This design comes from an exercise in tuning for a short achievable clock period and few clock cycles on the open sky130 flow, not from production work.
RTL that was checked went through simulation tests only; none was proved equivalent to the original.
Some runs may be left out. An edit can pass the tests and still lose a function that they never use.
For run 2, only the layout was checked, not whether the RTL still works.
Power and IR drop assume default switching activity.

--- design/flow/design.v ---
module alu_32bit(
    input  wire [31:0] a,
    input  wire [31:0] b,
    input  wire [3:0]  alu_ctrl,
    output reg  [31:0] y,
    output wire        zero
);
    assign zero = (y == 32'b0);
    always @* begin
        case (alu_ctrl)
            4'b0000: y = a & b;
            4'b0001: y = a | b;
            4'b0010: y = a + b;
            4'b0110: y = a - b;
            4'b0111: y = ($signed(a) < $signed(b)) ? 32'd1 : 32'd0;
            4'b1100: y = ~(a | b);
            default: y = 32'b0;
        endcase
    end
endmodule
module register_file(
    input  wire        clk,
    input  wire        we3,
    input  wire [4:0]  a1, a2, a3,
    input  wire [31:0] wd3,
    output wire [31:0] rd1, rd2
);
    reg [31:0] rf[31:0];
    assign rd1 = rf[a1];
    assign rd2 = rf[a2];
    always @(posedge clk) begin
        if (we3) rf[a3] <= wd3;
    end
endmodule
module pc_reg(
    input  wire        clk,
    input  wire        rst,
    input  wire [31:0] pc_next,
    output reg  [31:0] pc
);
    always @(posedge clk or posedge rst) begin
        if (rst) pc <= 32'b0;
        else     pc <= pc_next;
    end
endmodule
module signext(input wire [15:0] a, output wire [31:0] y);
    assign y = {{16{a[15]}}, a};
endmodule
module sl2(input wire [31:0] a, output wire [31:0] y);
    assign y = {a[29:0], 2'b00};
endmodule
module mux2 #(parameter W=32) (
    input  wire [W-1:0] d0, d1,
    input  wire         s,
    output wire [W-1:0] y
);
    assign y = s ? d1 : d0;
endmodule
module mux3 #(parameter W=32) (
    input  wire [W-1:0] d0, d1, d2,
    input  wire [1:0]   s,
    output reg  [W-1:0] y
);
    always @* begin
        case (s)
            2'b00: y = d0;
            2'b01: y = d1;
            2'b10: y = d2;
            default: y = d0;
        endcase
    end
endmodule
module maindec(
    input  wire [5:0] op,
    output reg        memtoreg, memwrite,
    output reg        branch, alusrc,
    output reg        regdst, regwrite,
    output reg        jump,
    output reg  [1:0] aluop
);
    always @* begin
        memtoreg=0; memwrite=0; branch=0; alusrc=0;
        regdst=0; regwrite=0; jump=0; aluop=2'b00;
        case(op)
            6'b000000: begin regdst=1; regwrite=1; aluop=2'b10; end  
            6'b100011: begin memtoreg=1; regwrite=1; alusrc=1; aluop=2'b00; end  
            6'b101011: begin memwrite=1; alusrc=1; aluop=2'b00; end  
            6'b000100: begin branch=1; aluop=2'b01; end  
            6'b001000: begin regwrite=1; alusrc=1; aluop=2'b00; end  
            6'b000010: begin jump=1; end  
        endcase
    end
endmodule
module aludec(
    input  wire [5:0] funct,
    input  wire [1:0] aluop,
    output reg  [3:0] alucontrol
);
    always @* begin
        case (aluop)
            2'b00: alucontrol = 4'b0010;  
            2'b01: alucontrol = 4'b0110;  
            default: begin  
                case (funct)
                    6'b100000: alucontrol = 4'b0010;       
                    6'b100010: alucontrol = 4'b0110;       
                    6'b100100: alucontrol = 4'b0000;       
                    6'b100101: alucontrol = 4'b0001;       
                    6'b101010: alucontrol = 4'b0111;       
                    default:   alucontrol = 4'b0000;
                endcase
            end
        endcase
    end
endmodule
module controller_single(
    input  wire [5:0] op, funct,
    output wire       memtoreg, memwrite,
    output wire       branch, alusrc,
    output wire       regdst, regwrite,
    output wire       jump,
    output wire [3:0] alucontrol
);
    wire [1:0] aluop;
    maindec md(op, memtoreg, memwrite, branch, alusrc, regdst, regwrite, jump, aluop);
    aludec  ad(funct, aluop, alucontrol);
endmodule
module mips_single_cycle (
    input  wire        clk,
    input  wire        rst,
    output wire [31:0] imem_addr,
    input  wire [31:0] imem_rdata,
    output wire        dmem_we,
    output wire [31:0] dmem_addr,
    output wire [31:0] dmem_wdata,
    input  wire [31:0] dmem_rdata
);
    localparam OP_R = 6'b000000, OP_LW = 6'b100011, OP_SW = 6'b101011,
               OP_BEQ = 6'b000100, OP_ADDI = 6'b001000, OP_J = 6'b000010;
    reg  [31:0] pc;
    reg         valid_d;
    reg  [31:0] ir_d, pc4_d;
    reg         valid_e;
    reg  [31:0] a_e, b_e, sd_e, bt_e;
    reg         add_e, sub_e, and_e, or_e, slt_e;
    reg         wr_e, ld_e, st_e, br_e;
    reg  [4:0]  rd_e;
    reg  [31:0] alu_m, sd_m;
    reg         wr_m, ld_m, st_m;
    reg  [4:0]  rd_m;
    reg  [31:0] res_w;
    reg         wr_w;
    reg  [4:0]  rd_w;
    wire [31:0] sum  = a_e + b_e;
    wire [31:0] diff = a_e - b_e;
    wire        lt   = (a_e[31] & ~b_e[31]) | (~(a_e[31] ^ b_e[31]) & diff[31]);
    wire [31:0] alu  = ({32{add_e}} & sum) | ({32{sub_e}} & diff) |
                       ({32{and_e}} & (a_e & b_e)) | ({32{or_e}} & (a_e | b_e)) |
                       {31'b0, slt_e & lt};
    wire        redir_e = valid_e & br_e & (a_e == b_e);
    wire [5:0]  op_d  = ir_d[31:26];
    wire [5:0]  fn_d  = ir_d[5:0];
    wire [4:0]  rs_d  = ir_d[25:21];
    wire [4:0]  rt_d  = ir_d[20:16];
    wire [4:0]  rdf_d = ir_d[15:11];
    wire [31:0] imm_d = {{16{ir_d[15]}}, ir_d[15:0]};
    wire is_r    = op_d == OP_R;
    wire is_lw   = op_d == OP_LW;
    wire is_sw   = op_d == OP_SW;
    wire is_beq  = op_d == OP_BEQ;
    wire is_addi = op_d == OP_ADDI;
    wire imm0    = ir_d[15:0] == 16'd0;
    wire same    = rs_d == rt_d;
    wire beq_d   = is_beq & ~imm0 & ~same;
    wire redir_d = valid_d & ~redir_e & is_beq & ~imm0 & same;
    wire use_rs  = is_r | is_lw | is_sw | is_addi | beq_d;
    wire use_rt  = is_r | is_sw | beq_d;
    wire [4:0] dst_d = is_r ? rdf_d : rt_d;
    wire wr_d    = (is_r | is_lw | is_addi) & (dst_d != 5'd0);
    wire r_add = is_r & (fn_d == 6'b100000);
    wire r_sub = is_r & (fn_d == 6'b100010);
    wire r_or  = is_r & (fn_d == 6'b100101);
    wire r_slt = is_r & (fn_d == 6'b101010);
    wire r_and = is_r & ~r_add & ~r_sub & ~r_or & ~r_slt;
    wire stall = valid_d & valid_e & ld_e & wr_e &
                 ((use_rs & (rs_d == rd_e)) | (use_rt & (rt_d == rd_e)));
    wire [31:0] rf1, rf2;
    register_file RF(clk, wr_w, rs_d, rt_d, rd_w, res_w, rf1, rf2);
    wire [31:0] mval = ld_m ? dmem_rdata : alu_m;
    wire hs_e = wr_e & (rs_d == rd_e);
    wire hs_m = wr_m & (rs_d == rd_m);
    wire hs_w = wr_w & (rs_d == rd_w);
    wire ht_e = wr_e & (rt_d == rd_e);
    wire ht_m = wr_m & (rt_d == rd_m);
    wire ht_w = wr_w & (rt_d == rd_w);
    wire [31:0] rs_old = hs_m ? mval : hs_w ? res_w : (rs_d == 5'd0) ? 32'd0 : rf1;
    wire [31:0] rt_old = ht_m ? mval : ht_w ? res_w : (rt_d == 5'd0) ? 32'd0 : rf2;
    wire [31:0] rs_val = hs_e ? alu : rs_old;
    wire [31:0] rt_val = ht_e ? alu : rt_old;
    wire        alusrc = is_lw | is_sw | is_addi;
    wire [31:0] b_val  = (ht_e & ~alusrc) ? alu : (alusrc ? imm_d : rt_old);
    wire [31:0] pc4   = pc + 32'd4;
    wire        j_f   = imem_rdata[31:26] == OP_J;
    wire [31:0] jt_f  = {pc4[31:28], imem_rdata[25:0], 2'b00};
    wire [31:0] bt_d  = pc4_d + {imm_d[29:0], 2'b00};
    wire        take_j = j_f & ~redir_e & ~redir_d & ~stall;
    wire [31:0] pc_nj = redir_e ? bt_e : redir_d ? bt_d : stall ? pc : pc4;
    wire [31:0] pc_next = take_j ? jt_f : pc_nj;
    always @(posedge clk or posedge rst) begin
        if (rst) begin
            pc      <= 32'd0;
            valid_d <= 1'b0;
            valid_e <= 1'b0;
            wr_e <= 1'b0; ld_e <= 1'b0; st_e <= 1'b0; br_e <= 1'b0;
            wr_m <= 1'b0; ld_m <= 1'b0; st_m <= 1'b0;
            wr_w <= 1'b0;
        end else begin
            pc <= pc_next;
            if (redir_e | redir_d) valid_d <= 1'b0;
            else if (!stall)       valid_d <= 1'b1;
            if (redir_e | stall | ~valid_d) begin
                valid_e <= 1'b0;
                wr_e <= 1'b0; ld_e <= 1'b0; st_e <= 1'b0; br_e <= 1'b0;
            end else begin
                valid_e <= 1'b1;
                wr_e <= wr_d; ld_e <= is_lw; st_e <= is_sw; br_e <= beq_d;
            end
            wr_m <= wr_e; ld_m <= ld_e; st_m <= st_e;
            wr_w <= wr_m;
        end
    end
    always @(posedge clk) begin
        if (!stall) begin
            ir_d  <= imem_rdata;
            pc4_d <= pc4;
        end
        a_e   <= rs_val;
        b_e   <= b_val;
        sd_e  <= rt_val;
        bt_e  <= bt_d;
        rd_e  <= dst_d;
        add_e <= r_add | alusrc;
        sub_e <= r_sub;
        and_e <= r_and;
        or_e  <= r_or;
        slt_e <= r_slt;
        alu_m <= alu;
        sd_m  <= sd_e;
        rd_m  <= rd_e;
        res_w <= mval;
        rd_w  <= rd_m;
    end
    assign imem_addr  = pc;
    assign dmem_we    = st_m;
    assign dmem_addr  = alu_m;
    assign dmem_wdata = sd_m;
endmodule
--- design/flow/run.sh ---
#!/bin/bash
# synth_recipe.tcl (not shown) runs the flow's synth.tcl, then flattens the netlist and writes it again
# the make line also repeats each setting of config.mk as NAME=value (left out here)
make -C /OpenROAD-flow-scripts/flow DESIGN_CONFIG=/design/flow/config.mk WORK_HOME=/design/flow/orfs CLKGATE_MAP_FILE= SYNTH_SCRIPT=/design/flow/synth_recipe.tcl finish
--- design/flow/config.mk ---
export PLATFORM = sky130hd
export DESIGN_NAME = mips_single_cycle
export DESIGN_NICKNAME = mips_single_cycle
export VERILOG_FILES = /design/flow/design.v
export SDC_FILE = /design/flow/constraint.sdc
export NUM_CORES = 4
export LEC_CHECK = 0
export ABC_CLOCK_PERIOD_IN_PS = 2000
export CAP_MARGIN = 20
export CORE_MARGIN = 2
export CORE_UTILIZATION = 45
export SETUP_SLACK_MARGIN = 5.0
export SLEW_MARGIN = 20
--- design/flow/constraint.sdc ---
create_clock -name core_clock -period 8.0 [get_ports {clk}]
set_input_delay 1.6000 -clock core_clock [delete_from_list [all_inputs] [get_ports {clk}]]
set_output_delay 1.6000 -clock core_clock [all_outputs]
set_load 0.01 [all_outputs]
==> metrics.md, run 1 <==
| Metric | Value |
|---|---|
| Status | no timing/DRC/antenna violations |
| 1st-iter DRT viols | 5540 |
| Worst hold path stage count | 0 |
| Clk pwr share | about a third |
| FFs & Latches | approximately 1400 |
| ANT cells | 1 |
| Crit-path max FO | 4 |
| Seq pwr share | between 40% and 50% |
| Slew margin rel. | ~29% |
| Fillers | ~11000 |
| Reg2Reg Depth | 16 |
| Critical R2R Launch | a_e[6] |
| Clock-pin slew on the worst setup and hold paths | around 0.060 ns |
| WHS Endpoint | sd_m[6] |
| Most common flop cell mapped by yosys | edfxtp_1 |
| Cell Area, Synth | 66210 um^2 |
| Final Hold Viols | 0 |
| Top cell category | flip-flops and latches |
| CP Launch Point | a_e[6] |
| Buffers on Ports | between 150 and 200 |
| CP Buf/Inv Count | 1 |
| Drt drc | 0 |
| Synth area leader | edfxtp_1 |
| Setup CP Type | reg2reg |
| CP top delay family | compound AO/OA/AOI/OAI gates |
| Max reg flops | a little over 1000 |
| Crit end category | flop |
| Multi-input gate area | 28380 um^2 |
| Part of the power in combinational logic | about a fifth |
| Fin Setup TNS | 0 ns |
| Max Cap Viol | 0 |
| Largest net degree at the start of global routing | 69 |
| Root Buffer | clkbuf_16 |
| Resized Gates After CTS | about 690 |
| Fraction of area in multi-input gates | a little over a third |
| Pwr Density | 249.4 nW/um^2 |
| Fin cells | 6519 |
| Unrepaired setup endpoints after global routing | true |
| Final setup viols | 0 |
| Total gr overflow | 0 |
| Initial antenna violation count | 4 |
| N_taps | between 1500 and 2000 |
| Count of cell types in the netlist | between 90 and 100 |
| Sequential Area | 38990 um^2 |
| Biggest register | RF.rf |
| Slowest Stage Delay on Critical Path | 0.47 ns |
| Int Pwr | ~14 mW |
| Clock network area share | between 6 and 7% |
| Most frequent cells in the layout | edfxtp_1 (1088), mux4_2 (637), buf_4 (256), dfxtp_1 (182), clkbuf_16 (170) |
| Clk buf depth | 3 |
Testbench counts for the RTL of run 1, summed over its fixed seeds: cycles 47,351.
run 1: power by group through the flow:
stage / registers, mW / logic [mW] / clock network, mW
detailed placement: 9.26 / 3.06 / 0
floorplan: 9.07 / 1.95 / 0
global route: 9.14 / 4.32 / 7.39
finish: 9.07 / 4.10 / 7.06
CTS: 9.07 / 3.61 / 7.11
global placement: 9.25 / 3.05 / 0
run 1: layer usage:
metal / wire length, um / GRT usage [%] / part of all wire [%] / up-vias
li1: - / - / - / 17426
met1: 85450 / 38.97 / 39 / 22778
met2: 106500 / 46.16 / 48 / 2390
met3: 19710 / 5.201 / 8.9 / 472
met4: 10080 / 12.07 / 4.5 / 4
met5: 33 / 0 / 0.015 / -
run 1: metrics by stage:
step | setup WS, ns | hold slack (ns)
floorplan | 4.863 | 0.3096
global placement | 3.578 | 0.3098
detailed placement | 3.526 | 0.3121
CTS | 4.403 | 0.3257
global route | 4.251 | 0.3302
finish | 4.407 | 0.3253
run 1: kinds of logic after synthesis:
group | share of synthesized area (%)
buffers and inverters | 2.612
XOR/XNOR | 1.296
adder cells (fa/ha/maj) | 2.483
flip-flops | 58.61
AO/OA/AOI/OAI | 6.951
multiplexers | 24.26
AND/OR/NAND/NOR | 3.787
**Run 1: signal wires by layer**

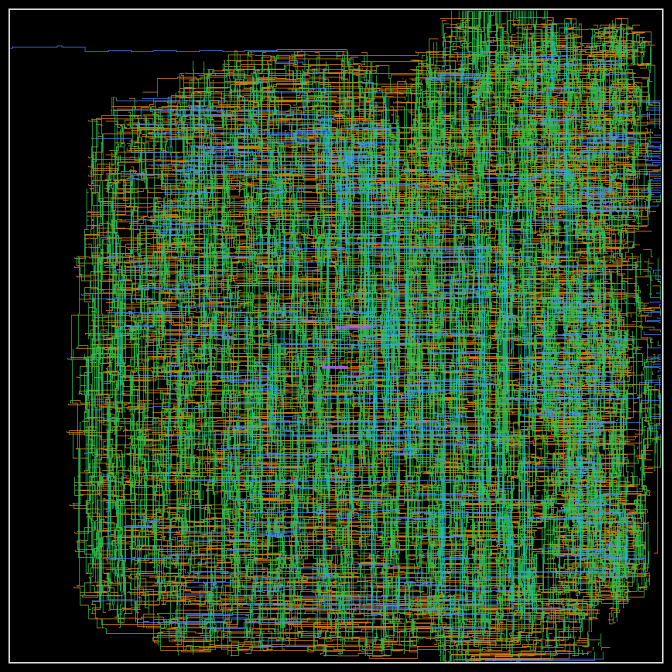
M3 -> blue  # wire length 19700 um
M1 -> orange  # wire length 85.4 mm
M4 -> cyan  # wire length 10100 um
M5 -> purple  # wire length 33.1 um
M2 -> green  # wire length 107 mm
gr usage total: 28.81%
WL final: 221.8 mm
Routed WL per cell: 34.03 um
via count: 43070

**Run 1: cell classes on the final placement**

The bar under the picture is 100 um long.
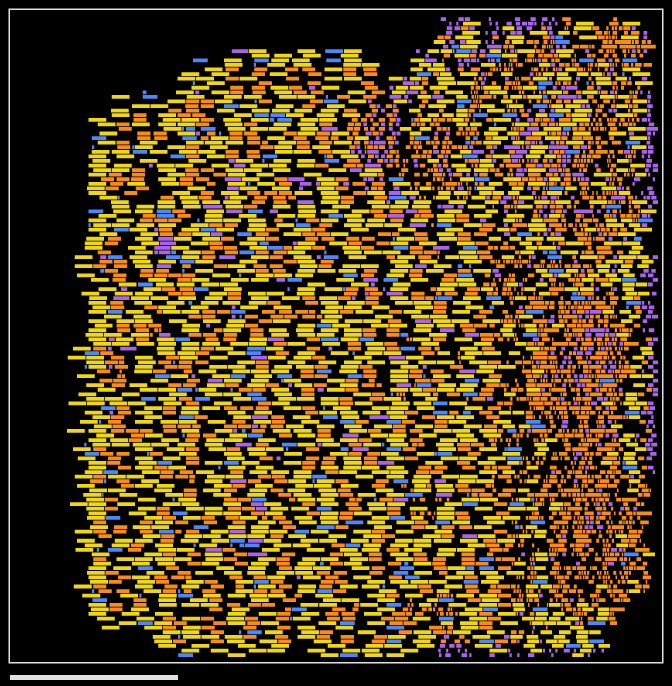
registers -> yellow  # cells 1384
remaining logic cells -> orange  # cells 2387
clock drivers and dummy loads -> blue  # cells 277
remaining buffers and delay cells -> purple  # cells 553
sequential cell area share: 48.05%
core area: 145900 um^2
Non-Filler Cell Area, Final: 81140 um^2
row cnt: 140

**Run 1: routing view**

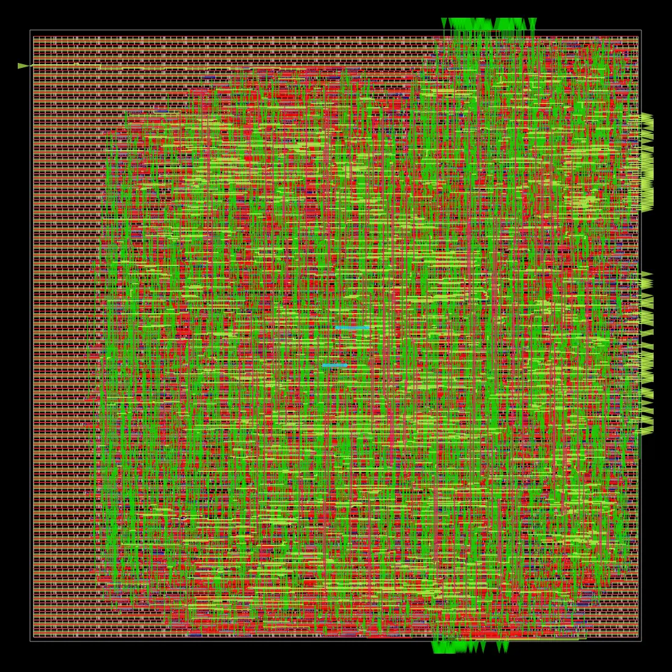
Max Used Layer: met5
DR WL met3: 19.71 mm
M1 WL: 85.45 mm
Met2 Routed Length: 106.5 mm

**Run 1: supply network**

The bar under the picture is 100 um long. Pins as bars on the die edge.
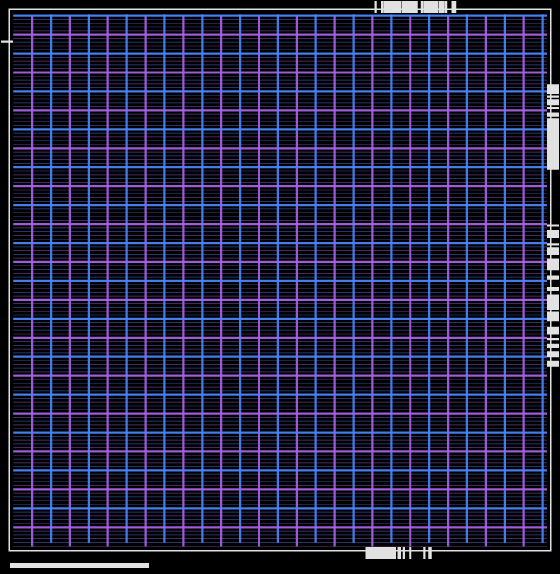
VDD -> blue
VSS -> purple
met1 rails = 141
met5 straps = 28
signal pins = 163
met4 straps = 28
rows = 140
worst vdd ir: 0.2135 mV
die outline width: 387.6 um
Die H: 387.6 um

**Run 1: clock distribution**

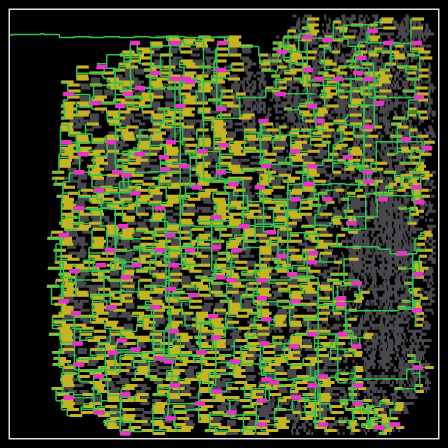

==> run 2, diff against run 1 <==
--- a/design/flow/design.v
+++ b/design/flow/design.v
@@ -1,20 +1,29 @@
-module alu_32bit(
-    input  wire [31:0] a,
-    input  wire [31:0] b,
-    input  wire [3:0]  alu_ctrl,
-    output reg  [31:0] y,
-    output wire        zero
-);
-    assign zero = (y == 32'b0);
-    always @* begin
-        case (alu_ctrl)
-            4'b0000: y = a & b;
-            4'b0001: y = a | b;
-            4'b0010: y = a + b;
-            4'b0110: y = a - b;
-            4'b0111: y = ($signed(a) < $signed(b)) ? 32'd1 : 32'd0;
-            4'b1100: y = ~(a | b);
-            default: y = 32'b0;
-        endcase
-    end
+module ks_add #(parameter W = 32) (
+    input  wire [W-1:0] a,
+    input  wire [W-1:0] b,
+    input  wire         cin,
+    output wire [W-1:0] s
+);
+    localparam L = $clog2(W);
+    wire [(L+1)*W-1:0] g;
+    wire [(L+1)*W-1:0] p;
+    wire [W-1:0] x = a ^ b;
+    assign g[W-1:0] = (a & b) | {{(W-1){1'b0}}, cin & x[0]};
+    assign p[W-1:0] = x;
+    genvar i, k;
+    generate
+        for (k = 0; k < L; k = k + 1) begin : lvl
+            for (i = 0; i < W; i = i + 1) begin : col
+                if (i >= (1 << k)) begin : comb
+                    assign g[(k+1)*W+i] = g[k*W+i] | (p[k*W+i] & g[k*W+i-(1<<k)]);
+                    assign p[(k+1)*W+i] = p[k*W+i] & p[k*W+i-(1<<k)];
+                end else begin : pass
+                    assign g[(k+1)*W+i] = g[k*W+i];
+                    assign p[(k+1)*W+i] = p[k*W+i];
+                end
+            end
+        end
+    endgenerate
+    wire [W-1:0] c = {g[L*W +: W-1], cin};
+    assign s = x ^ c;
 endmodule
@@ -153,4 +162,5 @@
     reg  [4:0]  rd_w;
-    wire [31:0] sum  = a_e + b_e;
-    wire [31:0] diff = a_e - b_e;
+    wire [31:0] sum, diff;
+    ks_add #(32) add_s(a_e, b_e, 1'b0, sum);
+    ks_add #(32) add_d(a_e, ~b_e, 1'b1, diff);
     wire        lt   = (a_e[31] & ~b_e[31]) | (~(a_e[31] ^ b_e[31]) & diff[31]);
@@ -201,6 +211,8 @@
     wire [31:0] b_val  = (ht_e & ~alusrc) ? alu : (alusrc ? imm_d : rt_old);
-    wire [31:0] pc4   = pc + 32'd4;
+    wire [31:0] pc4;
+    ks_add #(32) add_p(pc, 32'd4, 1'b0, pc4);
     wire        j_f   = imem_rdata[31:26] == OP_J;
     wire [31:0] jt_f  = {pc4[31:28], imem_rdata[25:0], 2'b00};
-    wire [31:0] bt_d  = pc4_d + {imm_d[29:0], 2'b00};
+    wire [31:0] bt_d;
+    ks_add #(32) add_b(pc4_d, {imm_d[29:0], 2'b00}, 1'b0, bt_d);
     wire        take_j = j_f & ~redir_e & ~redir_d & ~stall;
**Run 2: clock distribution**

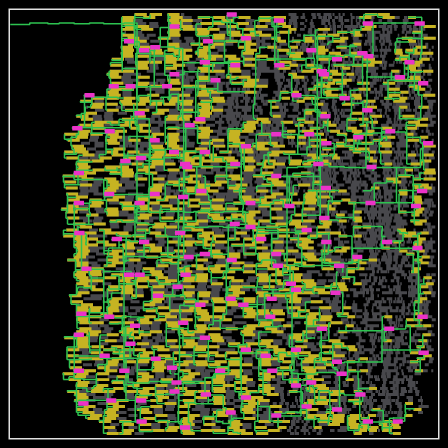
flip-flops -> yellow  # count 1384
clock-net drivers -> magenta  # count 142
clock wires -> green  # length 17100 um
flops lie = spread over the die
routed clock nets = 143
Clk pwr share: 34.9%
Setup Skew: 0.02885 ns
clock latency on the worst-skew pair: 0.81 ns
Clk power: 6.90 mW

**Run 2: supply network**

The bar under the picture is 100 um long. Pins as bars on the die edge.
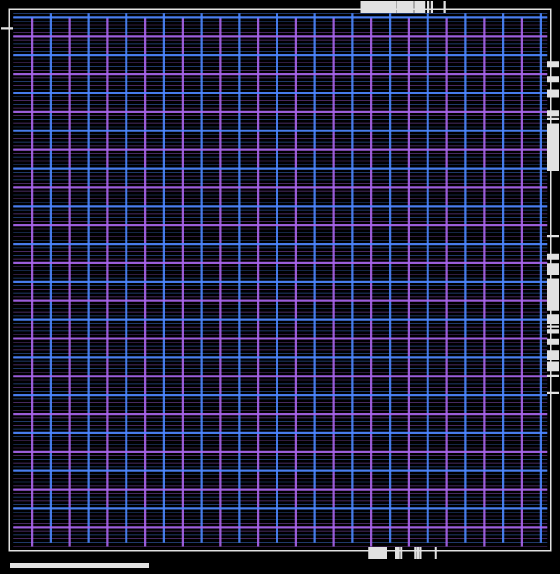
VDD -> blue
VSS -> purple
rows = 141
met1 rails = 142
met4 straps = 28
Die H: 388.9 um
core area: 147500 um^2
worst vdd ir: 0.1647 mV

==> run 2 against run 1 <==
Via count is 0.31% higher. Non-clock buffer count is 12 higher. Hold slack worse by 0.0025 ns. Fmax is 2.4% higher. Register-to-register slack better by 0.08 ns. Clock power is 2% lower. Worst setup slack better by 0.083 ns. Die area is 0.68% higher. Combinational power is 5% lower. Global-route usage hardly changed. Sequential share of layout area is 0.24 points lower. Critical endpoint is now b_e[0]. Largest cell class unchanged. Highest routed layer unchanged.
==> metrics.md, run 2 <==
| Metric | Value |
|---|---|
| Slowest Stage Delay on Critical Path | around 0.43 ns |
| Initial antenna violation count | 3 |
| Cell Area, Synth | ~67000 um^2 |
| WHS Endpoint | sd_m[26] |
| Met2 Routed Length | 105.6 mm |
| CP Launch Point | a_e[1] |
| Status | no timing/DRC/antenna violations |
| Row cnt | around 140 |
| M1 WL | 85.16 mm |
| Crit end category | flop |
| ANT cells | 0 |
| Xor/xnor share of the synthesized area | under 10% |
| Met3 Use GR | between 5 and 6% |
| Clock-pin slew on the worst setup and hold paths | roughly 0.070 ns |
| Max reg flops | slightly above 1000 |
| Die outline width | between 300 and 400 um |
| Final Hold Viols | 0 |
| Biggest register | RF.rf |
| Final setup viols | 0 |
| Largest family of logic cells by synthesized area | multiplexers |
| Gr usage total | between 20 and 30% |
| Reg2Reg Depth | 17 |
| Unrepaired setup endpoints after global routing | true |
| Met2 Use GR | ~47% |
| Buffers on Ports | 162 |
| Post-synthesis adder-cell area fraction | about 2.5% |
| Fillers | about 11000 |
| Most Crowded Layer GR | met2 |
| Most frequent cells in the layout | edfxtp_1 (1088), mux4_2 (636), buf_4 (237), dfxtp_1 (175), a21oi_1 (158) |
| Crit-path max FO | 3 |
| Max Cap Viol | 0 |
| Post-synthesis simple-gate area fraction | 4.148% |
| Pwr Density | ~240 nW/um^2 |
| Critical R2R Launch | a_e[1] |
| 1st-iter DRT viols | approximately 5200 |
**Run 2: cell classes on the final placement**

The bar under the picture is 100 um long.
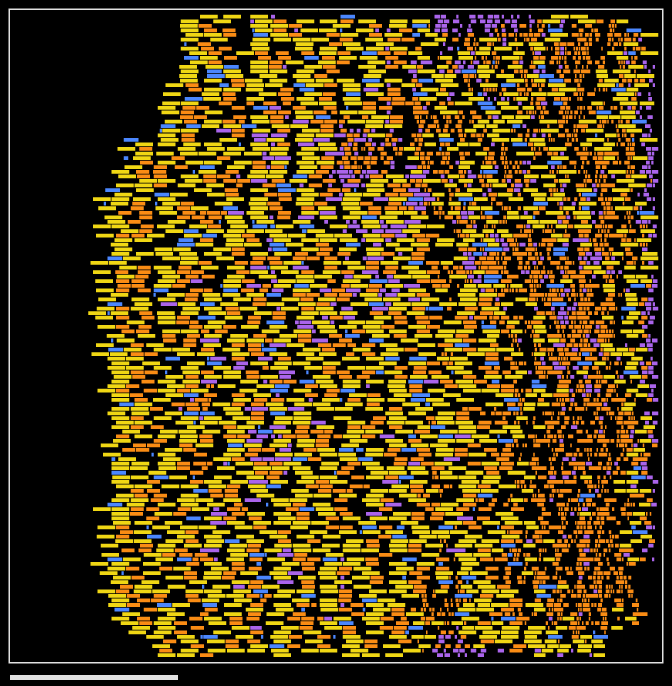
clock drivers and dummy loads -> blue  # cells 259
remaining buffers and delay cells -> purple  # cells 565
remaining logic cells -> orange  # cells 2444
registers -> yellow  # cells 1384
sequential cell area share: 47.82%
post-layout util: 55.25%

**Run 2: routing view**

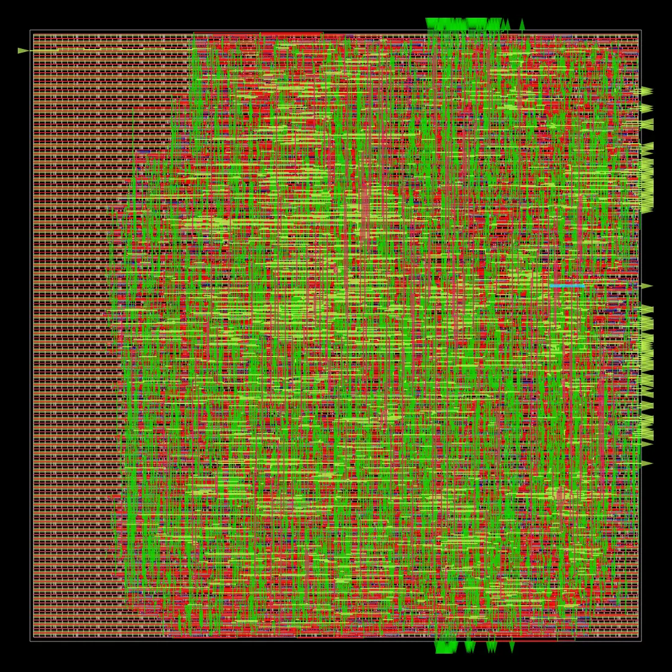
DR WL met3: 19.84 mm
via count: 43205

-- run 2: final cells by class --
| cell class | count | area (um^2) | area share [%] |
|---|---|---|---|
| timing repair buffer | 565 | 6451 | 7.917 |
| clock buffer | 179 | 3886 | 4.769 |
| tap | 1930 | 2415 | 2.963 |
| sequential | 1384 | 38960 | 47.82 |
| clock inverter | 80 | 907.1 | 1.113 |
| multi-input combinational | 2285 | 28250 | 34.67 |
| inverter | 159 | 614.3 | 0.7539 |
-- run 2: where the power goes --
group,internal (mW),leakage [nW],switching [mW]
Combinational,1.79,13.4,2.12
Sequential,8.45,12.7,0.530
Clock,3.98,2.36,2.92
Total,14.2,28.4,5.57
-- run 2: what timing repair did --
| action | CTS | global route |
|---|---|---|
| cloned | 41 | 11 |
| pin swaps | 81 | 90 |
| endpoints found under the setup margin | 298 | 167 |
| hold buffers | 0 | 0 |
| buffers inserted | 182 | 85 |
| resized for setup | 754 | 209 |
-- run 2: stage by stage --
step	worst slack (ns)	hold slack, ns	std cells
6_report	4.490	0.3228	6582
5_1_grt	4.387	0.3239	6582
4_1_cts	4.395	0.3249	6486
3_5_place_dp	3.625	0.3121	6004
3_3_place_gp	3.594	0.3110	6004
2_1_floorplan	4.896	0.3096	4138
**Run 2: signal wires by layer**

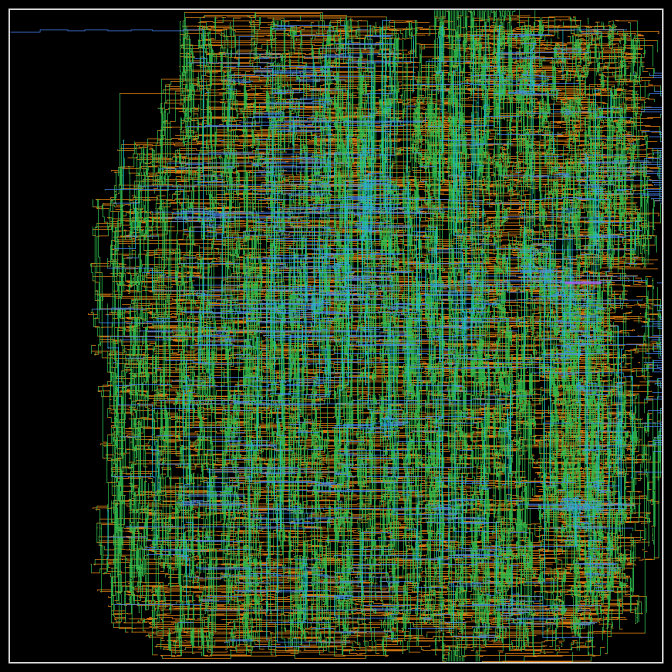

## Run 3: files that changed since run 2, shown whole
removed: design/flow/run.sh
==> design/flow/design.v <==
module ks_add #(parameter W = 32) (
    input  wire [W-1:0] a,
    input  wire [W-1:0] b,
    input  wire         cin,
    output wire [W-1:0] s
);
    parameter L = 5;   
    wire [(L+1)*W-1:0] g;
    wire [(L+1)*W-1:0] p;
    wire [W-1:0] x = a ^ b;
    assign g[W-1:0] = (a & b) | {{(W-1){1'b0}}, cin & x[0]};
    assign p[W-1:0] = x;
    genvar i, k;
    generate
        for (k = 0; k < L; k = k + 1) begin : lvl
            for (i = 0; i < W; i = i + 1) begin : col
                if (i >= (1 << k)) begin : comb
                    assign g[(k+1)*W+i] = g[k*W+i] | (p[k*W+i] & g[k*W+i-(1<<k)]);
                    assign p[(k+1)*W+i] = p[k*W+i] & p[k*W+i-(1<<k)];
                end else begin : pass
                    assign g[(k+1)*W+i] = g[k*W+i];
                    assign p[(k+1)*W+i] = p[k*W+i];
                end
            end
        end
    endgenerate
    wire [W-1:0] c = {g[L*W +: W-1], cin};
    assign s = x ^ c;
endmodule
module register_file(
    input  wire        clk,
    input  wire        we3,
    input  wire [4:0]  a1, a2, a3,
    input  wire [31:0] wd3,
    output wire [31:0] rd1, rd2
);
    reg [31:0] rf[31:0];
    assign rd1 = rf[a1];
    assign rd2 = rf[a2];
    always @(posedge clk) begin
        if (we3) rf[a3] <= wd3;
    end
endmodule
module pc_reg(
    input  wire        clk,
    input  wire        rst,
    input  wire [31:0] pc_next,
    output reg  [31:0] pc
);
    always @(posedge clk or posedge rst) begin
        if (rst) pc <= 32'b0;
        else     pc <= pc_next;
    end
endmodule
module signext(input wire [15:0] a, output wire [31:0] y);
    assign y = {{16{a[15]}}, a};
endmodule
module sl2(input wire [31:0] a, output wire [31:0] y);
    assign y = {a[29:0], 2'b00};
endmodule
module mux2 #(parameter W=32) (
    input  wire [W-1:0] d0, d1,
    input  wire         s,
    output wire [W-1:0] y
);
    assign y = s ? d1 : d0;
endmodule
module mux3 #(parameter W=32) (
    input  wire [W-1:0] d0, d1, d2,
    input  wire [1:0]   s,
    output reg  [W-1:0] y
);
    always @* begin
        case (s)
            2'b00: y = d0;
            2'b01: y = d1;
            2'b10: y = d2;
            default: y = d0;
        endcase
    end
endmodule
module maindec(
    input  wire [5:0] op,
    output reg        memtoreg, memwrite,
    output reg        branch, alusrc,
    output reg        regdst, regwrite,
    output reg        jump,
    output reg  [1:0] aluop
);
    always @* begin
        memtoreg=0; memwrite=0; branch=0; alusrc=0;
        regdst=0; regwrite=0; jump=0; aluop=2'b00;
        case(op)
            6'b000000: begin regdst=1; regwrite=1; aluop=2'b10; end  
            6'b100011: begin memtoreg=1; regwrite=1; alusrc=1; aluop=2'b00; end  
            6'b101011: begin memwrite=1; alusrc=1; aluop=2'b00; end  
            6'b000100: begin branch=1; aluop=2'b01; end  
            6'b001000: begin regwrite=1; alusrc=1; aluop=2'b00; end  
            6'b000010: begin jump=1; end  
        endcase
    end
endmodule
module aludec(
    input  wire [5:0] funct,
    input  wire [1:0] aluop,
    output reg  [3:0] alucontrol
);
    always @* begin
        case (aluop)
            2'b00: alucontrol = 4'b0010;  
            2'b01: alucontrol = 4'b0110;  
            default: begin  
                case (funct)
                    6'b100000: alucontrol = 4'b0010;       
                    6'b100010: alucontrol = 4'b0110;       
                    6'b100100: alucontrol = 4'b0000;       
                    6'b100101: alucontrol = 4'b0001;       
                    6'b101010: alucontrol = 4'b0111;       
                    default:   alucontrol = 4'b0000;
                endcase
            end
        endcase
    end
endmodule
module controller_single(
    input  wire [5:0] op, funct,
    output wire       memtoreg, memwrite,
    output wire       branch, alusrc,
    output wire       regdst, regwrite,
    output wire       jump,
    output wire [3:0] alucontrol
);
    wire [1:0] aluop;
    maindec md(op, memtoreg, memwrite, branch, alusrc, regdst, regwrite, jump, aluop);
    aludec  ad(funct, aluop, alucontrol);
endmodule
module mips_single_cycle (
    input  wire        clk,
    input  wire        rst,
    output wire [31:0] imem_addr,
    input  wire [31:0] imem_rdata,
    output wire        dmem_we,
    output wire [31:0] dmem_addr,
    output wire [31:0] dmem_wdata,
    input  wire [31:0] dmem_rdata
);
    localparam OP_R = 6'b000000, OP_LW = 6'b100011, OP_SW = 6'b101011,
               OP_BEQ = 6'b000100, OP_ADDI = 6'b001000, OP_J = 6'b000010;
    reg  [31:0] pc;
    reg         valid_d;
    reg  [31:0] ir_d, pc4_d, ra_d, rb_d;
    reg         se_s, sw_s, sx_s, sr_s;
    reg         se_t, sw_t, sx_t, sr_t;
    reg         valid_e;
    reg  [31:0] a_e, b_e, sd_e, bt_e, ad_e;
    reg         add_e, sub_e, and_e, or_e, slt_e;
    reg         wr_e, ld_e, st_e, br_e;
    reg  [4:0]  rd_e;
    reg  [31:0] res_w;
    reg         wr_w;
    reg  [4:0]  rd_w;
    reg  [31:0] res_x;
    wire [31:0] sum, diff;
    ks_add #(32) add_s(a_e, b_e, 1'b0, sum);
    ks_add #(32) add_d(a_e, ~b_e, 1'b1, diff);
    wire        lt   = (a_e[31] & ~b_e[31]) | (~(a_e[31] ^ b_e[31]) & diff[31]);
    wire [31:0] alu  = ({32{add_e}} & sum) | ({32{sub_e}} & diff) |
                       ({32{and_e}} & (a_e & b_e)) | ({32{or_e}} & (a_e | b_e)) |
                       {31'b0, slt_e & lt};
    wire [31:0] res_e   = ld_e ? dmem_rdata : alu;
    wire        redir_e = valid_e & br_e & (a_e == b_e);
    wire [5:0]  op_d  = ir_d[31:26];
    wire [5:0]  fn_d  = ir_d[5:0];
    wire [4:0]  rs_d  = ir_d[25:21];
    wire [4:0]  rt_d  = ir_d[20:16];
    wire [4:0]  rdf_d = ir_d[15:11];
    wire [31:0] imm_d = {{16{ir_d[15]}}, ir_d[15:0]};
    wire is_r    = op_d == OP_R;
    wire is_lw   = op_d == OP_LW;
    wire is_sw   = op_d == OP_SW;
    wire is_beq  = op_d == OP_BEQ;
    wire is_addi = op_d == OP_ADDI;
    wire imm0    = ir_d[15:0] == 16'd0;
    wire same    = rs_d == rt_d;
    wire beq_d   = is_beq & ~imm0;
    wire [4:0] dst_d = is_r ? rdf_d : rt_d;
    wire wr_d    = (is_r | is_lw | is_addi) & (dst_d != 5'd0);
    wire r_add = is_r & (fn_d == 6'b100000);
    wire r_sub = is_r & (fn_d == 6'b100010);
    wire r_or  = is_r & (fn_d == 6'b100101);
    wire r_slt = is_r & (fn_d == 6'b101010);
    wire r_and = is_r & ~r_add & ~r_sub & ~r_or & ~r_slt;
    wire stall = valid_d & (is_lw | is_sw) & se_s;
    wire [31:0] rs_wx = ({32{sw_s}} & res_w) | ({32{sx_s}} & res_x) | ({32{sr_s}} & ra_d);
    wire [31:0] rt_wx = ({32{sw_t}} & res_w) | ({32{sx_t}} & res_x) | ({32{sr_t}} & rb_d);
    wire [31:0] rs_val = se_s ? res_e : rs_wx;
    wire [31:0] rt_val = se_t ? res_e : rt_wx;
    wire        alusrc = is_addi;
    wire [31:0] b_val  = (se_t & ~alusrc) ? res_e : (alusrc ? imm_d : rt_wx);
    wire        sumdep = add_e & (se_s ^ se_t);
    wire [31:0] kval   = se_s ? rt_wx : rs_wx;
    wire [31:0] rq     = a_e ^ b_e ^ kval;                  
    wire [31:0] co     = (a_e & b_e) | (rq & (a_e ^ b_e));  
    wire        eq_sum = ~rq[0] & (rq[31:1] == co[30:0]);
    wire        eq_wx  = rs_wx == rt_wx;
    wire        nodep  = ~se_s & ~se_t;
    wire        redir_d = valid_d & ~redir_e & beq_d &
                          (same | (nodep & eq_wx) | (sumdep & eq_sum));
    wire        br_d   = beq_d & ~same & ~nodep & ~sumdep;
    wire [31:0] ad_d;
    ks_add #(32) add_a(rs_wx, imm_d, 1'b0, ad_d);
    wire [4:0]  rs_f = imem_rdata[25:21];
    wire [4:0]  rt_f = imem_rdata[20:16];
    wire [31:0] rf1, rf2;
    register_file RF(clk, wr_w, rs_f, rt_f, rd_w, res_w, rf1, rf2);
    wire        wr_dv = valid_d & wr_d;
    wire        fe_s = wr_dv & (rs_f == dst_d);
    wire        fw_s = ~fe_s & wr_e & (rs_f == rd_e);
    wire        fx_s = ~fe_s & ~fw_s & wr_w & (rs_f == rd_w);
    wire        fr_s = ~fe_s & ~fw_s & ~fx_s & (rs_f != 5'd0);
    wire        fe_t = wr_dv & (rt_f == dst_d);
    wire        fw_t = ~fe_t & wr_e & (rt_f == rd_e);
    wire        fx_t = ~fe_t & ~fw_t & wr_w & (rt_f == rd_w);
    wire        fr_t = ~fe_t & ~fw_t & ~fx_t & (rt_f != 5'd0);
    wire [31:0] pc4;
    ks_add #(32) add_p(pc, 32'd4, 1'b0, pc4);
    wire        j_f   = imem_rdata[31:26] == OP_J;
    wire [31:0] jt_f  = {pc4[31:28], imem_rdata[25:0], 2'b00};
    wire [31:0] bt_d;
    ks_add #(32) add_b(pc4_d, {imm_d[29:0], 2'b00}, 1'b0, bt_d);
    wire [31:0] pc_f  = stall ? pc : j_f ? jt_f : pc4;
    wire [31:0] pc_next = redir_e ? bt_e : redir_d ? bt_d : pc_f;
    always @(posedge clk or posedge rst) begin
        if (rst) begin
            pc      <= 32'd0;
            valid_d <= 1'b0;
            valid_e <= 1'b0;
            wr_e <= 1'b0; ld_e <= 1'b0; st_e <= 1'b0; br_e <= 1'b0;
            wr_w <= 1'b0;
        end else begin
            pc <= pc_next;
            if (redir_e | redir_d) valid_d <= 1'b0;
            else if (!stall)       valid_d <= 1'b1;
            if (redir_e | stall | ~valid_d) begin
                valid_e <= 1'b0;
                wr_e <= 1'b0; ld_e <= 1'b0; st_e <= 1'b0; br_e <= 1'b0;
            end else begin
                valid_e <= 1'b1;
                wr_e <= wr_d; ld_e <= is_lw; st_e <= is_sw; br_e <= br_d;
            end
            wr_w <= wr_e;
        end
    end
    always @(posedge clk) begin
        if (stall) begin
            ra_d <= rs_wx;
            rb_d <= rt_wx;
            se_s <= 1'b0; sw_s <= se_s; sx_s <= 1'b0; sr_s <= ~se_s;
            se_t <= 1'b0; sw_t <= se_t; sx_t <= 1'b0; sr_t <= ~se_t;
        end else begin
            ir_d  <= imem_rdata;
            pc4_d <= pc4;
            ra_d  <= rf1;
            rb_d  <= rf2;
            se_s <= fe_s; sw_s <= fw_s; sx_s <= fx_s; sr_s <= fr_s;
            se_t <= fe_t; sw_t <= fw_t; sx_t <= fx_t; sr_t <= fr_t;
        end
        a_e   <= rs_val;
        b_e   <= b_val;
        sd_e  <= rt_val;
        bt_e  <= bt_d;
        ad_e  <= ad_d;
        rd_e  <= dst_d;
        add_e <= r_add | alusrc;
        sub_e <= r_sub;
        and_e <= r_and;
        or_e  <= r_or;
        slt_e <= r_slt;
        res_w <= res_e;
        rd_w  <= rd_e;
        res_x <= res_w;
    end
    assign imem_addr  = pc;
    assign dmem_we    = st_e;
    assign dmem_addr  = ad_e;
    assign dmem_wdata = sd_e;
endmodule
==> design/flow/flow/run.sh <==
#!/bin/bash
# Standard ORFS layout (standard.sh, unchanged synthesis script and
# registers), except that Yosys's full/half-adder extraction is skipped
# (ADDER_MAP_FILE empty) so that ABC maps the adders as plain logic.
set -euo pipefail
bash standard.sh ADDER_MAP_FILE= finish > make_finish.log 2>&1
==> design/flow/standard.sh <==
#!/bin/bash
# synth_recipe.tcl (not shown) runs the flow's synth.tcl, then flattens the netlist and writes it again
# the make line also repeats each setting of config.mk as NAME=value (left out here)
make -C /OpenROAD-flow-scripts/flow DESIGN_CONFIG=/design/flow/config.mk WORK_HOME=/design/flow/orfs CLKGATE_MAP_FILE= SYNTH_SCRIPT=/design/flow/synth_recipe.tcl "${@:-finish}"
**Run 3: signal wires by layer**

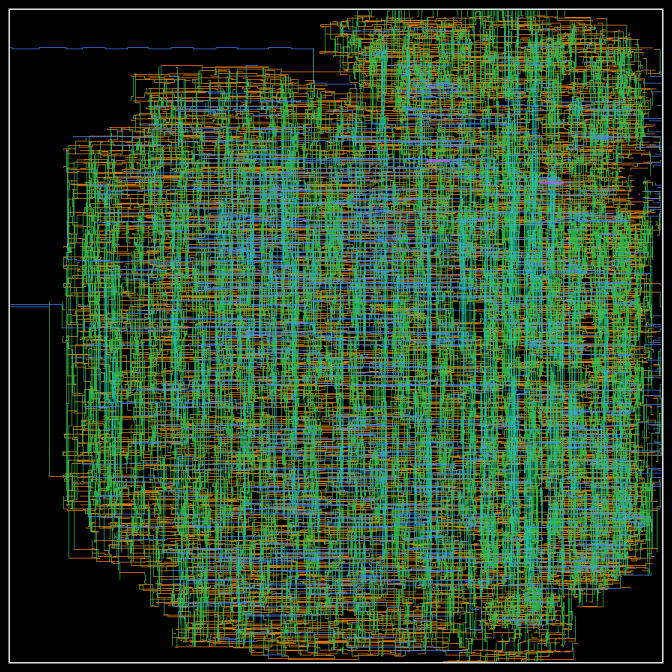
M1 -> orange  # wire length 93.3 mm
M3 -> blue  # wire length 25.7 mm
M4 -> cyan  # wire length 13700 um
M2 -> green  # wire length 117 mm
M5 -> purple  # wire length 25.8 um
gr usage total: 30.33%
Routed WL per cell: 33.10 um

**Run 3: supply network**

The bar under the picture is 100 um long. Pins as bars on the die edge.
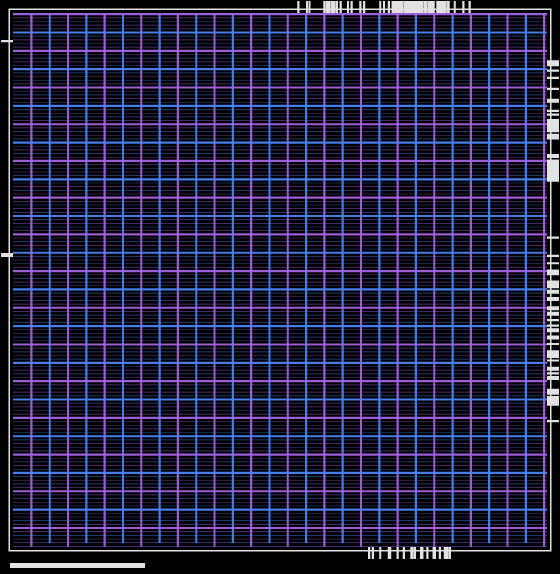
VSS -> purple
VDD -> blue
met5 straps = 29
signal pins = 163
rows = 145
met4 straps = 29
met1 rails = 146
die outline width: 400.2 um
worst vdd ir: 0.2135 mV
core area: 156000 um^2
Die H: 400.2 um

**Run 3: routing view**

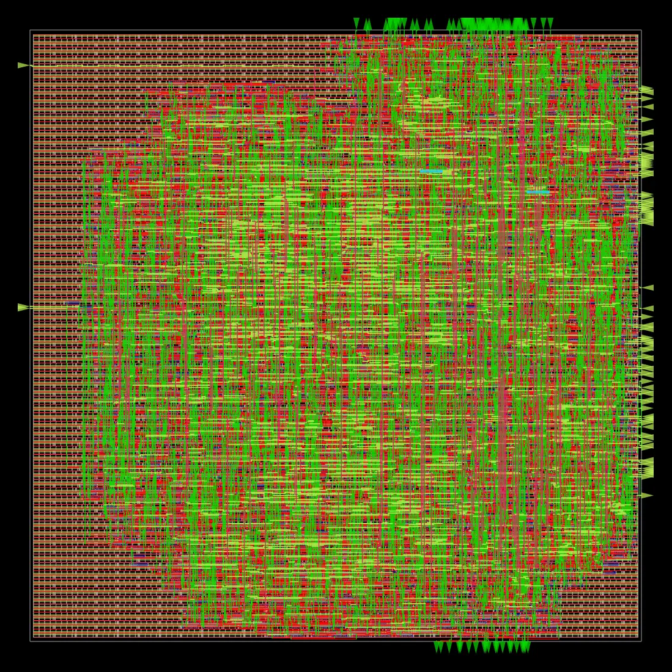
via count: 49269
Met2 Routed Length: 116.7 mm
DR WL met3: 25.70 mm
WL final: 249.5 mm
M1 WL: 93.30 mm

**Run 3: clock distribution**

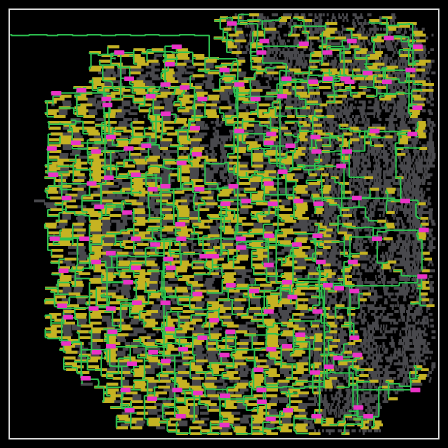
clock wires -> green  # length 18000 um
clock-net drivers -> magenta  # count 154
flip-flops -> yellow  # count 1438
flops lie = spread over the die
routed clock nets = 155
Clk power: 7.12 mW
Setup Skew: 0.03840 ns
clock latency on the worst-skew pair: 0.82 ns

==> run 3 against run 2 <==
Still clean. Clock skew up 0.0096 ns. Cell area rose by 8.9%. First-iteration DRC count is 28% higher. Die area up 5.9%. Critical path type unchanged. Largest cell class unchanged. Largest power group unchanged.
==> metrics.md, run 3 <==
| Metric | Value |
|---|---|
| Status | no timing/DRC/antenna violations |
| Count of cell types in the netlist | 100 |
| Post-synthesis simple-gate area fraction | around 6.4% |
| Synth Area in Compound Gates | under 10% |
| Fillers | around 12000 |
| Post-layout util | between 50% and 60% |
| Crit end category | flop |
| Setup CP Type | reg2reg |
| Root Buffer | clkbuf_16 |
| Mux share of post-synthesis cell area | 22.45% |
| Slew margin rel. | a little under a third |
| Slowest Stage Delay on Critical Path | just under 0.5 ns |
| Cell Area, Synth | ~70000 um^2 |
| Clock-pin slew on the worst setup and hold paths | 0.06 ns |
| Xor/xnor share of the synthesized area | 4.076% |
| Met1 Usage GRT | between 40% and 50% |
| Multi-input gate area | 31910 um^2 |
| Non-Filler Cell Area, Final | between 80000 and 90000 um^2 |
| # hold bufs at CTS | 0 |
| Crit-path max FO | 6 |
| Most Crowded Layer GR | met2 |
| Most common flop cell mapped by yosys | edfxtp_1 |
| CP Buf/Inv Count | 3 |
| Row cnt | between 100 and 150 |
| Initial antenna violation count | 9 |
| Final setup viols | 0 |
| Final Hold Viols | 0 |
| Minimum clock period | around 3.7 ns |
| Vias in the first global route | around 47000 |
| WHS | ~0.37 ns |
| Drt drc | 0 |
| Number of placed cells counting well taps | 6733 |
| 1st-iter DRT viols | approximately 6600 |
| Final setup margin | ~4.3 ns |
| Routability Congestion | approximately 0.95 |
| Fin Setup TNS | 0 ns |
| Max Cap Viol | 0 |
| Sequential Area | between 40000 and 50000 um^2 |
| Met2 Use GR | 47.88% |
| Post-place setup slack | ~3.2 ns |
| Buffers on Ports | 162 |
| Critical R2R Launch | sx_s |
| Clk buf depth | 3 |
| Unrepaired setup endpoints after global routing | true |
| Synth area leader | edfxtp_1 |
| Met3 Use GR | under 10% |
| Largest net degree at the start of global routing | a little over 90 |
| Fin cells | 7537 |
| Largest family of logic cells by synthesized area | multiplexers |
| WHS Endpoint | bt_e[1] |
| Most frequent cells in the layout | edfxtp_1 (1088), mux4_2 (634), buf_4 (471), nand2_1 (280), dfxtp_1 (218) |
| Worst hold path stage count | 0 |
| Biggest register | RF.rf |
| Pwr Density | around 230 nW/um^2 |
| Total gr overflow | 0 |
| Max reg flops | a little over 1000 |
| I/O pin cnt | between 150 and 200 |
| Max Used Layer | met5 |
| Post-synthesis adder-cell area fraction | less than 1% |
| Reg2Reg Depth | 13 |
Testbench counts for the RTL of run 3, summed over its fixed seeds: cycles 45,528.
==> run 3: worst max path at each step <==
| stage | startpoint | to | cells after the start |
|---|---|---|---|
| 4_1_cts | sw_s | ad_e[31] | 14 |
| 3_5_place_dp | res_w[30] | pc[27] | 11 |
| 5_1_grt | sw_s | pc[27] | 17 |
| 3_3_place_gp | res_w[8] | pc[27] | 12 |
| 2_1_floorplan | imem_rdata[21] | ra_d[11] | 8 |
| 6_report | sx_s | ad_e[30] | 13 |
==> run 3: where the power goes <==
group	internal [mW]	leakage, nW	total [mW]	switching, mW
combinational	2.15	15.5	4.46	2.31
sequential	8.36	13.3	8.76	0.401
clock	4.08	2.43	7.12	3.04
total	14.6	31.2	20.3	5.75
==> run 3: layout make-up <==
type                            count  share of cell area, %
Inverter                           93                 0.4246
Clock inverter                     72                 0.7123
Clock buffer                      212                  4.880
Antenna cell                        6                0.01693
Tap cell                         2058                  2.903
Multi-Input combinational cell   2838                  35.98
Sequential cell                  1438                  45.26
Timing Repair Buffer              820                  9.825
==> run 3: timing repair <==
action	CTS	global route
endpoints found under the hold margin	0	0
setup endpoints to repair	542	252
cloned	47	17
resized for setup	953	300
pin swaps	143	156
buffers inserted	328	122
**Run 3: cell classes on the final placement**

The bar under the picture is 100 um long.
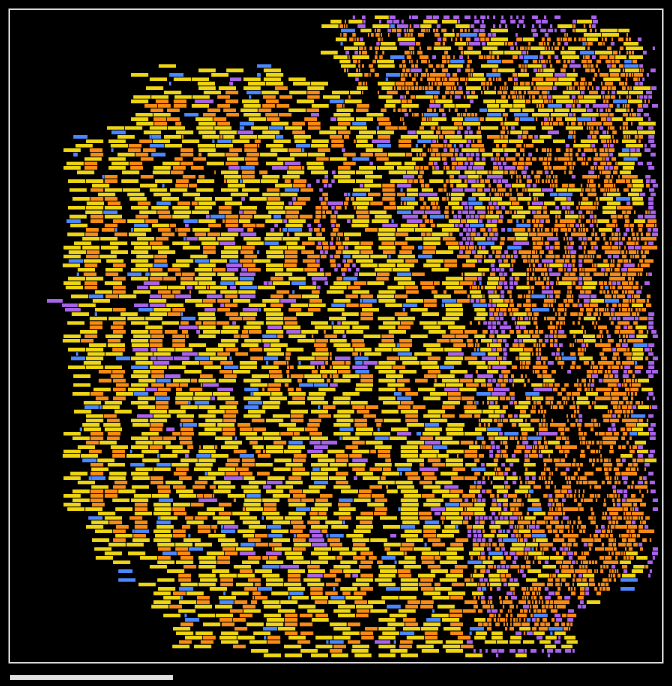

==> run 4, diff against run 3 <==
--- a/design/flow/design.v
+++ b/design/flow/design.v
@@ -1,2 +1,2 @@
-module ks_add #(parameter W = 32) (
+module ks_add #(parameter W = 32, parameter L = 5) (
     input  wire [W-1:0] a,
@@ -6,3 +6,2 @@
 );
-    parameter L = 5;   
     wire [(L+1)*W-1:0] g;
@@ -28,2 +27,28 @@
     assign s = x ^ c;
+endmodule
+module agu_add(
+    input  wire [31:0] base,
+    input  wire [15:0] off,
+    output wire [31:0] addr
+);
+    wire [15:0] lo;
+    wire        c16;
+    wire [15:0] hi = base[31:16];
+    ks_add #(16, 4) add_lo(base[15:0], off, 1'b0, lo);
+    assign c16 = (base[15] & off[15]) | ((base[15] ^ off[15]) & ~lo[15]);
+    wire [15:0] inc, dec;
+    genvar i;
+    generate
+        for (i = 0; i < 16; i = i + 1) begin : id
+            if (i == 0) begin : b0
+                assign inc[i] = ~hi[i];
+                assign dec[i] = ~hi[i];
+            end else begin : bn
+                assign inc[i] = hi[i] ^ (&hi[i-1:0]);
+                assign dec[i] = hi[i] ^ ~(|hi[i-1:0]);
+            end
+        end
+    endgenerate
+    wire s = off[15];
+    assign addr = {(c16 & ~s) ? inc : (~c16 & s) ? dec : hi, lo};
 endmodule
@@ -199,14 +224,9 @@
     wire [31:0] b_val  = (se_t & ~alusrc) ? res_e : (alusrc ? imm_d : rt_wx);
-    wire        sumdep = add_e & (se_s ^ se_t);
-    wire [31:0] kval   = se_s ? rt_wx : rs_wx;
-    wire [31:0] rq     = a_e ^ b_e ^ kval;                  
-    wire [31:0] co     = (a_e & b_e) | (rq & (a_e ^ b_e));  
-    wire        eq_sum = ~rq[0] & (rq[31:1] == co[30:0]);
-    wire        eq_wx  = rs_wx == rt_wx;
-    wire        nodep  = ~se_s & ~se_t;
-    wire        redir_d = valid_d & ~redir_e & beq_d &
-                          (same | (nodep & eq_wx) | (sumdep & eq_sum));
-    wire        br_d   = beq_d & ~same & ~nodep & ~sumdep;
+    wire        zdep   = add_e & ((se_s & (rt_d == 5'd0)) | (se_t & (rs_d == 5'd0)));
+    wire [31:0] hx     = a_e ^ b_e;
+    wire        sum0   = ~hx[0] & (hx[31:1] == (a_e[30:0] | b_e[30:0]));
+    wire        redir_d = valid_d & ~redir_e & beq_d & (same | (zdep & sum0));
+    wire        br_d   = beq_d & ~same & ~zdep;
     wire [31:0] ad_d;
-    ks_add #(32) add_a(rs_wx, imm_d, 1'b0, ad_d);
+    agu_add add_a(rs_wx, ir_d[15:0], ad_d);
     wire [4:0]  rs_f = imem_rdata[25:21];
**Run 4: cell classes on the final placement**

The bar under the picture is 100 um long.
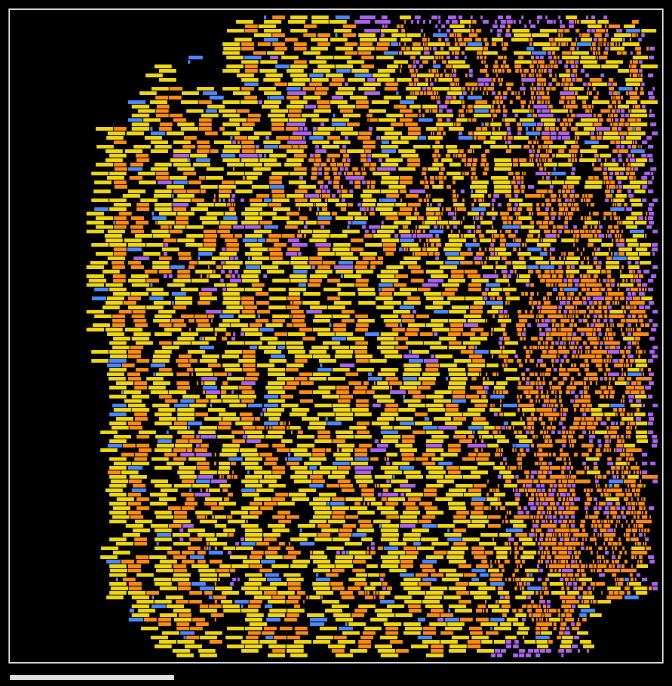
remaining buffers and delay cells -> purple  # cells 700
clock drivers and dummy loads -> blue  # cells 279
remaining logic cells -> orange  # cells 2777
registers -> yellow  # cells 1438
core area: 153900 um^2
post-layout util: 55.95%

**Run 4: signal wires by layer**

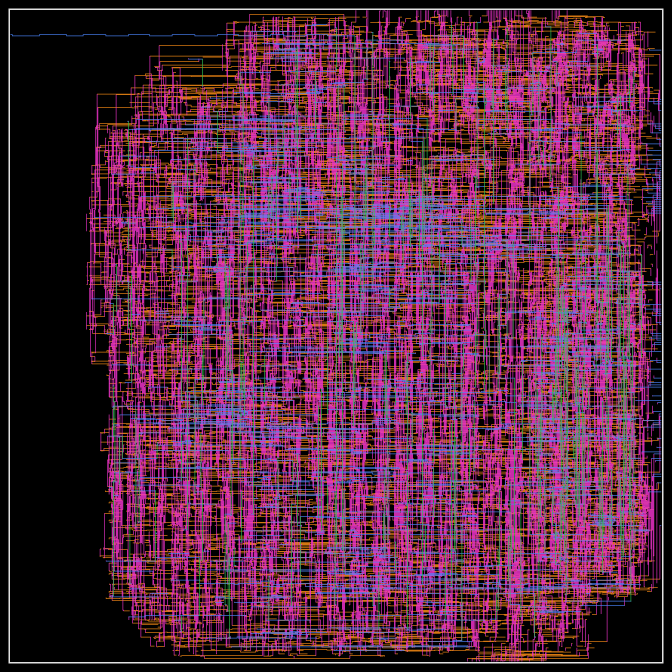
M3 -> blue  # wire length 24.4 mm
M2 -> magenta  # wire length 118 mm
M1 -> orange  # wire length 88.2 mm
M4 -> green  # wire length 13500 um
via count: 47915
gr usage total: 30.06%
WL final: 244.0 mm

==> run 4 against run 3 <==
Hold slack improved by 0.0028 ns. Area after synthesis fell by 1.3%. Cell area fell by 2.9%. Highest routed layer is now met4. Clock skew fell by 0.0088 ns. Clock power barely moved. Synthesized cell count fell by 3.7%. Still clean. Via count fell by 2.7%. Flip-flop and latch count did not move. Register-to-register slack improved by 0.22 ns. Critical path depth did not move.
==> metrics.md, run 4 <==
| Metric | Value |
|---|---|
| Pwr Density | between 200 and 250 nW/um^2 |
| Met2 Routed Length | approximately 120 mm |
| # hold bufs at CTS | 0 |
| Total gr overflow | 0 |
| Biggest register | RF.rf |
| ANT cells | 2 |
| Routed WL per cell | 33.70 um |
| Sequential cell area share | ~47% |
| Resized Gates After CTS | ~800 |
| Reg2Reg Depth | 13 |
| Post-synthesis simple-gate area fraction | between 6 and 7% |
| Post-CTS Setup Inserts | 220 |
| CP Launch Point | sw_s |
| Die H | 397.5 um |
| Multi-input gate area | just over 30000 um^2 |
| Slew margin rel. | a little under an eighth |
| Met1 Usage GRT | 38.89% |
| Synth area leader | edfxtp_1 |
| Clkbuf count | ~210 |
| Buffering overhead | 8.349% |
| Multi-Input Combinational | about 2700 |
| Synth Area in Compound Gates | under 10% |
| Status | no timing/DRC/antenna violations |
| N_taps | 2044 |
| Critical R2R Launch | sw_s |
| Fin Setup TNS | 0 ns |
| Largest family of logic cells by synthesized area | multiplexers |
| Setup CP Type | reg2reg |
| 1st-iter DRT viols | 6352 |
| Clk buf depth | 3 |
| Crit-path max FO | 10 |
| Top cell category | flip-flops and latches |
| Final Hold Viols | 0 |
Testbench counts for the RTL of run 4, summed over its fixed seeds: cycles 45,562.
**Run 4: routing view**

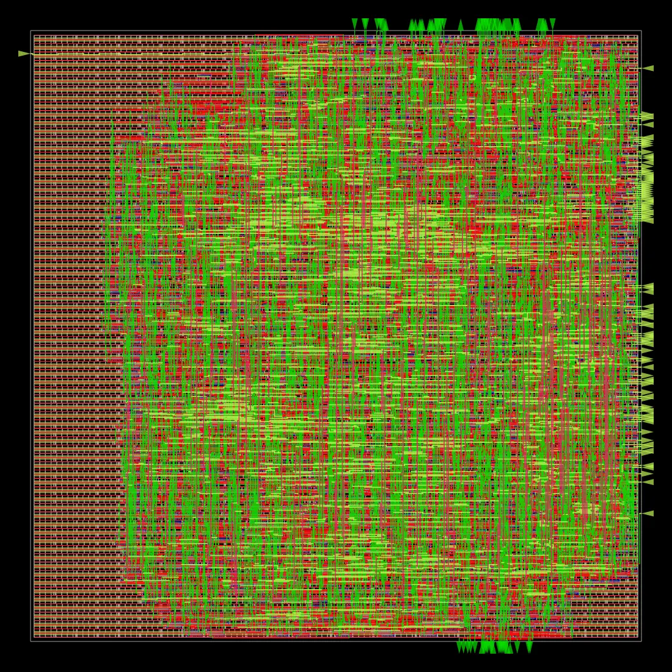
M1 WL: 88.16 mm
DR WL met3: 24.37 mm

**Run 4: clock distribution**

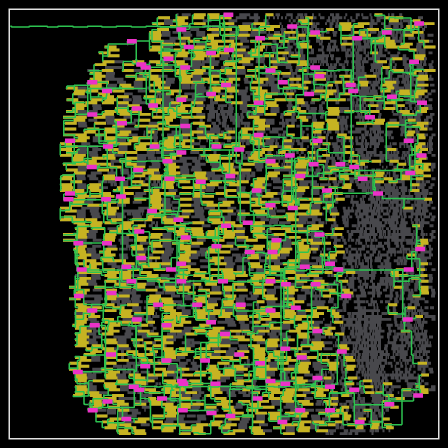
clock wires -> green  # length 17700 um
clock-net drivers -> magenta  # count 151
flip-flops -> yellow  # count 1438
flops lie = spread over the die
routed clock nets = 152
Setup Skew: 0.02957 ns
Clk pwr share: 35.9%
Clk power: 7.14 mW
clock latency on the worst-skew pair: 0.81 ns

## run 4: worst max-delay path, cell delays in order, from the launching register on
cell      delay [ns]
dfxtp_4         0.42
buf_12          0.18
buf_4           0.14
a222oi_1        0.45
buf_4           0.26
buf_4           0.16
nand3_1         0.20
nor2_1          0.20
nand3_2         0.20
nor4b_4         0.45
nand2_2         0.16
nor3_4          0.19
mux2i_1         0.14
xor2_1          0.17
## run 4: how the worst min path moves through the flow
stage	to	slack, ns	cells after the start
after floorplan	bt_e[0]	0.35	0
after detailed placement	bt_e[1]	0.36	0
after global routing	bt_e[1]	0.38	0
after CTS	bt_e[1]	0.37	0
final	bt_e[1]	0.37	0
after global placement	bt_e[0]	0.35	0
## run 4: per-stage QoR
stage,instances,hold slack (ns),util (%),setup WS [ns]
finish,7240,0.3726,55.95,4.545
global route,7238,0.3774,55.95,4.499
CTS,7081,0.3707,54.18,4.658
detailed placement,6554,0.3574,48.00,3.358
global placement,6542,0.3531,47.94,3.341
floorplan,4593,0.3479,-,4.473
## run 4: power by group
group | internal [mW] | switching [mW] | total (mW)
clock network | 4.12 | 3.03 | 7.14
registers | 8.37 | 0.402 | 8.77
logic | 1.88 | 2.08 | 3.97
total | 14.4 | 5.51 | 19.9
**Run 4: supply network**

The bar under the picture is 100 um long. Pins as bars on the die edge.
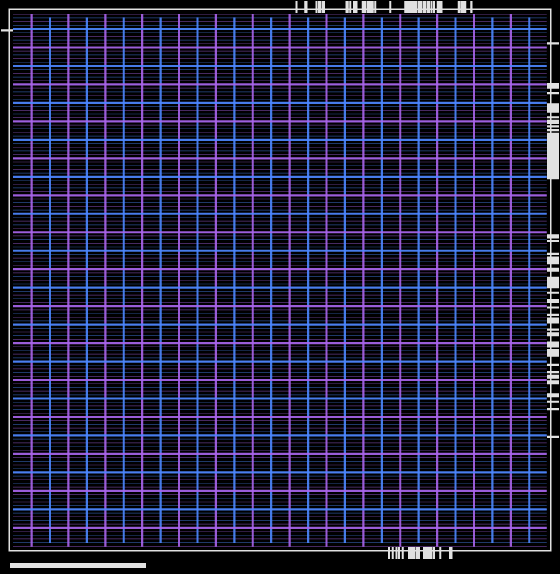

==> run 5, diff against run 4 <==
==> design/flow/flow/run.sh (replaced) <==
#!/bin/bash
# Standard ORFS layout (standard.sh: unchanged synthesis script and
# registers), with three changes to how the layout is made:
#  - Yosys's full/half-adder extraction is skipped (ADDER_MAP_FILE empty),
#    so ABC maps the adders as plain logic;
#  - the resizer may change a cell's footprint when it resizes it
#    (MATCH_CELL_FOOTPRINT 0);
#  - every input and output port still gets a buffer, a buf_8 rather than
#    the default choice.
set -euo pipefail
bash standard.sh ADDER_MAP_FILE= MATCH_CELL_FOOTPRINT=0 \
    "BUFFER_PORTS_ARGS=-buffer_cell sky130_fd_sc_hd__buf_8" finish > make_finish.log 2>&1
**Run 5: supply network**

The bar under the picture is 100 um long. Pins as bars on the die edge.
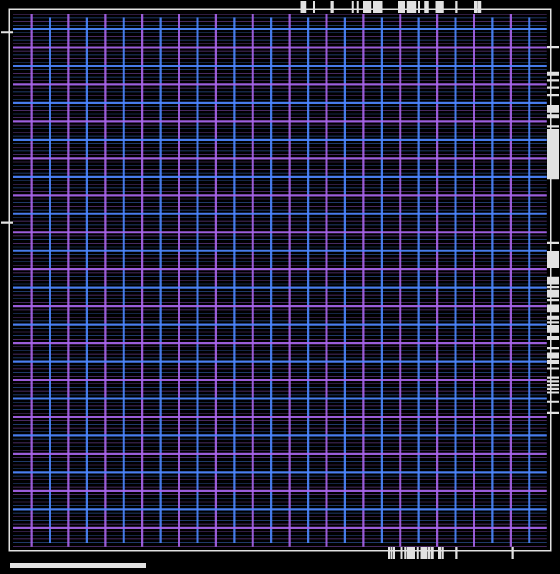
VSS -> purple
VDD -> blue
met4 straps = 28
met5 straps = 28
die outline width: 397.5 um
Die H: 397.5 um
worst vdd ir: 0.1459 mV

**Run 5: routing view**

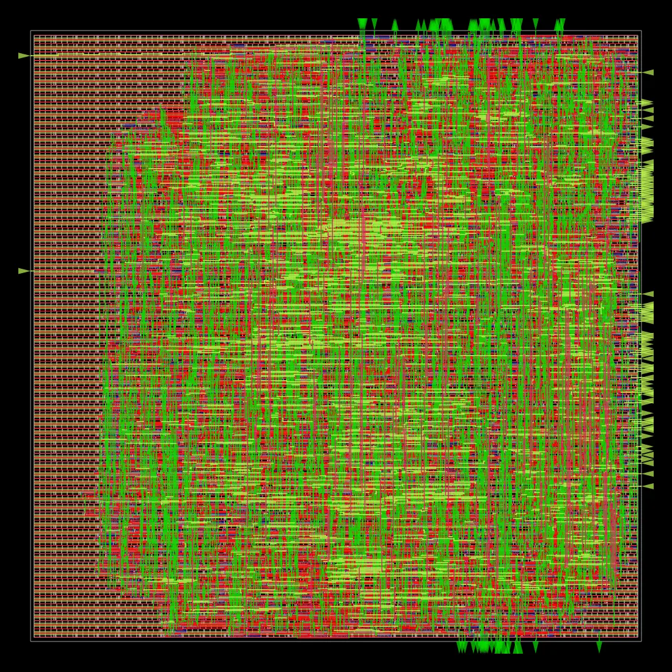
DR WL met3: 24.46 mm
Met2 Routed Length: 115.4 mm

**Run 5: clock distribution**

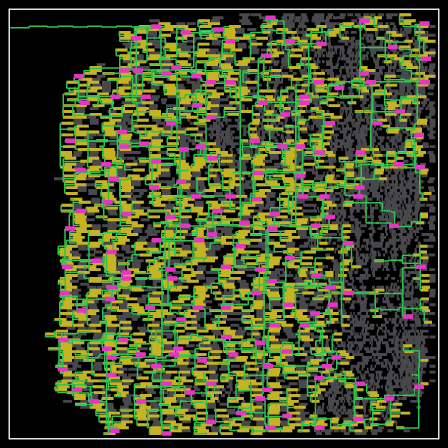
clock wires -> green  # length 17800 um
flip-flops -> yellow  # count 1438
clock-net drivers -> magenta  # count 155
flops lie = spread over the die
Setup Skew: 0.03070 ns
Clk pwr share: 35.5%

**Run 5: signal wires by layer**

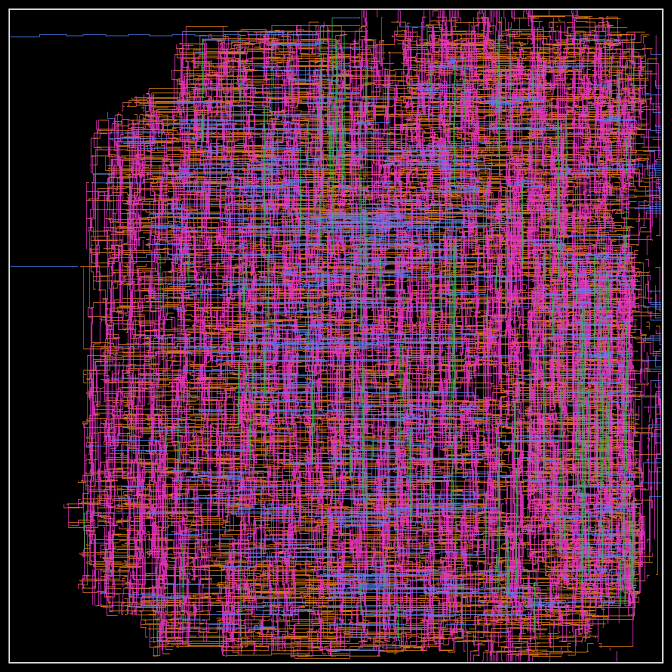
M1 -> orange  # wire length 91.0 mm
M4 -> green  # wire length 10900 um
M3 -> blue  # wire length 24.5 mm
M2 -> magenta  # wire length 115 mm
Routed WL per cell: 33.39 um
gr usage total: 29.49%
WL final: 241.7 mm
via count: 47481

==> run 5 against run 4 <==
Still clean. Clock skew up 0.0011 ns. Combinational power up 3%. Hold slack improved by 0.023 ns. Flip-flop and latch count unchanged. Final cell count hardly changed. Sequential share of layout area shrank 0.46 points. Cell area rose by 0.89%. Non-clock buffer count shrank 6. Clock power shrank 0.7%. Global-route usage is 0.57 points lower.
==> metrics.md, run 5 <==
| Metric | Value |
|---|---|
| Status | no timing/DRC/antenna violations |
| CP top delay family | adder cells |
| Met1 Usage GRT | around two fifths |
| Clock-pin slew on the worst setup and hold paths | approximately 0.060 ns |
| Final Hold Viols | 0 |
| Int Pwr | around 14 mW |
| Biggest register | RF.rf |
| Buffers on Ports | 162 |
| CP Launch Point | sw_s |
| Count of cell types in the netlist | between 90 and 100 |
| Pwr Density | approximately 230 nW/um^2 |
| Clk power | about 7 mW |
| Most frequent cells in the layout | edfxtp_1 (1088), mux4_2 (640), buf_4 (380), nand2_1 (264), dfxtp_1 (222) |
| Minimum clock period | 3.380 ns |
| Fin Setup TNS | 0 ns |
| Number of placed cells counting well taps | between 6000 and 7000 |
| Max reg flops | 1024 |
| WHS | a little under 0.4 ns |
| Top Consumer | registers |
| Row cnt | 144 |
| Worst hold path stage count | 0 |
| Crit end category | flop |
| 1st-iter DRT viols | ~6500 |
| P_seq | between 8 and 9 mW |
| Max Cap Viol | 0 |
| Largest net degree at the start of global routing | roughly 110 |
| Root Buffer | clkbuf_16 |
| Slew margin rel. | roughly 24% |
## run 5: cell counts after synthesis
No cell type changed its count.
## run 5: kinds of logic (layout without fill, tap and decap cells)
family | count (synthesis) | in the layout | synth area share [%]
buffers and inverters | 448 | 1049 | 2.668
flip-flops | 1438 | 1438 | 57.22
multiplexers | 783 | 783 | 22.87
AO/OA/AOI/OAI | 718 | 718 | 7.223
AND/OR/NAND/NOR | 919 | 919 | 6.329
XOR/XNOR | 251 | 251 | 3.165
adder cells (fa/ha/maj) | 36 | 36 | 0.5315
## run 5: layer usage
layer  vias to the layer above  routed length (um)
met2                      2847              115400
met4                         0               10920
met1                     24643               90950
met5                         -                   0
met3                       532               24460
li1                      19459                   -
## run 5: layout make-up
cell class,instances,area (um^2)
multi-input combinational,2707,30880
tap,2044,2557
fill,11893,67010
clock buffer,207,4229
timing repair buffer,694,8024
clock inverter,78,728.2
sequential,1438,40160
inverter,70,277.8
## run 5: repair_timing
item,4_1_cts,5_1_grt
cloned,29,21
endpoints found under the setup margin,424,252
gates resized for setup,453,347
buffers inserted,211,147
pin swaps,96,179
**Run 5: cell classes on the final placement**

The bar under the picture is 100 um long.
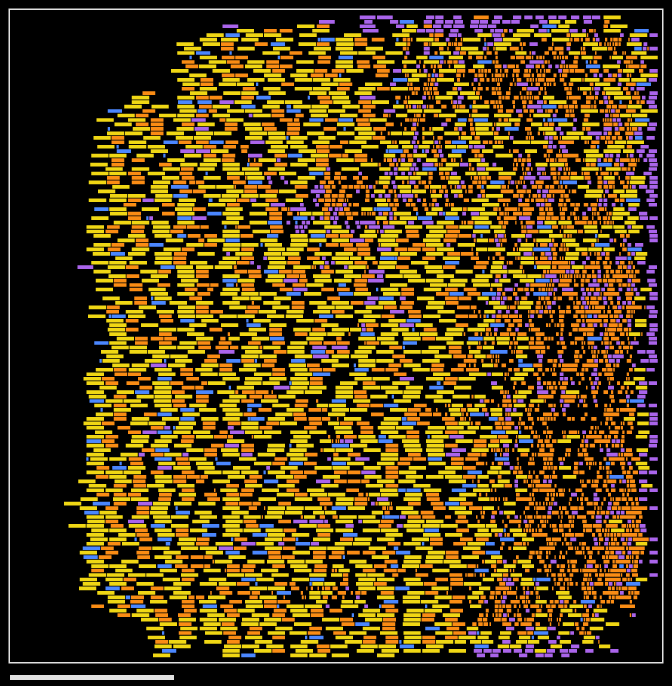

==> run 6, diff against run 5 <==
--- a/design/flow/design.v
+++ b/design/flow/design.v
@@ -202,17 +202,5 @@
     wire [31:0] imm_d = {{16{ir_d[15]}}, ir_d[15:0]};
-    wire is_r    = op_d == OP_R;
-    wire is_lw   = op_d == OP_LW;
-    wire is_sw   = op_d == OP_SW;
-    wire is_beq  = op_d == OP_BEQ;
-    wire is_addi = op_d == OP_ADDI;
-    wire imm0    = ir_d[15:0] == 16'd0;
-    wire same    = rs_d == rt_d;
-    wire beq_d   = is_beq & ~imm0;
-    wire [4:0] dst_d = is_r ? rdf_d : rt_d;
-    wire wr_d    = (is_r | is_lw | is_addi) & (dst_d != 5'd0);
-    wire r_add = is_r & (fn_d == 6'b100000);
-    wire r_sub = is_r & (fn_d == 6'b100010);
-    wire r_or  = is_r & (fn_d == 6'b100101);
-    wire r_slt = is_r & (fn_d == 6'b101010);
-    wire r_and = is_r & ~r_add & ~r_sub & ~r_or & ~r_slt;
+    reg  is_r, is_lw, is_sw, is_addi, beq_d, same, rs0_d, rt0_d, wr_d;
+    reg  r_add, r_sub, r_or, r_slt, r_and;
+    reg  [4:0] dst_d;
     wire stall = valid_d & (is_lw | is_sw) & se_s;
@@ -224,3 +212,3 @@
     wire [31:0] b_val  = (se_t & ~alusrc) ? res_e : (alusrc ? imm_d : rt_wx);
-    wire        zdep   = add_e & ((se_s & (rt_d == 5'd0)) | (se_t & (rs_d == 5'd0)));
+    wire        zdep   = add_e & ((se_s & rt0_d) | (se_t & rs0_d));
     wire [31:0] hx     = a_e ^ b_e;
@@ -233,2 +221,12 @@
     wire [4:0]  rt_f = imem_rdata[20:16];
+    wire [5:0]  op_f    = imem_rdata[31:26];
+    wire [5:0]  fn_f    = imem_rdata[5:0];
+    wire        f_r     = op_f == OP_R;
+    wire        f_lw    = op_f == OP_LW;
+    wire        f_addi  = op_f == OP_ADDI;
+    wire [4:0]  f_dst   = f_r ? imem_rdata[15:11] : rt_f;
+    wire        f_radd  = f_r & (fn_f == 6'b100000);
+    wire        f_rsub  = f_r & (fn_f == 6'b100010);
+    wire        f_ror   = f_r & (fn_f == 6'b100101);
+    wire        f_rslt  = f_r & (fn_f == 6'b101010);
     wire [31:0] rf1, rf2;
@@ -281,2 +279,17 @@
             ir_d  <= imem_rdata;
+            is_r    <= f_r;
+            is_lw   <= f_lw;
+            is_sw   <= op_f == OP_SW;
+            is_addi <= f_addi;
+            beq_d   <= (op_f == OP_BEQ) & (imem_rdata[15:0] != 16'd0);
+            same    <= rs_f == rt_f;
+            rs0_d   <= rs_f == 5'd0;
+            rt0_d   <= rt_f == 5'd0;
+            dst_d   <= f_dst;
+            wr_d    <= (f_r | f_lw | f_addi) & (f_dst != 5'd0);
+            r_add   <= f_radd;
+            r_sub   <= f_rsub;
+            r_or    <= f_ror;
+            r_slt   <= f_rslt;
+            r_and   <= f_r & ~f_radd & ~f_rsub & ~f_ror & ~f_rslt;
             pc4_d <= pc4;
**Run 6: cell classes on the final placement**

The bar under the picture is 100 um long.
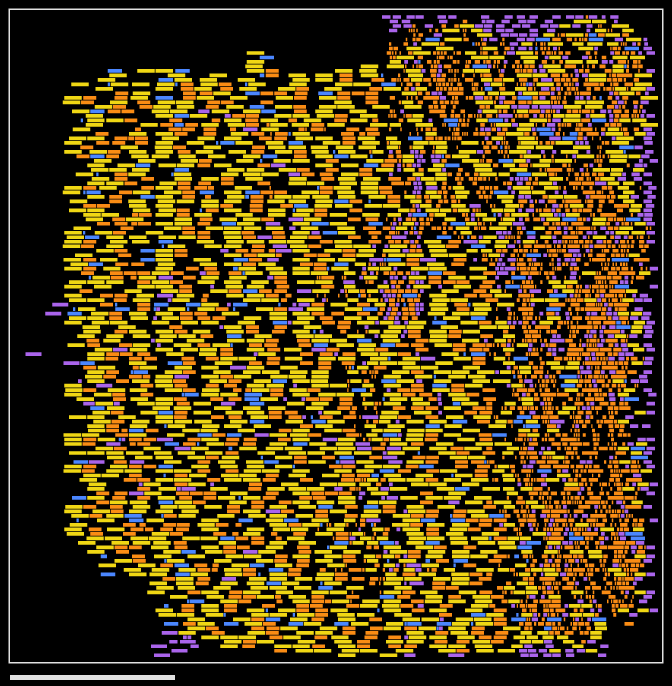
remaining logic cells -> orange  # cells 2609
clock drivers and dummy loads -> blue  # cells 281
remaining buffers and delay cells -> purple  # cells 728
registers -> yellow  # cells 1440
row cnt: 143
post-layout util: 56.84%
Non-Filler Cell Area, Final: 86240 um^2

**Run 6: routing view**

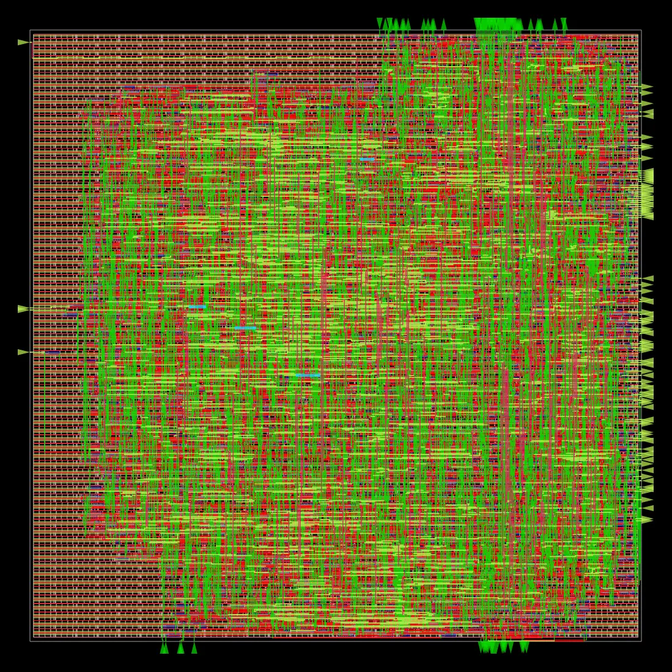
via count: 46276
WL final: 238.4 mm

**Run 6: signal wires by layer**

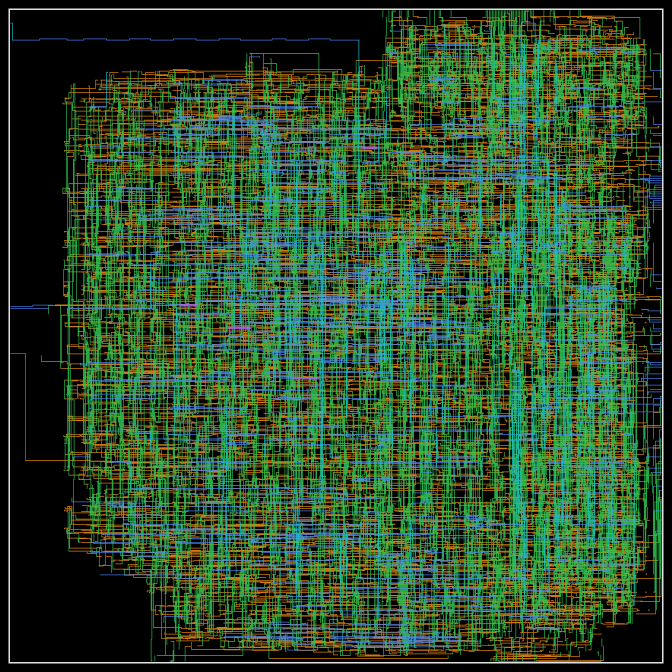
M5 -> purple  # wire length 42.3 um
M1 -> orange  # wire length 90.4 mm
M4 -> cyan  # wire length 10300 um
M3 -> blue  # wire length 25.5 mm
M2 -> green  # wire length 112 mm
Routed WL per cell: 33.64 um
gr usage total: 29.67%

**Run 6: clock distribution**

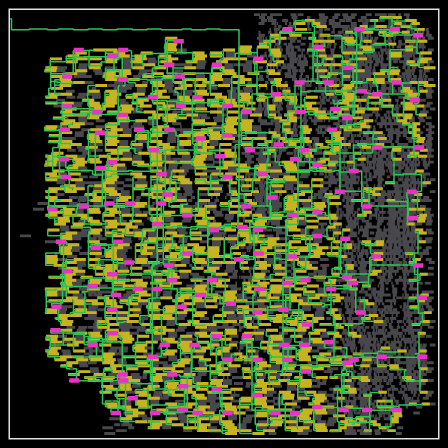
clock-net drivers -> magenta  # count 152
clock wires -> green  # length 17900 um
flip-flops -> yellow  # count 1440
routed clock nets = 153
Clk power: 7.04 mW
Setup Skew: 0.02445 ns

==> run 6 against run 5 <==
Hold slack lost 0.053 ns. Register-to-register slack lost 0.02 ns. Worst setup slack lost 0.019 ns. Sequential share of layout area grew 0.40 points. Non-clock buffer count grew 34. Final cell count shrank 2.1%. Total power shrank 0.58%. Fmax shrank 0.56%. Cell area shrank 0.71%. Count of clock-buffer cells in the layout shrank 5. Largest cell class unchanged. Critical path type unchanged. Synthesized cell count shrank 4.1%. Sequential power is essentially flat.
==> metrics.md, run 6 <==
| Metric | Value |
|---|---|
| Most used cell, CP | maj3_2 |
| Initial antenna violation count | 7 |
| Int Pwr | approximately 14 mW |
| Cell Area, Synth | around 70000 um^2 |
| CP top delay family | adder cells |
| WHS | roughly 0.34 ns |
| # hold bufs at CTS | 0 |
| Root Buffer | clkbuf_16 |
| Max reg flops | around 1000 |
| Most common flop cell mapped by yosys | edfxtp_1 |
| Status | no timing/DRC/antenna violations |
| I/O pin cnt | 163 |
| Reg2Reg Depth | 13 |
| Core area | ~150000 um^2 |
| Vias in the first global route | 45007 |
| Clk buf depth | 3 |
| Met3 Use GR | 6.197% |
| Worst hold path stage count | 0 |
| Minimum clock period | approximately 3.4 ns |
| Buffers on Ports | 162 |
| Final Hold Viols | 0 |
| Met2 Use GR | 47.29% |
| Resized Gates After CTS | 550 |
| DR WL met3 | ~25 mm |
| Sw Ratio | between 20% and 30% |
| Clk pwr share | a little over a third |
| Worst vdd ir | around 0.2 mV |
| Routability Congestion | about 0.97 |
| Crit-path max FO | 3 |
| Unrepaired setup endpoints after global routing | true |
| Met1 Usage GRT | roughly 40% |
| Fin Setup TNS | 0 ns |
| M1 WL | ~90 mm |
| Crit path depth | 13 |
| Met2 Routed Length | 112.3 mm |
| 1st-iter DRT viols | 6197 |
| P_seq | 8.78 mW |
| Count of cell types in the netlist | slightly below 100 |
| Final setup margin | 4.601 ns |
| Final setup viols | 0 |
| Synth area leader | edfxtp_1 |
Testbench counts for the RTL of run 6, summed over its fixed seeds: cycles 45,562.
[run 6: cell count changes after synthesis, moves of 15 or more]
| cell | delta |
|---|---|
| nor2_1 | -29 |
| nand4_1 | -15 |
| buf_1 | -16 |
| a21oi_1 | +27 |
| nor3_1 | -32 |
| or2_2 | -22 |
| nand3_1 | -20 |
| mux2i_1 | -19 |
| a211oi_1 | -15 |
| o211ai_1 | -22 |
[run 6: final timing paths]
kind                       from       end  slack [ns]
setup / recovery           sx_s  ad_e[14]        4.60
hold reg to reg            r_or      or_e        0.34
min in group asynchronous   rst     pc[1]        0.91
setup reg to reg           sx_s  ad_e[14]        4.60
hold / removal             r_or      or_e        0.34
max in group asynchronous   rst    pc[19]        6.47
[run 6: logic make-up after synthesis]
kind of cell	share of synthesized area, %
buf+inv	2.663
fa+ha+maj	0.6471
simple gates	5.184
compound gates	6.921
xor+xnor	3.363
flops	58.17
mux	23.05
[run 6: cell type report]
class | instances | area, um^2
well taps | 2030 | 2540
clock inverters | 79 | 673.1
flip-flops and latches | 1440 | 40220
fillers | 11689 | 65480
repair buffers | 728 | 8381
multi-input cells | 2523 | 29860
inverters | 85 | 335.3
clock buffers | 202 | 4223
diodes | 1 | 2.502
repair inverters | 1 | 7.507
**Run 6: supply network**

The bar under the picture is 100 um long. Pins as bars on the die edge.
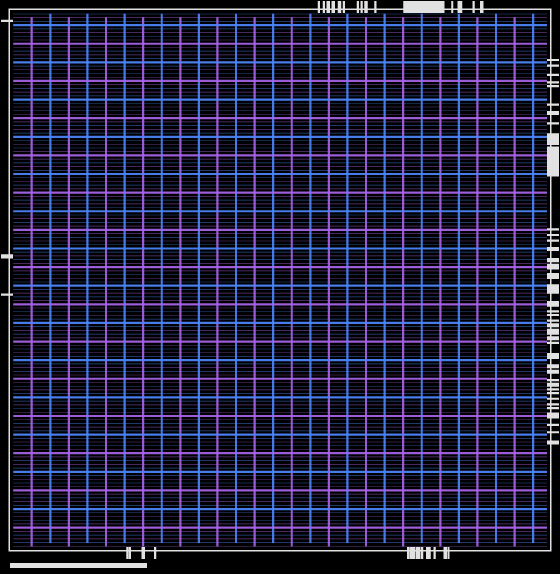

==> run 7, diff against run 6 <==
--- a/design/flow/design.v
+++ b/design/flow/design.v
@@ -217,4 +217,8 @@
     wire        br_d   = beq_d & ~same & ~zdep;
-    wire [31:0] ad_d;
-    agu_add add_a(rs_wx, ir_d[15:0], ad_d);
+    wire [31:0] ad_w, ad_x, ad_r;
+    ks_add #(32) add_aw(res_w, imm_d, 1'b0, ad_w);
+    ks_add #(32) add_ax(res_x, imm_d, 1'b0, ad_x);
+    ks_add #(32) add_ar(ra_d,  imm_d, 1'b0, ad_r);
+    wire [31:0] ad_d = ({32{sw_s}} & ad_w) | ({32{sx_s}} & ad_x) | ({32{sr_s}} & ad_r) |
+                       ({32{~sw_s & ~sx_s & ~sr_s}} & imm_d);
     wire [4:0]  rs_f = imem_rdata[25:21];
--- a/design/flow/config.mk
+++ b/design/flow/config.mk
@@ -13 +13,3 @@
 export SLEW_MARGIN = 20
+export SYNTH_HIERARCHICAL = 1
+export SYNTH_MINIMUM_KEEP_SIZE = 300
**Run 7: supply network**

The bar under the picture is 100 um long. Pins as bars on the die edge.
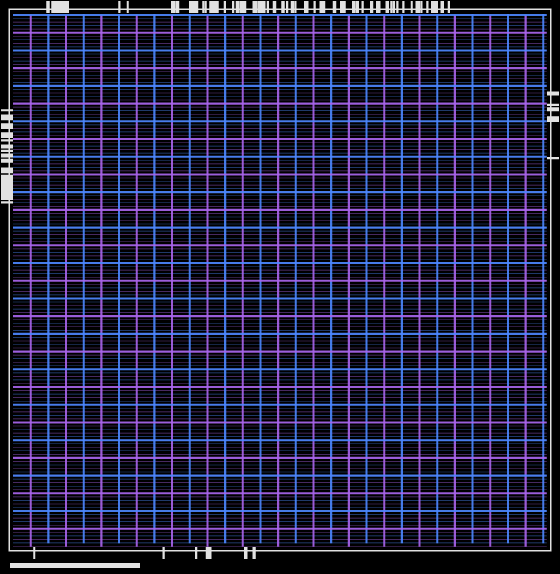
VSS -> purple
VDD -> blue
met1 rails = 151
met4 straps = 30
die outline width: 414.6 um
core area: 167200 um^2

**Run 7: cell classes on the final placement**

The bar under the picture is 100 um long.
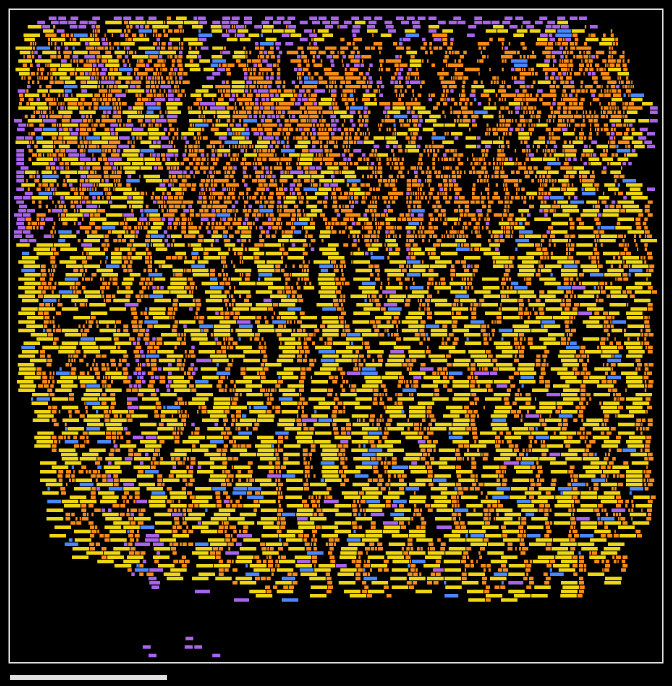
remaining buffers and delay cells -> purple  # cells 712
registers -> yellow  # cells 1440
clock drivers and dummy loads -> blue  # cells 280
remaining logic cells -> orange  # cells 4695
post-layout util: 55.48%
Non-Filler Cell Area, Final: 92780 um^2
sequential cell area share: 43.35%
row cnt: 150

**Run 7: signal wires by layer**

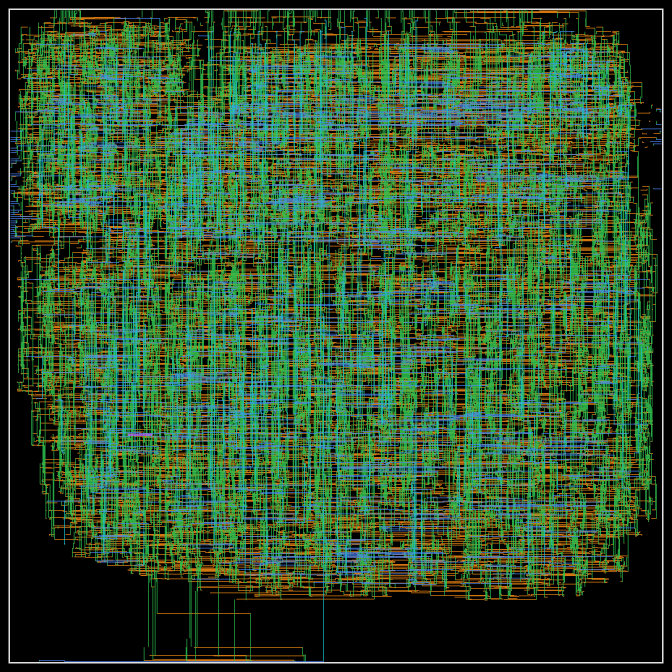
M4 -> cyan  # wire length 14500 um
M2 -> green  # wire length 130 mm
M3 -> blue  # wire length 28.8 mm
M5 -> purple  # wire length 13.8 um
M1 -> orange  # wire length 119 mm
WL final: 292.3 mm
Routed WL per cell: 31.32 um
gr usage total: 32.42%

**Run 7: routing view**

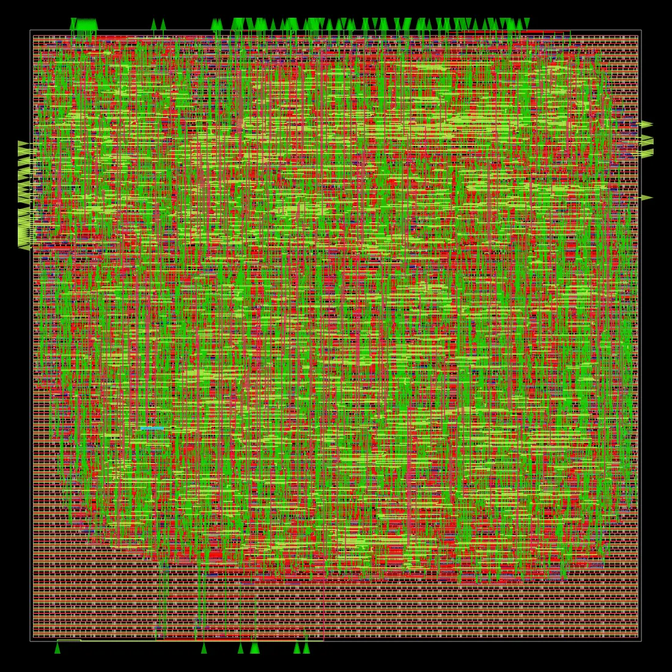
M1 WL: 119.1 mm
DR WL met3: 28.76 mm
Met2 Routed Length: 130.0 mm
via count: 61262

==> run 7 against run 6 <==
Cell area grew 7.6%. Total power grew 4.7%. Combinational power grew 14%. Core utilization shrank 1.4 points. Area after synthesis grew 11%. Sequential share of layout area shrank 3.3 points. Via count grew 32%. Critical path type unchanged. Flip-flop and latch count is the same.
==> metrics.md, run 7 <==
| Metric | Value |
|---|---|
| Status | no timing/DRC/antenna violations |
| WHS | around 0.35 ns |
| Crit path cell chain | buf_6 > buf_6 > a31oi_4 > o211ai_1 > a2111oi_4 > o211ai_1 > buf_4 > o2bb2ai_4 > a41o_1 > o41ai_4 > buf_4 > a211oi_2 > mux2i_1 > xnor2_1 > o21ai_2 |
| Post-synthesis adder-cell area fraction | less than 1% |
| Sequential Area | slightly above 40000 um^2 |
| Multi-Input Combinational | around 4600 |
| Total gr overflow | 0 |
| Drt drc | 0 |
| Signal inverters | between 100 and 150 |
| Met1 Usage GRT | a little under half |
| Met3 Use GR | about 5.3% |
| FFs & Latches | between 1000 and 1500 |
| Largest family of logic cells by synthesized area | multiplexers |
| Routability Congestion | a little under 1 |
| Fillers | roughly 14000 |
| Sw Ratio | 29.55% |
| Buffering overhead | approximately 9% |
| Final setup viols | 0 |
| ANT cells | 1 |
| Final setup margin | around 4.6 ns |
| Slew margin rel. | between 30% and 40% |
| Synth Area in Compound Gates | 14.21% |
| Clock latency on the worst-skew pair | between 0.8 and 0.9 ns |
| Worst vdd ir | approximately 0.23 mV |
| Most Crowded Layer GR | met2 |
| Biggest register | RF.rf |
| Initial antenna violation count | 4 |
| Int Pwr | approximately 15 mW |
| P_seq | 8.88 mW |
| Clkbuf count | approximately 200 |
| Largest net degree at the start of global routing | 153 |
| Final Hold Viols | 0 |
Testbench counts for the RTL of run 7, summed over its fixed seeds: cycles 45,562.
run 7: cell types whose count changed after synthesis, sizes merged, moves of 90 or more:
cell / before / now
nand2: 275 / 531
mux2i: 53 / 1075
a31oi: 32 / 131
a22oi: 19 / 211
buf: 112 / 294
mux4: 640 / 0
nor3: 35 / 125
a21oi: 137 / 412
nand3: 42 / 254
a22o: 3 / 131
run 7: worst paths after layout:
kind,startpoint,to,slack (ns),cells after the start
hold / removal,r_sub,sub_e,0.35,0
max in group asynchronous,rst,pc[31],6.44,2
setup / recovery,ir_d[5],ad_e[31],4.65,15
hold reg to reg,r_sub,sub_e,0.35,0
setup reg to reg,ir_d[5],ad_e[31],4.65,15
min in group asynchronous,rst,pc[0],0.95,2
run 7: what timing repair did:
action / in CTS / in global routing
setup endpoints to repair: 331 / 226
buffers inserted: 244 / 133
hold endpoints to repair: 0 / 0
hold buffers: 0 / 0
gates cloned: 29 / 8
pin swaps: 136 / 163
gates resized for setup: 577 / 338
run 7: critical path, delay by kind of cell (launching register included):
family,cells,cell delay (ns)
compound gates,9,1.53
buf+inv,4,0.68
flops,1,0.51
mux,1,0.25
xor+xnor,1,0.18
**Run 7: clock distribution**

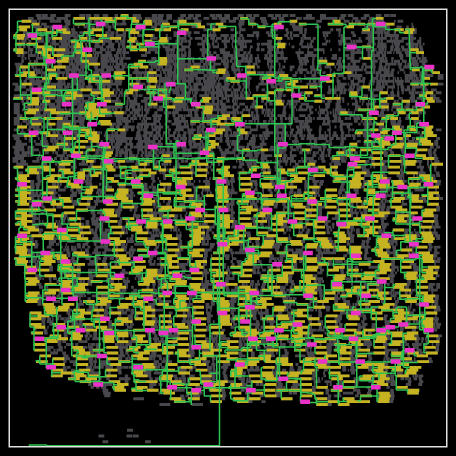

==> run 8, diff against run 7 <==
--- a/design/flow/design.v
+++ b/design/flow/design.v
@@ -175,3 +175,8 @@
     reg         valid_d;
-    reg  [31:0] ir_d, pc4_d, ra_d, rb_d;
+    reg  [31:0] ir_d, pc4_d, ra_d, rb_d, pc_d;
+    reg  [29:0] pcm_d;       
+    reg         seq_d;       
+    reg         tk_d;        
+    reg  [15:0] pimm_d;      
+    reg         hb_d;        
     reg         se_s, sw_s, sx_s, sr_s;
@@ -180,2 +185,3 @@
     reg  [31:0] a_e, b_e, sd_e, bt_e, ad_e;
+    reg         fx_e;        
     reg         add_e, sub_e, and_e, or_e, slt_e;
@@ -195,3 +201,3 @@
     wire [31:0] res_e   = ld_e ? dmem_rdata : alu;
-    wire        redir_e = valid_e & br_e & (a_e == b_e);
+    wire        redir_e = valid_e & ((br_e & (a_e == b_e)) | fx_e);
     wire [5:0]  op_d  = ir_d[31:26];
@@ -215,10 +221,49 @@
     wire        sum0   = ~hx[0] & (hx[31:1] == (a_e[30:0] | b_e[30:0]));
-    wire        redir_d = valid_d & ~redir_e & beq_d & (same | (zdep & sum0));
-    wire        br_d   = beq_d & ~same & ~zdep;
-    wire [31:0] ad_w, ad_x, ad_r;
-    ks_add #(32) add_aw(res_w, imm_d, 1'b0, ad_w);
-    ks_add #(32) add_ax(res_x, imm_d, 1'b0, ad_x);
-    ks_add #(32) add_ar(ra_d,  imm_d, 1'b0, ad_r);
-    wire [31:0] ad_d = ({32{sw_s}} & ad_w) | ({32{sx_s}} & ad_x) | ({32{sr_s}} & ad_r) |
-                       ({32{~sw_s & ~sx_s & ~sr_s}} & imm_d);
+    wire        taken_d = beq_d & (same | (zdep & sum0));
+    wire        redir_d = valid_d & ~redir_e & ~tk_d & taken_d;
+    wire        fix_d   = tk_d & ~(taken_d & (ir_d[15:0] == pimm_d));
+    wire        br_d   = beq_d & ~same & ~zdep & ~tk_d;
+    wire [31:0] ax     = ra_d ^ imm_d;
+    wire        addi0  = valid_d & is_addi & sr_s & (rt_d != 5'd0) &
+                         ~ax[0] & (ax[31:1] == (ra_d[30:0] | imm_d[30:0]));
+    localparam NB = 8;
+    reg  [NB-1:0] bv;
+    reg  [29:0] btag [0:NB-1];
+    reg  [31:0] btgt [0:NB-1];
+    reg  [15:0] bimm [0:NB-1];
+    reg         bsame[0:NB-1];
+    reg  [4:0]  bx   [0:NB-1];
+    reg  [2:0]  bptr;
+    reg         hit_n;
+    reg  [31:0] tgt_n;
+    reg  [15:0] imm_n;
+    reg         same_n;
+    reg  [4:0]  x_n;
+    integer bi;
+    always @* begin
+        hit_n = 1'b0; tgt_n = 32'd0; imm_n = 16'd0; same_n = 1'b0; x_n = 5'd0;
+        for (bi = 0; bi < NB; bi = bi + 1) begin
+            if (bv[bi] && btag[bi] == pc[31:2]) begin
+                hit_n  = 1'b1;
+                tgt_n  = tgt_n | btgt[bi];
+                imm_n  = imm_n | bimm[bi];
+                same_n = same_n | bsame[bi];
+                x_n    = x_n | bx[bi];
+            end
+        end
+    end
+    reg         hit_r;       
+    reg         seq_r;       
+    reg  [31:0] tgt_r;
+    reg  [15:0] imm_r;
+    reg         same_r;
+    reg  [4:0]  x_r;
+    wire        hit_f  = seq_r & hit_r;
+    wire        tk_f   = hit_f & (same_r | (addi0 & (x_r == rt_d)));
+    wire [31:0] tgt_f  = tgt_r;
+    wire [15:0] pimm_f = imm_r;
+    wire        alloc = valid_d & seq_d & ~hb_d & beq_d &
+                        (same | rt0_d | rs0_d);
+    wire [31:0] ad_d;
+    agu_add add_a(rs_wx, ir_d[15:0], ad_d);
     wire [4:0]  rs_f = imem_rdata[25:21];
@@ -252,4 +297,7 @@
     ks_add #(32) add_b(pc4_d, {imm_d[29:0], 2'b00}, 1'b0, bt_d);
-    wire [31:0] pc_f  = stall ? pc : j_f ? jt_f : pc4;
-    wire [31:0] pc_next = redir_e ? bt_e : redir_d ? bt_d : pc_f;
+    wire        hold_f = redir_e | redir_d | stall;
+    wire        take_b = tk_f & ~hold_f;
+    wire [31:0] pc_f  = j_f ? jt_f : tk_f ? tgt_f : pc4;
+    wire [31:0] pc_next = redir_e ? bt_e : redir_d ? bt_d : stall ? pc : pc_f;
+    wire        seq_n   = ~hold_f & ~j_f & ~take_b;
     always @(posedge clk or posedge rst) begin
@@ -261,4 +309,12 @@
             wr_w <= 1'b0;
+            bptr <= 3'd0;
+            bv   <= {NB{1'b0}};
+            seq_r <= 1'b0;
         end else begin
+            if (alloc) begin
+                bv[bptr] <= 1'b1;
+                bptr <= bptr + 3'd1;
+            end
             pc <= pc_next;
+            seq_r <= seq_n;
             if (redir_e | redir_d) valid_d <= 1'b0;
@@ -299,2 +355,8 @@
             pc4_d <= pc4;
+            pc_d  <= pc;
+            pcm_d <= pc_d[31:2];
+            seq_d <= seq_r;
+            tk_d  <= take_b & ~j_f;
+            pimm_d <= pimm_f;
+            hb_d  <= hit_f;
             ra_d  <= rf1;
@@ -304,2 +366,14 @@
         end
+        hit_r  <= hit_n;
+        tgt_r  <= tgt_n;
+        imm_r  <= imm_n;
+        same_r <= same_n;
+        x_r    <= x_n;
+        if (alloc) begin
+            btag[bptr]  <= pcm_d;
+            btgt[bptr]  <= bt_d;
+            bimm[bptr]  <= ir_d[15:0];
+            bsame[bptr] <= same;
+            bx[bptr]    <= rt0_d ? rs_d : rt_d;
+        end
         a_e   <= rs_val;
@@ -307,3 +381,4 @@
         sd_e  <= rt_val;
-        bt_e  <= bt_d;
+        bt_e  <= tk_d ? pc4_d : bt_d;
+        fx_e  <= valid_d & ~stall & ~redir_e & fix_d;
         ad_e  <= ad_d;
--- a/design/flow/config.mk
+++ b/design/flow/config.mk
@@ -13,3 +13 @@
 export SLEW_MARGIN = 20
-export SYNTH_HIERARCHICAL = 1
-export SYNTH_MINIMUM_KEEP_SIZE = 300
**Run 8: clock distribution**

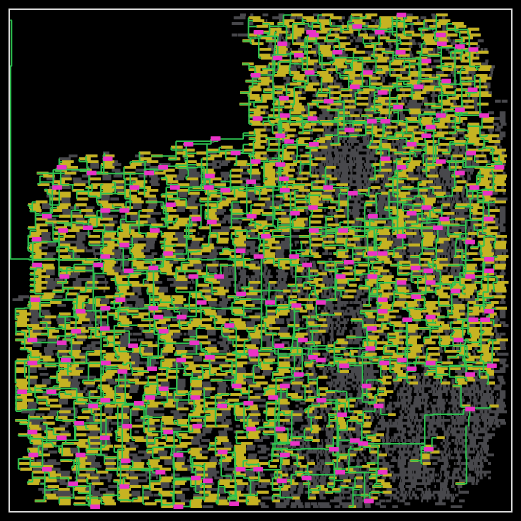
clock wires -> green  # length 26.8 mm
clock-net drivers -> magenta  # count 228
flip-flops -> yellow  # count 2269
flops lie = spread over the die
Setup Skew: 0.08505 ns
Clk pwr share: 34.9%
clock latency on the worst-skew pair: 0.91 ns
Clk power: 11.0 mW

**Run 8: signal wires by layer**

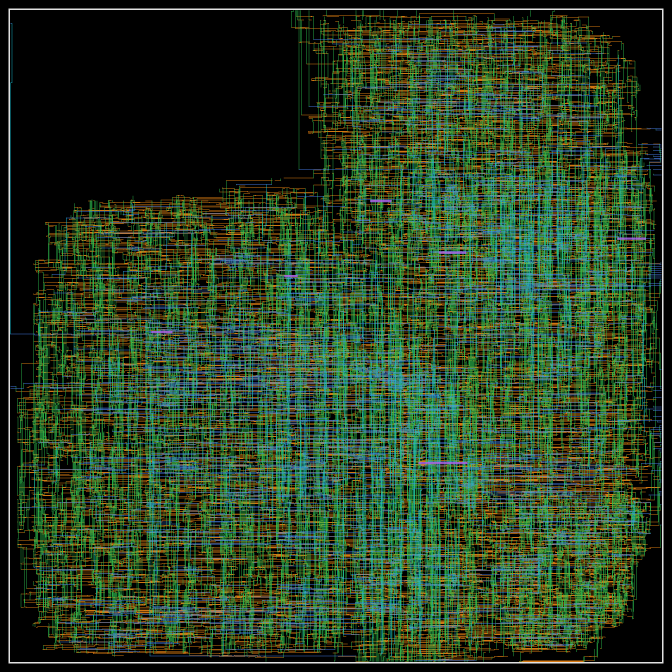
M3 -> blue  # wire length 42.8 mm
M2 -> green  # wire length 160 mm
M4 -> cyan  # wire length 15900 um
M1 -> orange  # wire length 138 mm
M5 -> purple  # wire length 108 um
WL final: 356.5 mm
via count: 65635
gr usage total: 30.21%
Routed WL per cell: 35.93 um

==> run 8 against run 7 <==
Still clean on timing, DRC and antenna. Worst setup slack lost 0.20 ns. First-iteration DRC count up 14%. Total power increased by 52%. Critical path depth is the same. Flip-flop and latch count grew 829. Die area increased by 31%. Core utilization rose by 1.1 points. Sequential power rose by 62%. Clock skew up 0.051 ns. Clock power is 51% higher. Fmax is 5.5% lower.
==> metrics.md, run 8 <==
| Metric | Value |
|---|---|
| # hold bufs at CTS | 0 |
| Final Hold Viols | 0 |
| Multi-input gate area | 36980 um^2 |
| FFs & Latches | 2269 |
| Status | no timing/DRC/antenna violations |
| Clock-pin slew on the worst setup and hold paths | about 0.060 ns |
| Crit-path max FO | 7 |
| Comb group | 6.10 mW |
| Minimum clock period | approximately 3.5 ns |
| Part of the power in combinational logic | between 10% and 20% |
| Buffers, non-clock | around 900 |
| Max Cap Viol | 0 |
| Pwr Density | roughly 250 nW/um^2 |
| Root Buffer | clkbuf_16 |
| Max Used Layer | met5 |
| Multi-Input Combinational | around 3400 |
| Setup CP Type | reg2reg |
| Buffers on Ports | between 150 and 200 |
| Xor/xnor share of the synthesized area | between 4 and 5% |
| Slew margin rel. | approximately an eighth |
| DR WL met3 | ~43 mm |
| Routability Congestion | ~0.91 |
| Slowest Stage Delay on Critical Path | 0.51 ns |
| Vias in the first global route | approximately 62000 |
| Count of cell types in the netlist | 90 |
| Most common flop cell mapped by yosys | edfxtp_1 |
| Unrepaired setup endpoints after global routing | true |
| Top cell category | flip-flops and latches |
| Seq pwr share | 45.8% |
| Fillers | about 17000 |
| Synth area leader | edfxtp_1 |
| Number of placed cells counting well taps | between 8000 and 9000 |
| Crit end category | flop |
| Mux share of post-synthesis cell area | 16.20% |
| Initial antenna violation count | 26 |
| Fraction of area in multi-input gates | 29.78% |
| Synth Area in Compound Gates | under 10% |
| Clock network area share | a little over 6% |
| 1st-iter DRT viols | between 9000 and 10000 |
| Fin cells | 9922 |
| N_taps | about 2900 |
| Met2 Routed Length | 160.2 mm |
| M1 WL | ~140 mm |
Testbench counts for the RTL of run 8, summed over its fixed seeds: cycles 44,211.
**Run 8: supply network**

The bar under the picture is 100 um long. Pins as bars on the die edge.
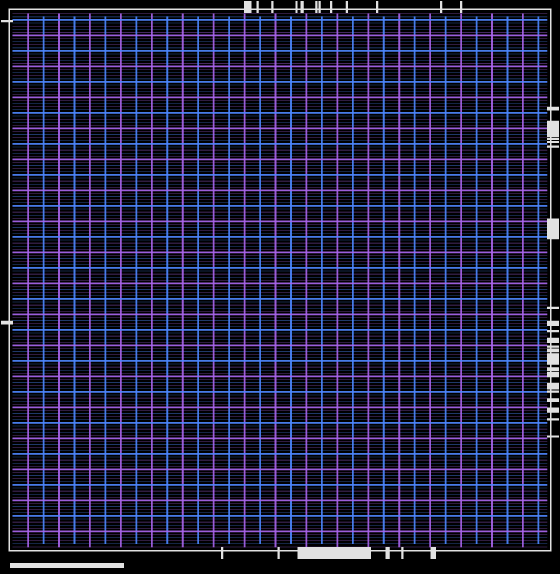
VDD -> blue
VSS -> purple
signal pins = 163
met5 straps = 34
rows = 172
Die H: 473.9 um
worst vdd ir: 0.2464 mV
core area: 219500 um^2
die outline width: 473.9 um

**Run 8: cell classes on the final placement**

The bar under the picture is 100 um long.
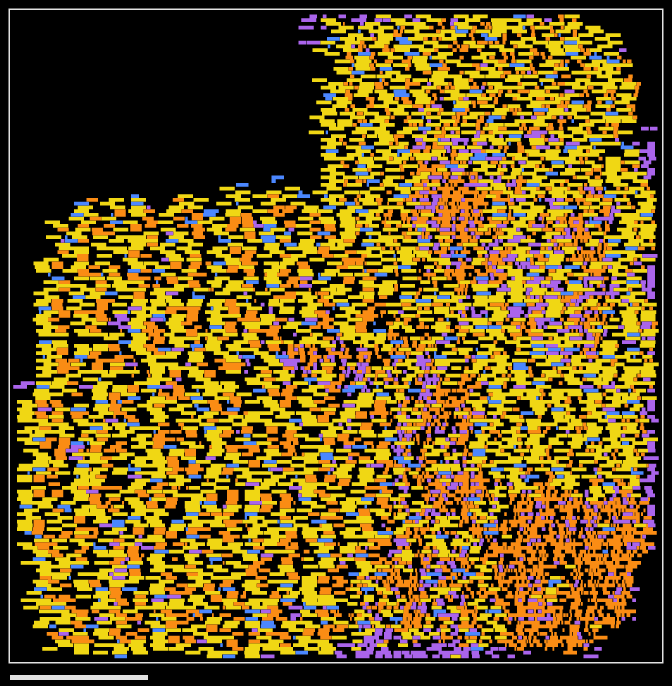
remaining logic cells -> orange  # cells 3435
clock drivers and dummy loads -> blue  # cells 433
remaining buffers and delay cells -> purple  # cells 907
registers -> yellow  # cells 2269
row cnt: 172
sequential cell area share: 51.97%
Non-Filler Cell Area, Final: 124200 um^2
post-layout util: 56.56%

run 8: timing repair:
| action | CTS | global route |
|---|---|---|
| setup endpoints to repair | 1236 | 554 |
| resized for setup | 826 | 399 |
| gates cloned | 40 | 35 |
| buffers inserted | 295 | 150 |
| pin swaps | 156 | 207 |
run 8: stage by stage:
step | hold WS, ns | cell area (um^2) | utilization [%]
final | 0.3393 | 124200 | 56.56
after global routing | 0.3599 | 124100 | 56.56
after CTS | 0.3489 | 120200 | 54.77
after detailed placement | 0.3333 | 105800 | 48.21
after global placement | 0.3346 | 105700 | 48.16
after floorplan | 0.3233 | 100100 | -
run 8: worst paths after layout:
kind,start,to,slack (ns),cells past startpoint
min in group asynchronous,rst,bv[6],0.80,2
max in group asynchronous,rst,pc[24],5.97,3
worst min-delay path,r_or,or_e,0.34,0
worst max register to register,sw_s,ad_e[26],4.45,15
worst min register to register,r_or,or_e,0.34,0
worst max-delay path,sw_s,ad_e[26],4.45,15
run 8: layer usage:
metal / track usage [%] / up-vias
met2: 45.76 / 4273
met1: 43.05 / 34426
li1: - / 26101
met4: 10.84 / 12
met3: 6.668 / 823
met5: 0 / -
**Run 8: routing view**

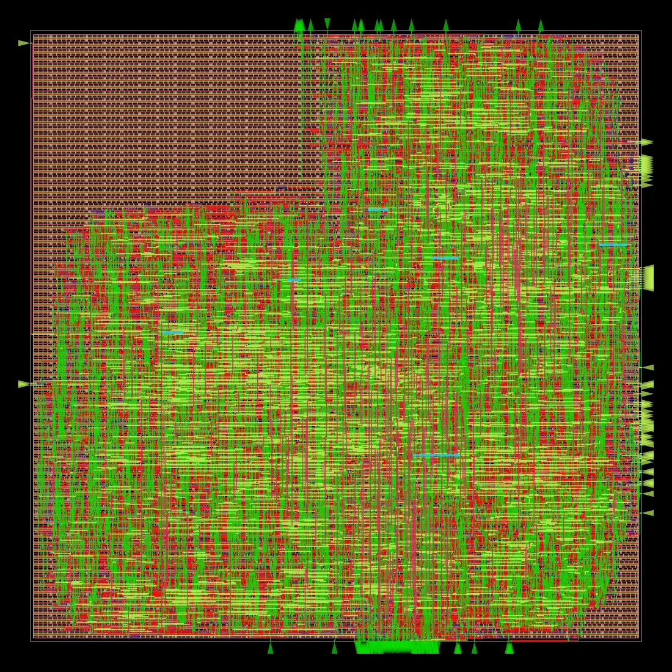

==> run 9, diff against run 8 <==
--- a/design/flow/design.v
+++ b/design/flow/design.v
@@ -177,3 +177,2 @@
     reg  [29:0] pcm_d;       
-    reg         seq_d;       
     reg         tk_d;        
@@ -208,5 +207,17 @@
     wire [31:0] imm_d = {{16{ir_d[15]}}, ir_d[15:0]};
-    reg  is_r, is_lw, is_sw, is_addi, beq_d, same, rs0_d, rt0_d, wr_d;
-    reg  r_add, r_sub, r_or, r_slt, r_and;
-    reg  [4:0] dst_d;
+    wire is_r    = op_d == OP_R;
+    wire is_lw   = op_d == OP_LW;
+    wire is_sw   = op_d == OP_SW;
+    wire is_beq  = op_d == OP_BEQ;
+    wire is_addi = op_d == OP_ADDI;
+    wire imm0    = ir_d[15:0] == 16'd0;
+    wire same    = rs_d == rt_d;
+    wire beq_d   = is_beq & ~imm0;
+    wire [4:0] dst_d = is_r ? rdf_d : rt_d;
+    wire wr_d    = (is_r | is_lw | is_addi) & (dst_d != 5'd0);
+    wire r_add = is_r & (fn_d == 6'b100000);
+    wire r_sub = is_r & (fn_d == 6'b100010);
+    wire r_or  = is_r & (fn_d == 6'b100101);
+    wire r_slt = is_r & (fn_d == 6'b101010);
+    wire r_and = is_r & ~r_add & ~r_sub & ~r_or & ~r_slt;
     wire stall = valid_d & (is_lw | is_sw) & se_s;
@@ -218,3 +229,3 @@
     wire [31:0] b_val  = (se_t & ~alusrc) ? res_e : (alusrc ? imm_d : rt_wx);
-    wire        zdep   = add_e & ((se_s & rt0_d) | (se_t & rs0_d));
+    wire        zdep   = add_e & ((se_s & (rt_d == 5'd0)) | (se_t & (rs_d == 5'd0)));
     wire [31:0] hx     = a_e ^ b_e;
@@ -264,4 +275,4 @@
     wire [15:0] pimm_f = imm_r;
-    wire        alloc = valid_d & seq_d & ~hb_d & beq_d &
-                        (same | rt0_d | rs0_d);
+    wire        alloc = valid_d & ~hb_d & beq_d &
+                        (same | (rt_d == 5'd0) | (rs_d == 5'd0));
     wire [31:0] ad_d;
@@ -270,12 +281,2 @@
     wire [4:0]  rt_f = imem_rdata[20:16];
-    wire [5:0]  op_f    = imem_rdata[31:26];
-    wire [5:0]  fn_f    = imem_rdata[5:0];
-    wire        f_r     = op_f == OP_R;
-    wire        f_lw    = op_f == OP_LW;
-    wire        f_addi  = op_f == OP_ADDI;
-    wire [4:0]  f_dst   = f_r ? imem_rdata[15:11] : rt_f;
-    wire        f_radd  = f_r & (fn_f == 6'b100000);
-    wire        f_rsub  = f_r & (fn_f == 6'b100010);
-    wire        f_ror   = f_r & (fn_f == 6'b100101);
-    wire        f_rslt  = f_r & (fn_f == 6'b101010);
     wire [31:0] rf1, rf2;
@@ -299,4 +300,5 @@
     wire        take_b = tk_f & ~hold_f;
-    wire [31:0] pc_f  = j_f ? jt_f : tk_f ? tgt_f : pc4;
-    wire [31:0] pc_next = redir_e ? bt_e : redir_d ? bt_d : stall ? pc : pc_f;
+    wire [31:0] pc_nf = redir_e ? bt_e : redir_d ? bt_d : stall ? pc :
+                        take_b ? tgt_f : pc4;
+    wire [31:0] pc_next = (j_f & ~hold_f) ? jt_f : pc_nf;
     wire        seq_n   = ~hold_f & ~j_f & ~take_b;
@@ -339,21 +341,5 @@
             ir_d  <= imem_rdata;
-            is_r    <= f_r;
-            is_lw   <= f_lw;
-            is_sw   <= op_f == OP_SW;
-            is_addi <= f_addi;
-            beq_d   <= (op_f == OP_BEQ) & (imem_rdata[15:0] != 16'd0);
-            same    <= rs_f == rt_f;
-            rs0_d   <= rs_f == 5'd0;
-            rt0_d   <= rt_f == 5'd0;
-            dst_d   <= f_dst;
-            wr_d    <= (f_r | f_lw | f_addi) & (f_dst != 5'd0);
-            r_add   <= f_radd;
-            r_sub   <= f_rsub;
-            r_or    <= f_ror;
-            r_slt   <= f_rslt;
-            r_and   <= f_r & ~f_radd & ~f_rsub & ~f_ror & ~f_rslt;
             pc4_d <= pc4;
             pc_d  <= pc;
-            pcm_d <= pc_d[31:2];
-            seq_d <= seq_r;
+            pcm_d <= pc[31:2] - 30'd1;
             tk_d  <= take_b & ~j_f;
@@ -376,3 +362,3 @@
             bsame[bptr] <= same;
-            bx[bptr]    <= rt0_d ? rs_d : rt_d;
+            bx[bptr]    <= (rt_d == 5'd0) ? rs_d : rt_d;
         end
**Run 9: routing view**

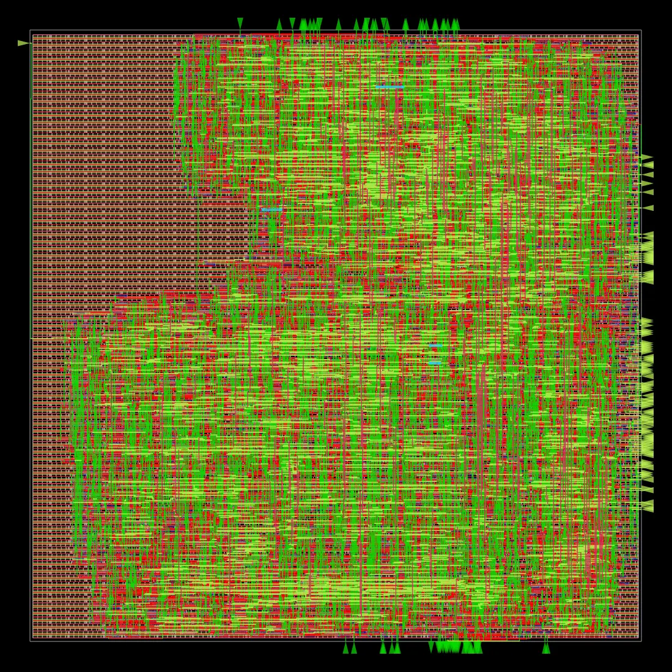
DR WL met3: 46.59 mm
gr usage total: 29.79%
Met2 Routed Length: 156.8 mm
via count: 66290
M1 WL: 137.7 mm

**Run 9: signal wires by layer**

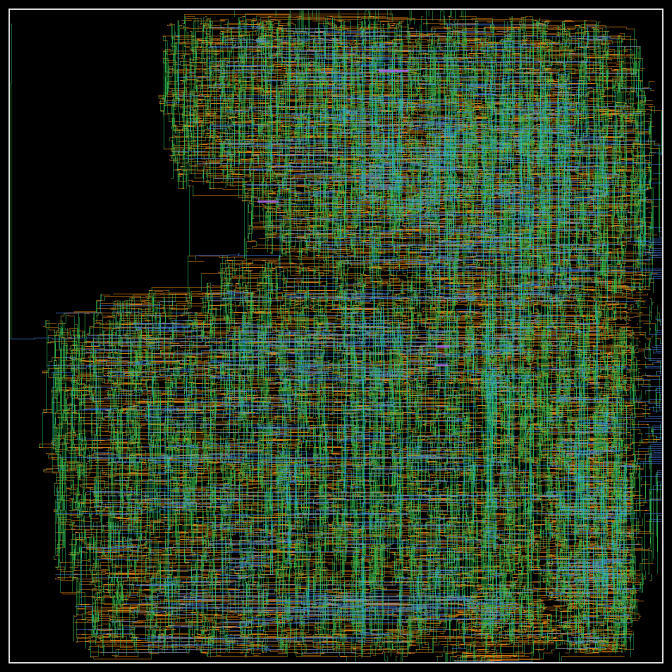
M3 -> blue  # wire length 46.6 mm
M2 -> green  # wire length 157 mm
M4 -> cyan  # wire length 12600 um
M1 -> orange  # wire length 138 mm
M5 -> purple  # wire length 49.7 um
Routed WL per cell: 35.02 um
WL final: 353.7 mm

**Run 9: supply network**

The bar under the picture is 100 um long. Pins as bars on the die edge.
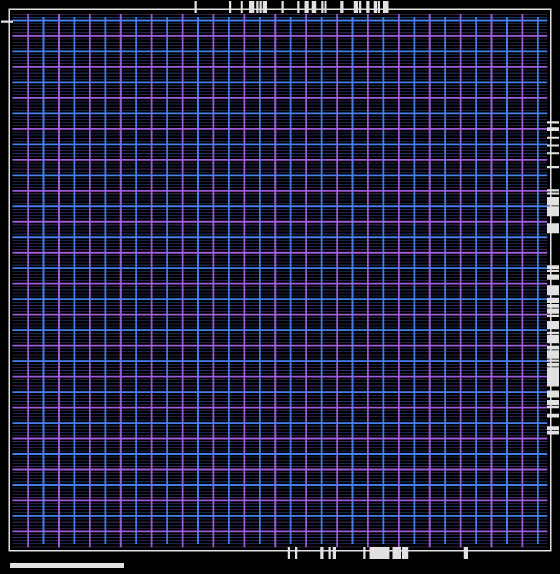
VDD -> blue
VSS -> purple
met5 straps = 34
rows = 172
met4 straps = 34
met1 rails = 173
signal pins = 163
worst vdd ir: 0.2405 mV
die outline width: 474.3 um

**Run 9: clock distribution**

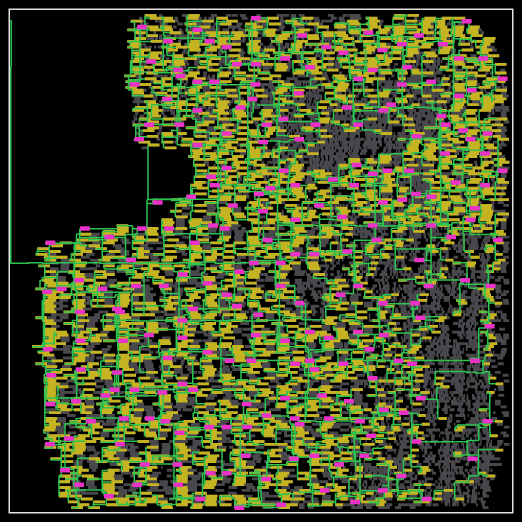
flip-flops -> yellow  # count 2225
clock-net drivers -> magenta  # count 226
clock wires -> green  # length 26.3 mm
flops lie = spread over the die
Setup Skew: 0.07810 ns
Clk pwr share: 35.3%
clock latency on the worst-skew pair: 0.90 ns
Clk power: 11.1 mW

==> run 9 against run 8 <==
Still clean. Routed wire length shrank 0.78%. Global-route usage shrank 0.42 points. Non-clock buffer count shrank 10. Area after synthesis grew 0.20%. Critical path type unchanged. Largest power group unchanged.
==> metrics.md, run 9 <==
| Metric | Value |
|---|---|
| Crit end category | flop |
| Minimum clock period | about 3.5 ns |
| WHS | around 0.4 ns |
| Post-layout util | 56.69% |
| Post-place setup slack | between 2 and 3 ns |
| Clock-pin slew on the worst setup and hold paths | 0.07 ns |
| CP Buf/Inv Count | 4 |
| Synth area leader | edfxtp_1 |
| Setup CP Type | reg2reg |
| Synth Area in Compound Gates | roughly 7.5% |
| Max Cap Viol | 0 |
| Largest family of logic cells by synthesized area | multiplexers |
| Fin cells | between 10000 and 15000 |
| Status | no timing/DRC/antenna violations |
| Buffers on Ports | between 150 and 200 |
| Slew margin rel. | a little under a quarter |
| Drt drc | 0 |
| Cell Area, Synth | 99540 um^2 |
| Fin Setup TNS | 0 ns |
| CP top delay family | compound AO/OA/AOI/OAI gates |
| Post-CTS Setup Inserts | ~350 |
| Total gr overflow | 0 |
| Post-synthesis simple-gate area fraction | between 5 and 6% |
| Crit path cell chain | xnor2_4 > a21oi_1 > a2111oi_0 > nand4_1 > nor4_4 > buf_12 > buf_8 > o21a_4 > buf_6 > nor3_4 > buf_6 > a221o_1 > a21oi_2 > o21ai_1 |
| Final setup viols | 0 |
| Clk buf depth | 3 |
Testbench counts for the RTL of run 9, summed over its fixed seeds: cycles 44,211.
-- run 9: per-layer routing --
layer	vias to the layer above	track usage, %	wire, um
li1	26525	-	-
met1	34521	43.41	137700
met2	4546	44.53	156800
met3	690	6.848	46590
met4	8	9.055	12590
met5	-	0	49
-- run 9: power by group --
group / leakage, nW / internal (mW) / switching [mW]
combinational: 18.3 / 2.94 / 3.40
sequential: 20.5 / 13.3 / 0.742
clock: 3.80 / 6.42 / 4.67
-- run 9: path summary, 6_finish.rpt --
path / end / from / slack, ns / cells after the start
max in group asynchronous: pc[10] / rst / 6.11 / 3
min in group asynchronous: bv[5] / rst / 0.61 / 2
hold reg to reg: pimm_d[12] / imm_r[12] / 0.39 / 0
hold / removal: pimm_d[12] / imm_r[12] / 0.39 / 0
setup / recovery: pc[20] / b_e[20] / 4.49 / 14
setup reg to reg: pc[20] / b_e[20] / 4.49 / 14
-- run 9: final cells by class --
class	count	area (um^2)
Fill cell	16595	95160
Sequential cell	2225	63130
Multi-Input combinational cell	3474	38200
Timing Repair Buffer	897	11270
Clock buffer	308	6277
Tap cell	2958	3701
Clock inverter	125	1533
Inverter	109	437.9
Antenna cell	3	7.507

[port drivers added, routing unchanged]
Ports are ideal in the flow. The routed layouts listed here were re-timed in OpenROAD. Step 1 assumes that a clkbuf_16 drives the clock port and a buf_2 every other input. Step 2, shift: input delay + t, output delay - t, t = (earliest + latest rising clock arrival at the registers) / 2. This alone moves slack from input paths to output paths. Slacks: ideal ports / drivers / drivers and shift; pairs: ideal ports / drivers.
| run | shift t [ns] | setup slack, ns | clock arrival spread, ns | slew at the worst register clock pin (ns) |
|---|---|---|---|---|
| run 1 | 0.867 | 4.407 / 4.407 / 4.188 | 0.045 / 0.046 | 0.07 / 0.07 |
| run 2 | 0.879 | 4.490 / 4.490 / 4.036 | 0.034 / 0.034 | 0.07 / 0.07 |
| run 3 | 0.883 | 4.323 / 4.323 / 3.801 | 0.043 / 0.043 | 0.07 / 0.07 |
| run 4 | 0.887 | 4.545 / 4.545 / 3.955 | 0.031 / 0.031 | 0.08 / 0.08 |
| run 5 | 0.889 | 4.620 / 4.620 / 3.805 | 0.031 / 0.031 | 0.07 / 0.07 |
| run 6 | 0.877 | 4.601 / 4.601 / 3.801 | 0.025 / 0.025 | 0.07 / 0.07 |
| run 7 | 0.881 | 4.647 / 4.647 / 3.935 | 0.034 / 0.035 | 0.07 / 0.07 |
| run 8 | 0.956 | 4.451 / 4.451 / 3.571 | 0.089 / 0.089 | 0.07 / 0.07 |
| run 9 | 0.946 | 4.488 / 4.488 / 3.786 | 0.087 / 0.086 | 0.07 / 0.07 |
After both steps setup and hold are still met in every run listed. The setup slack of run 8, which loses most, moves by 0.000 ns with the drivers and by -0.880 ns with both steps.
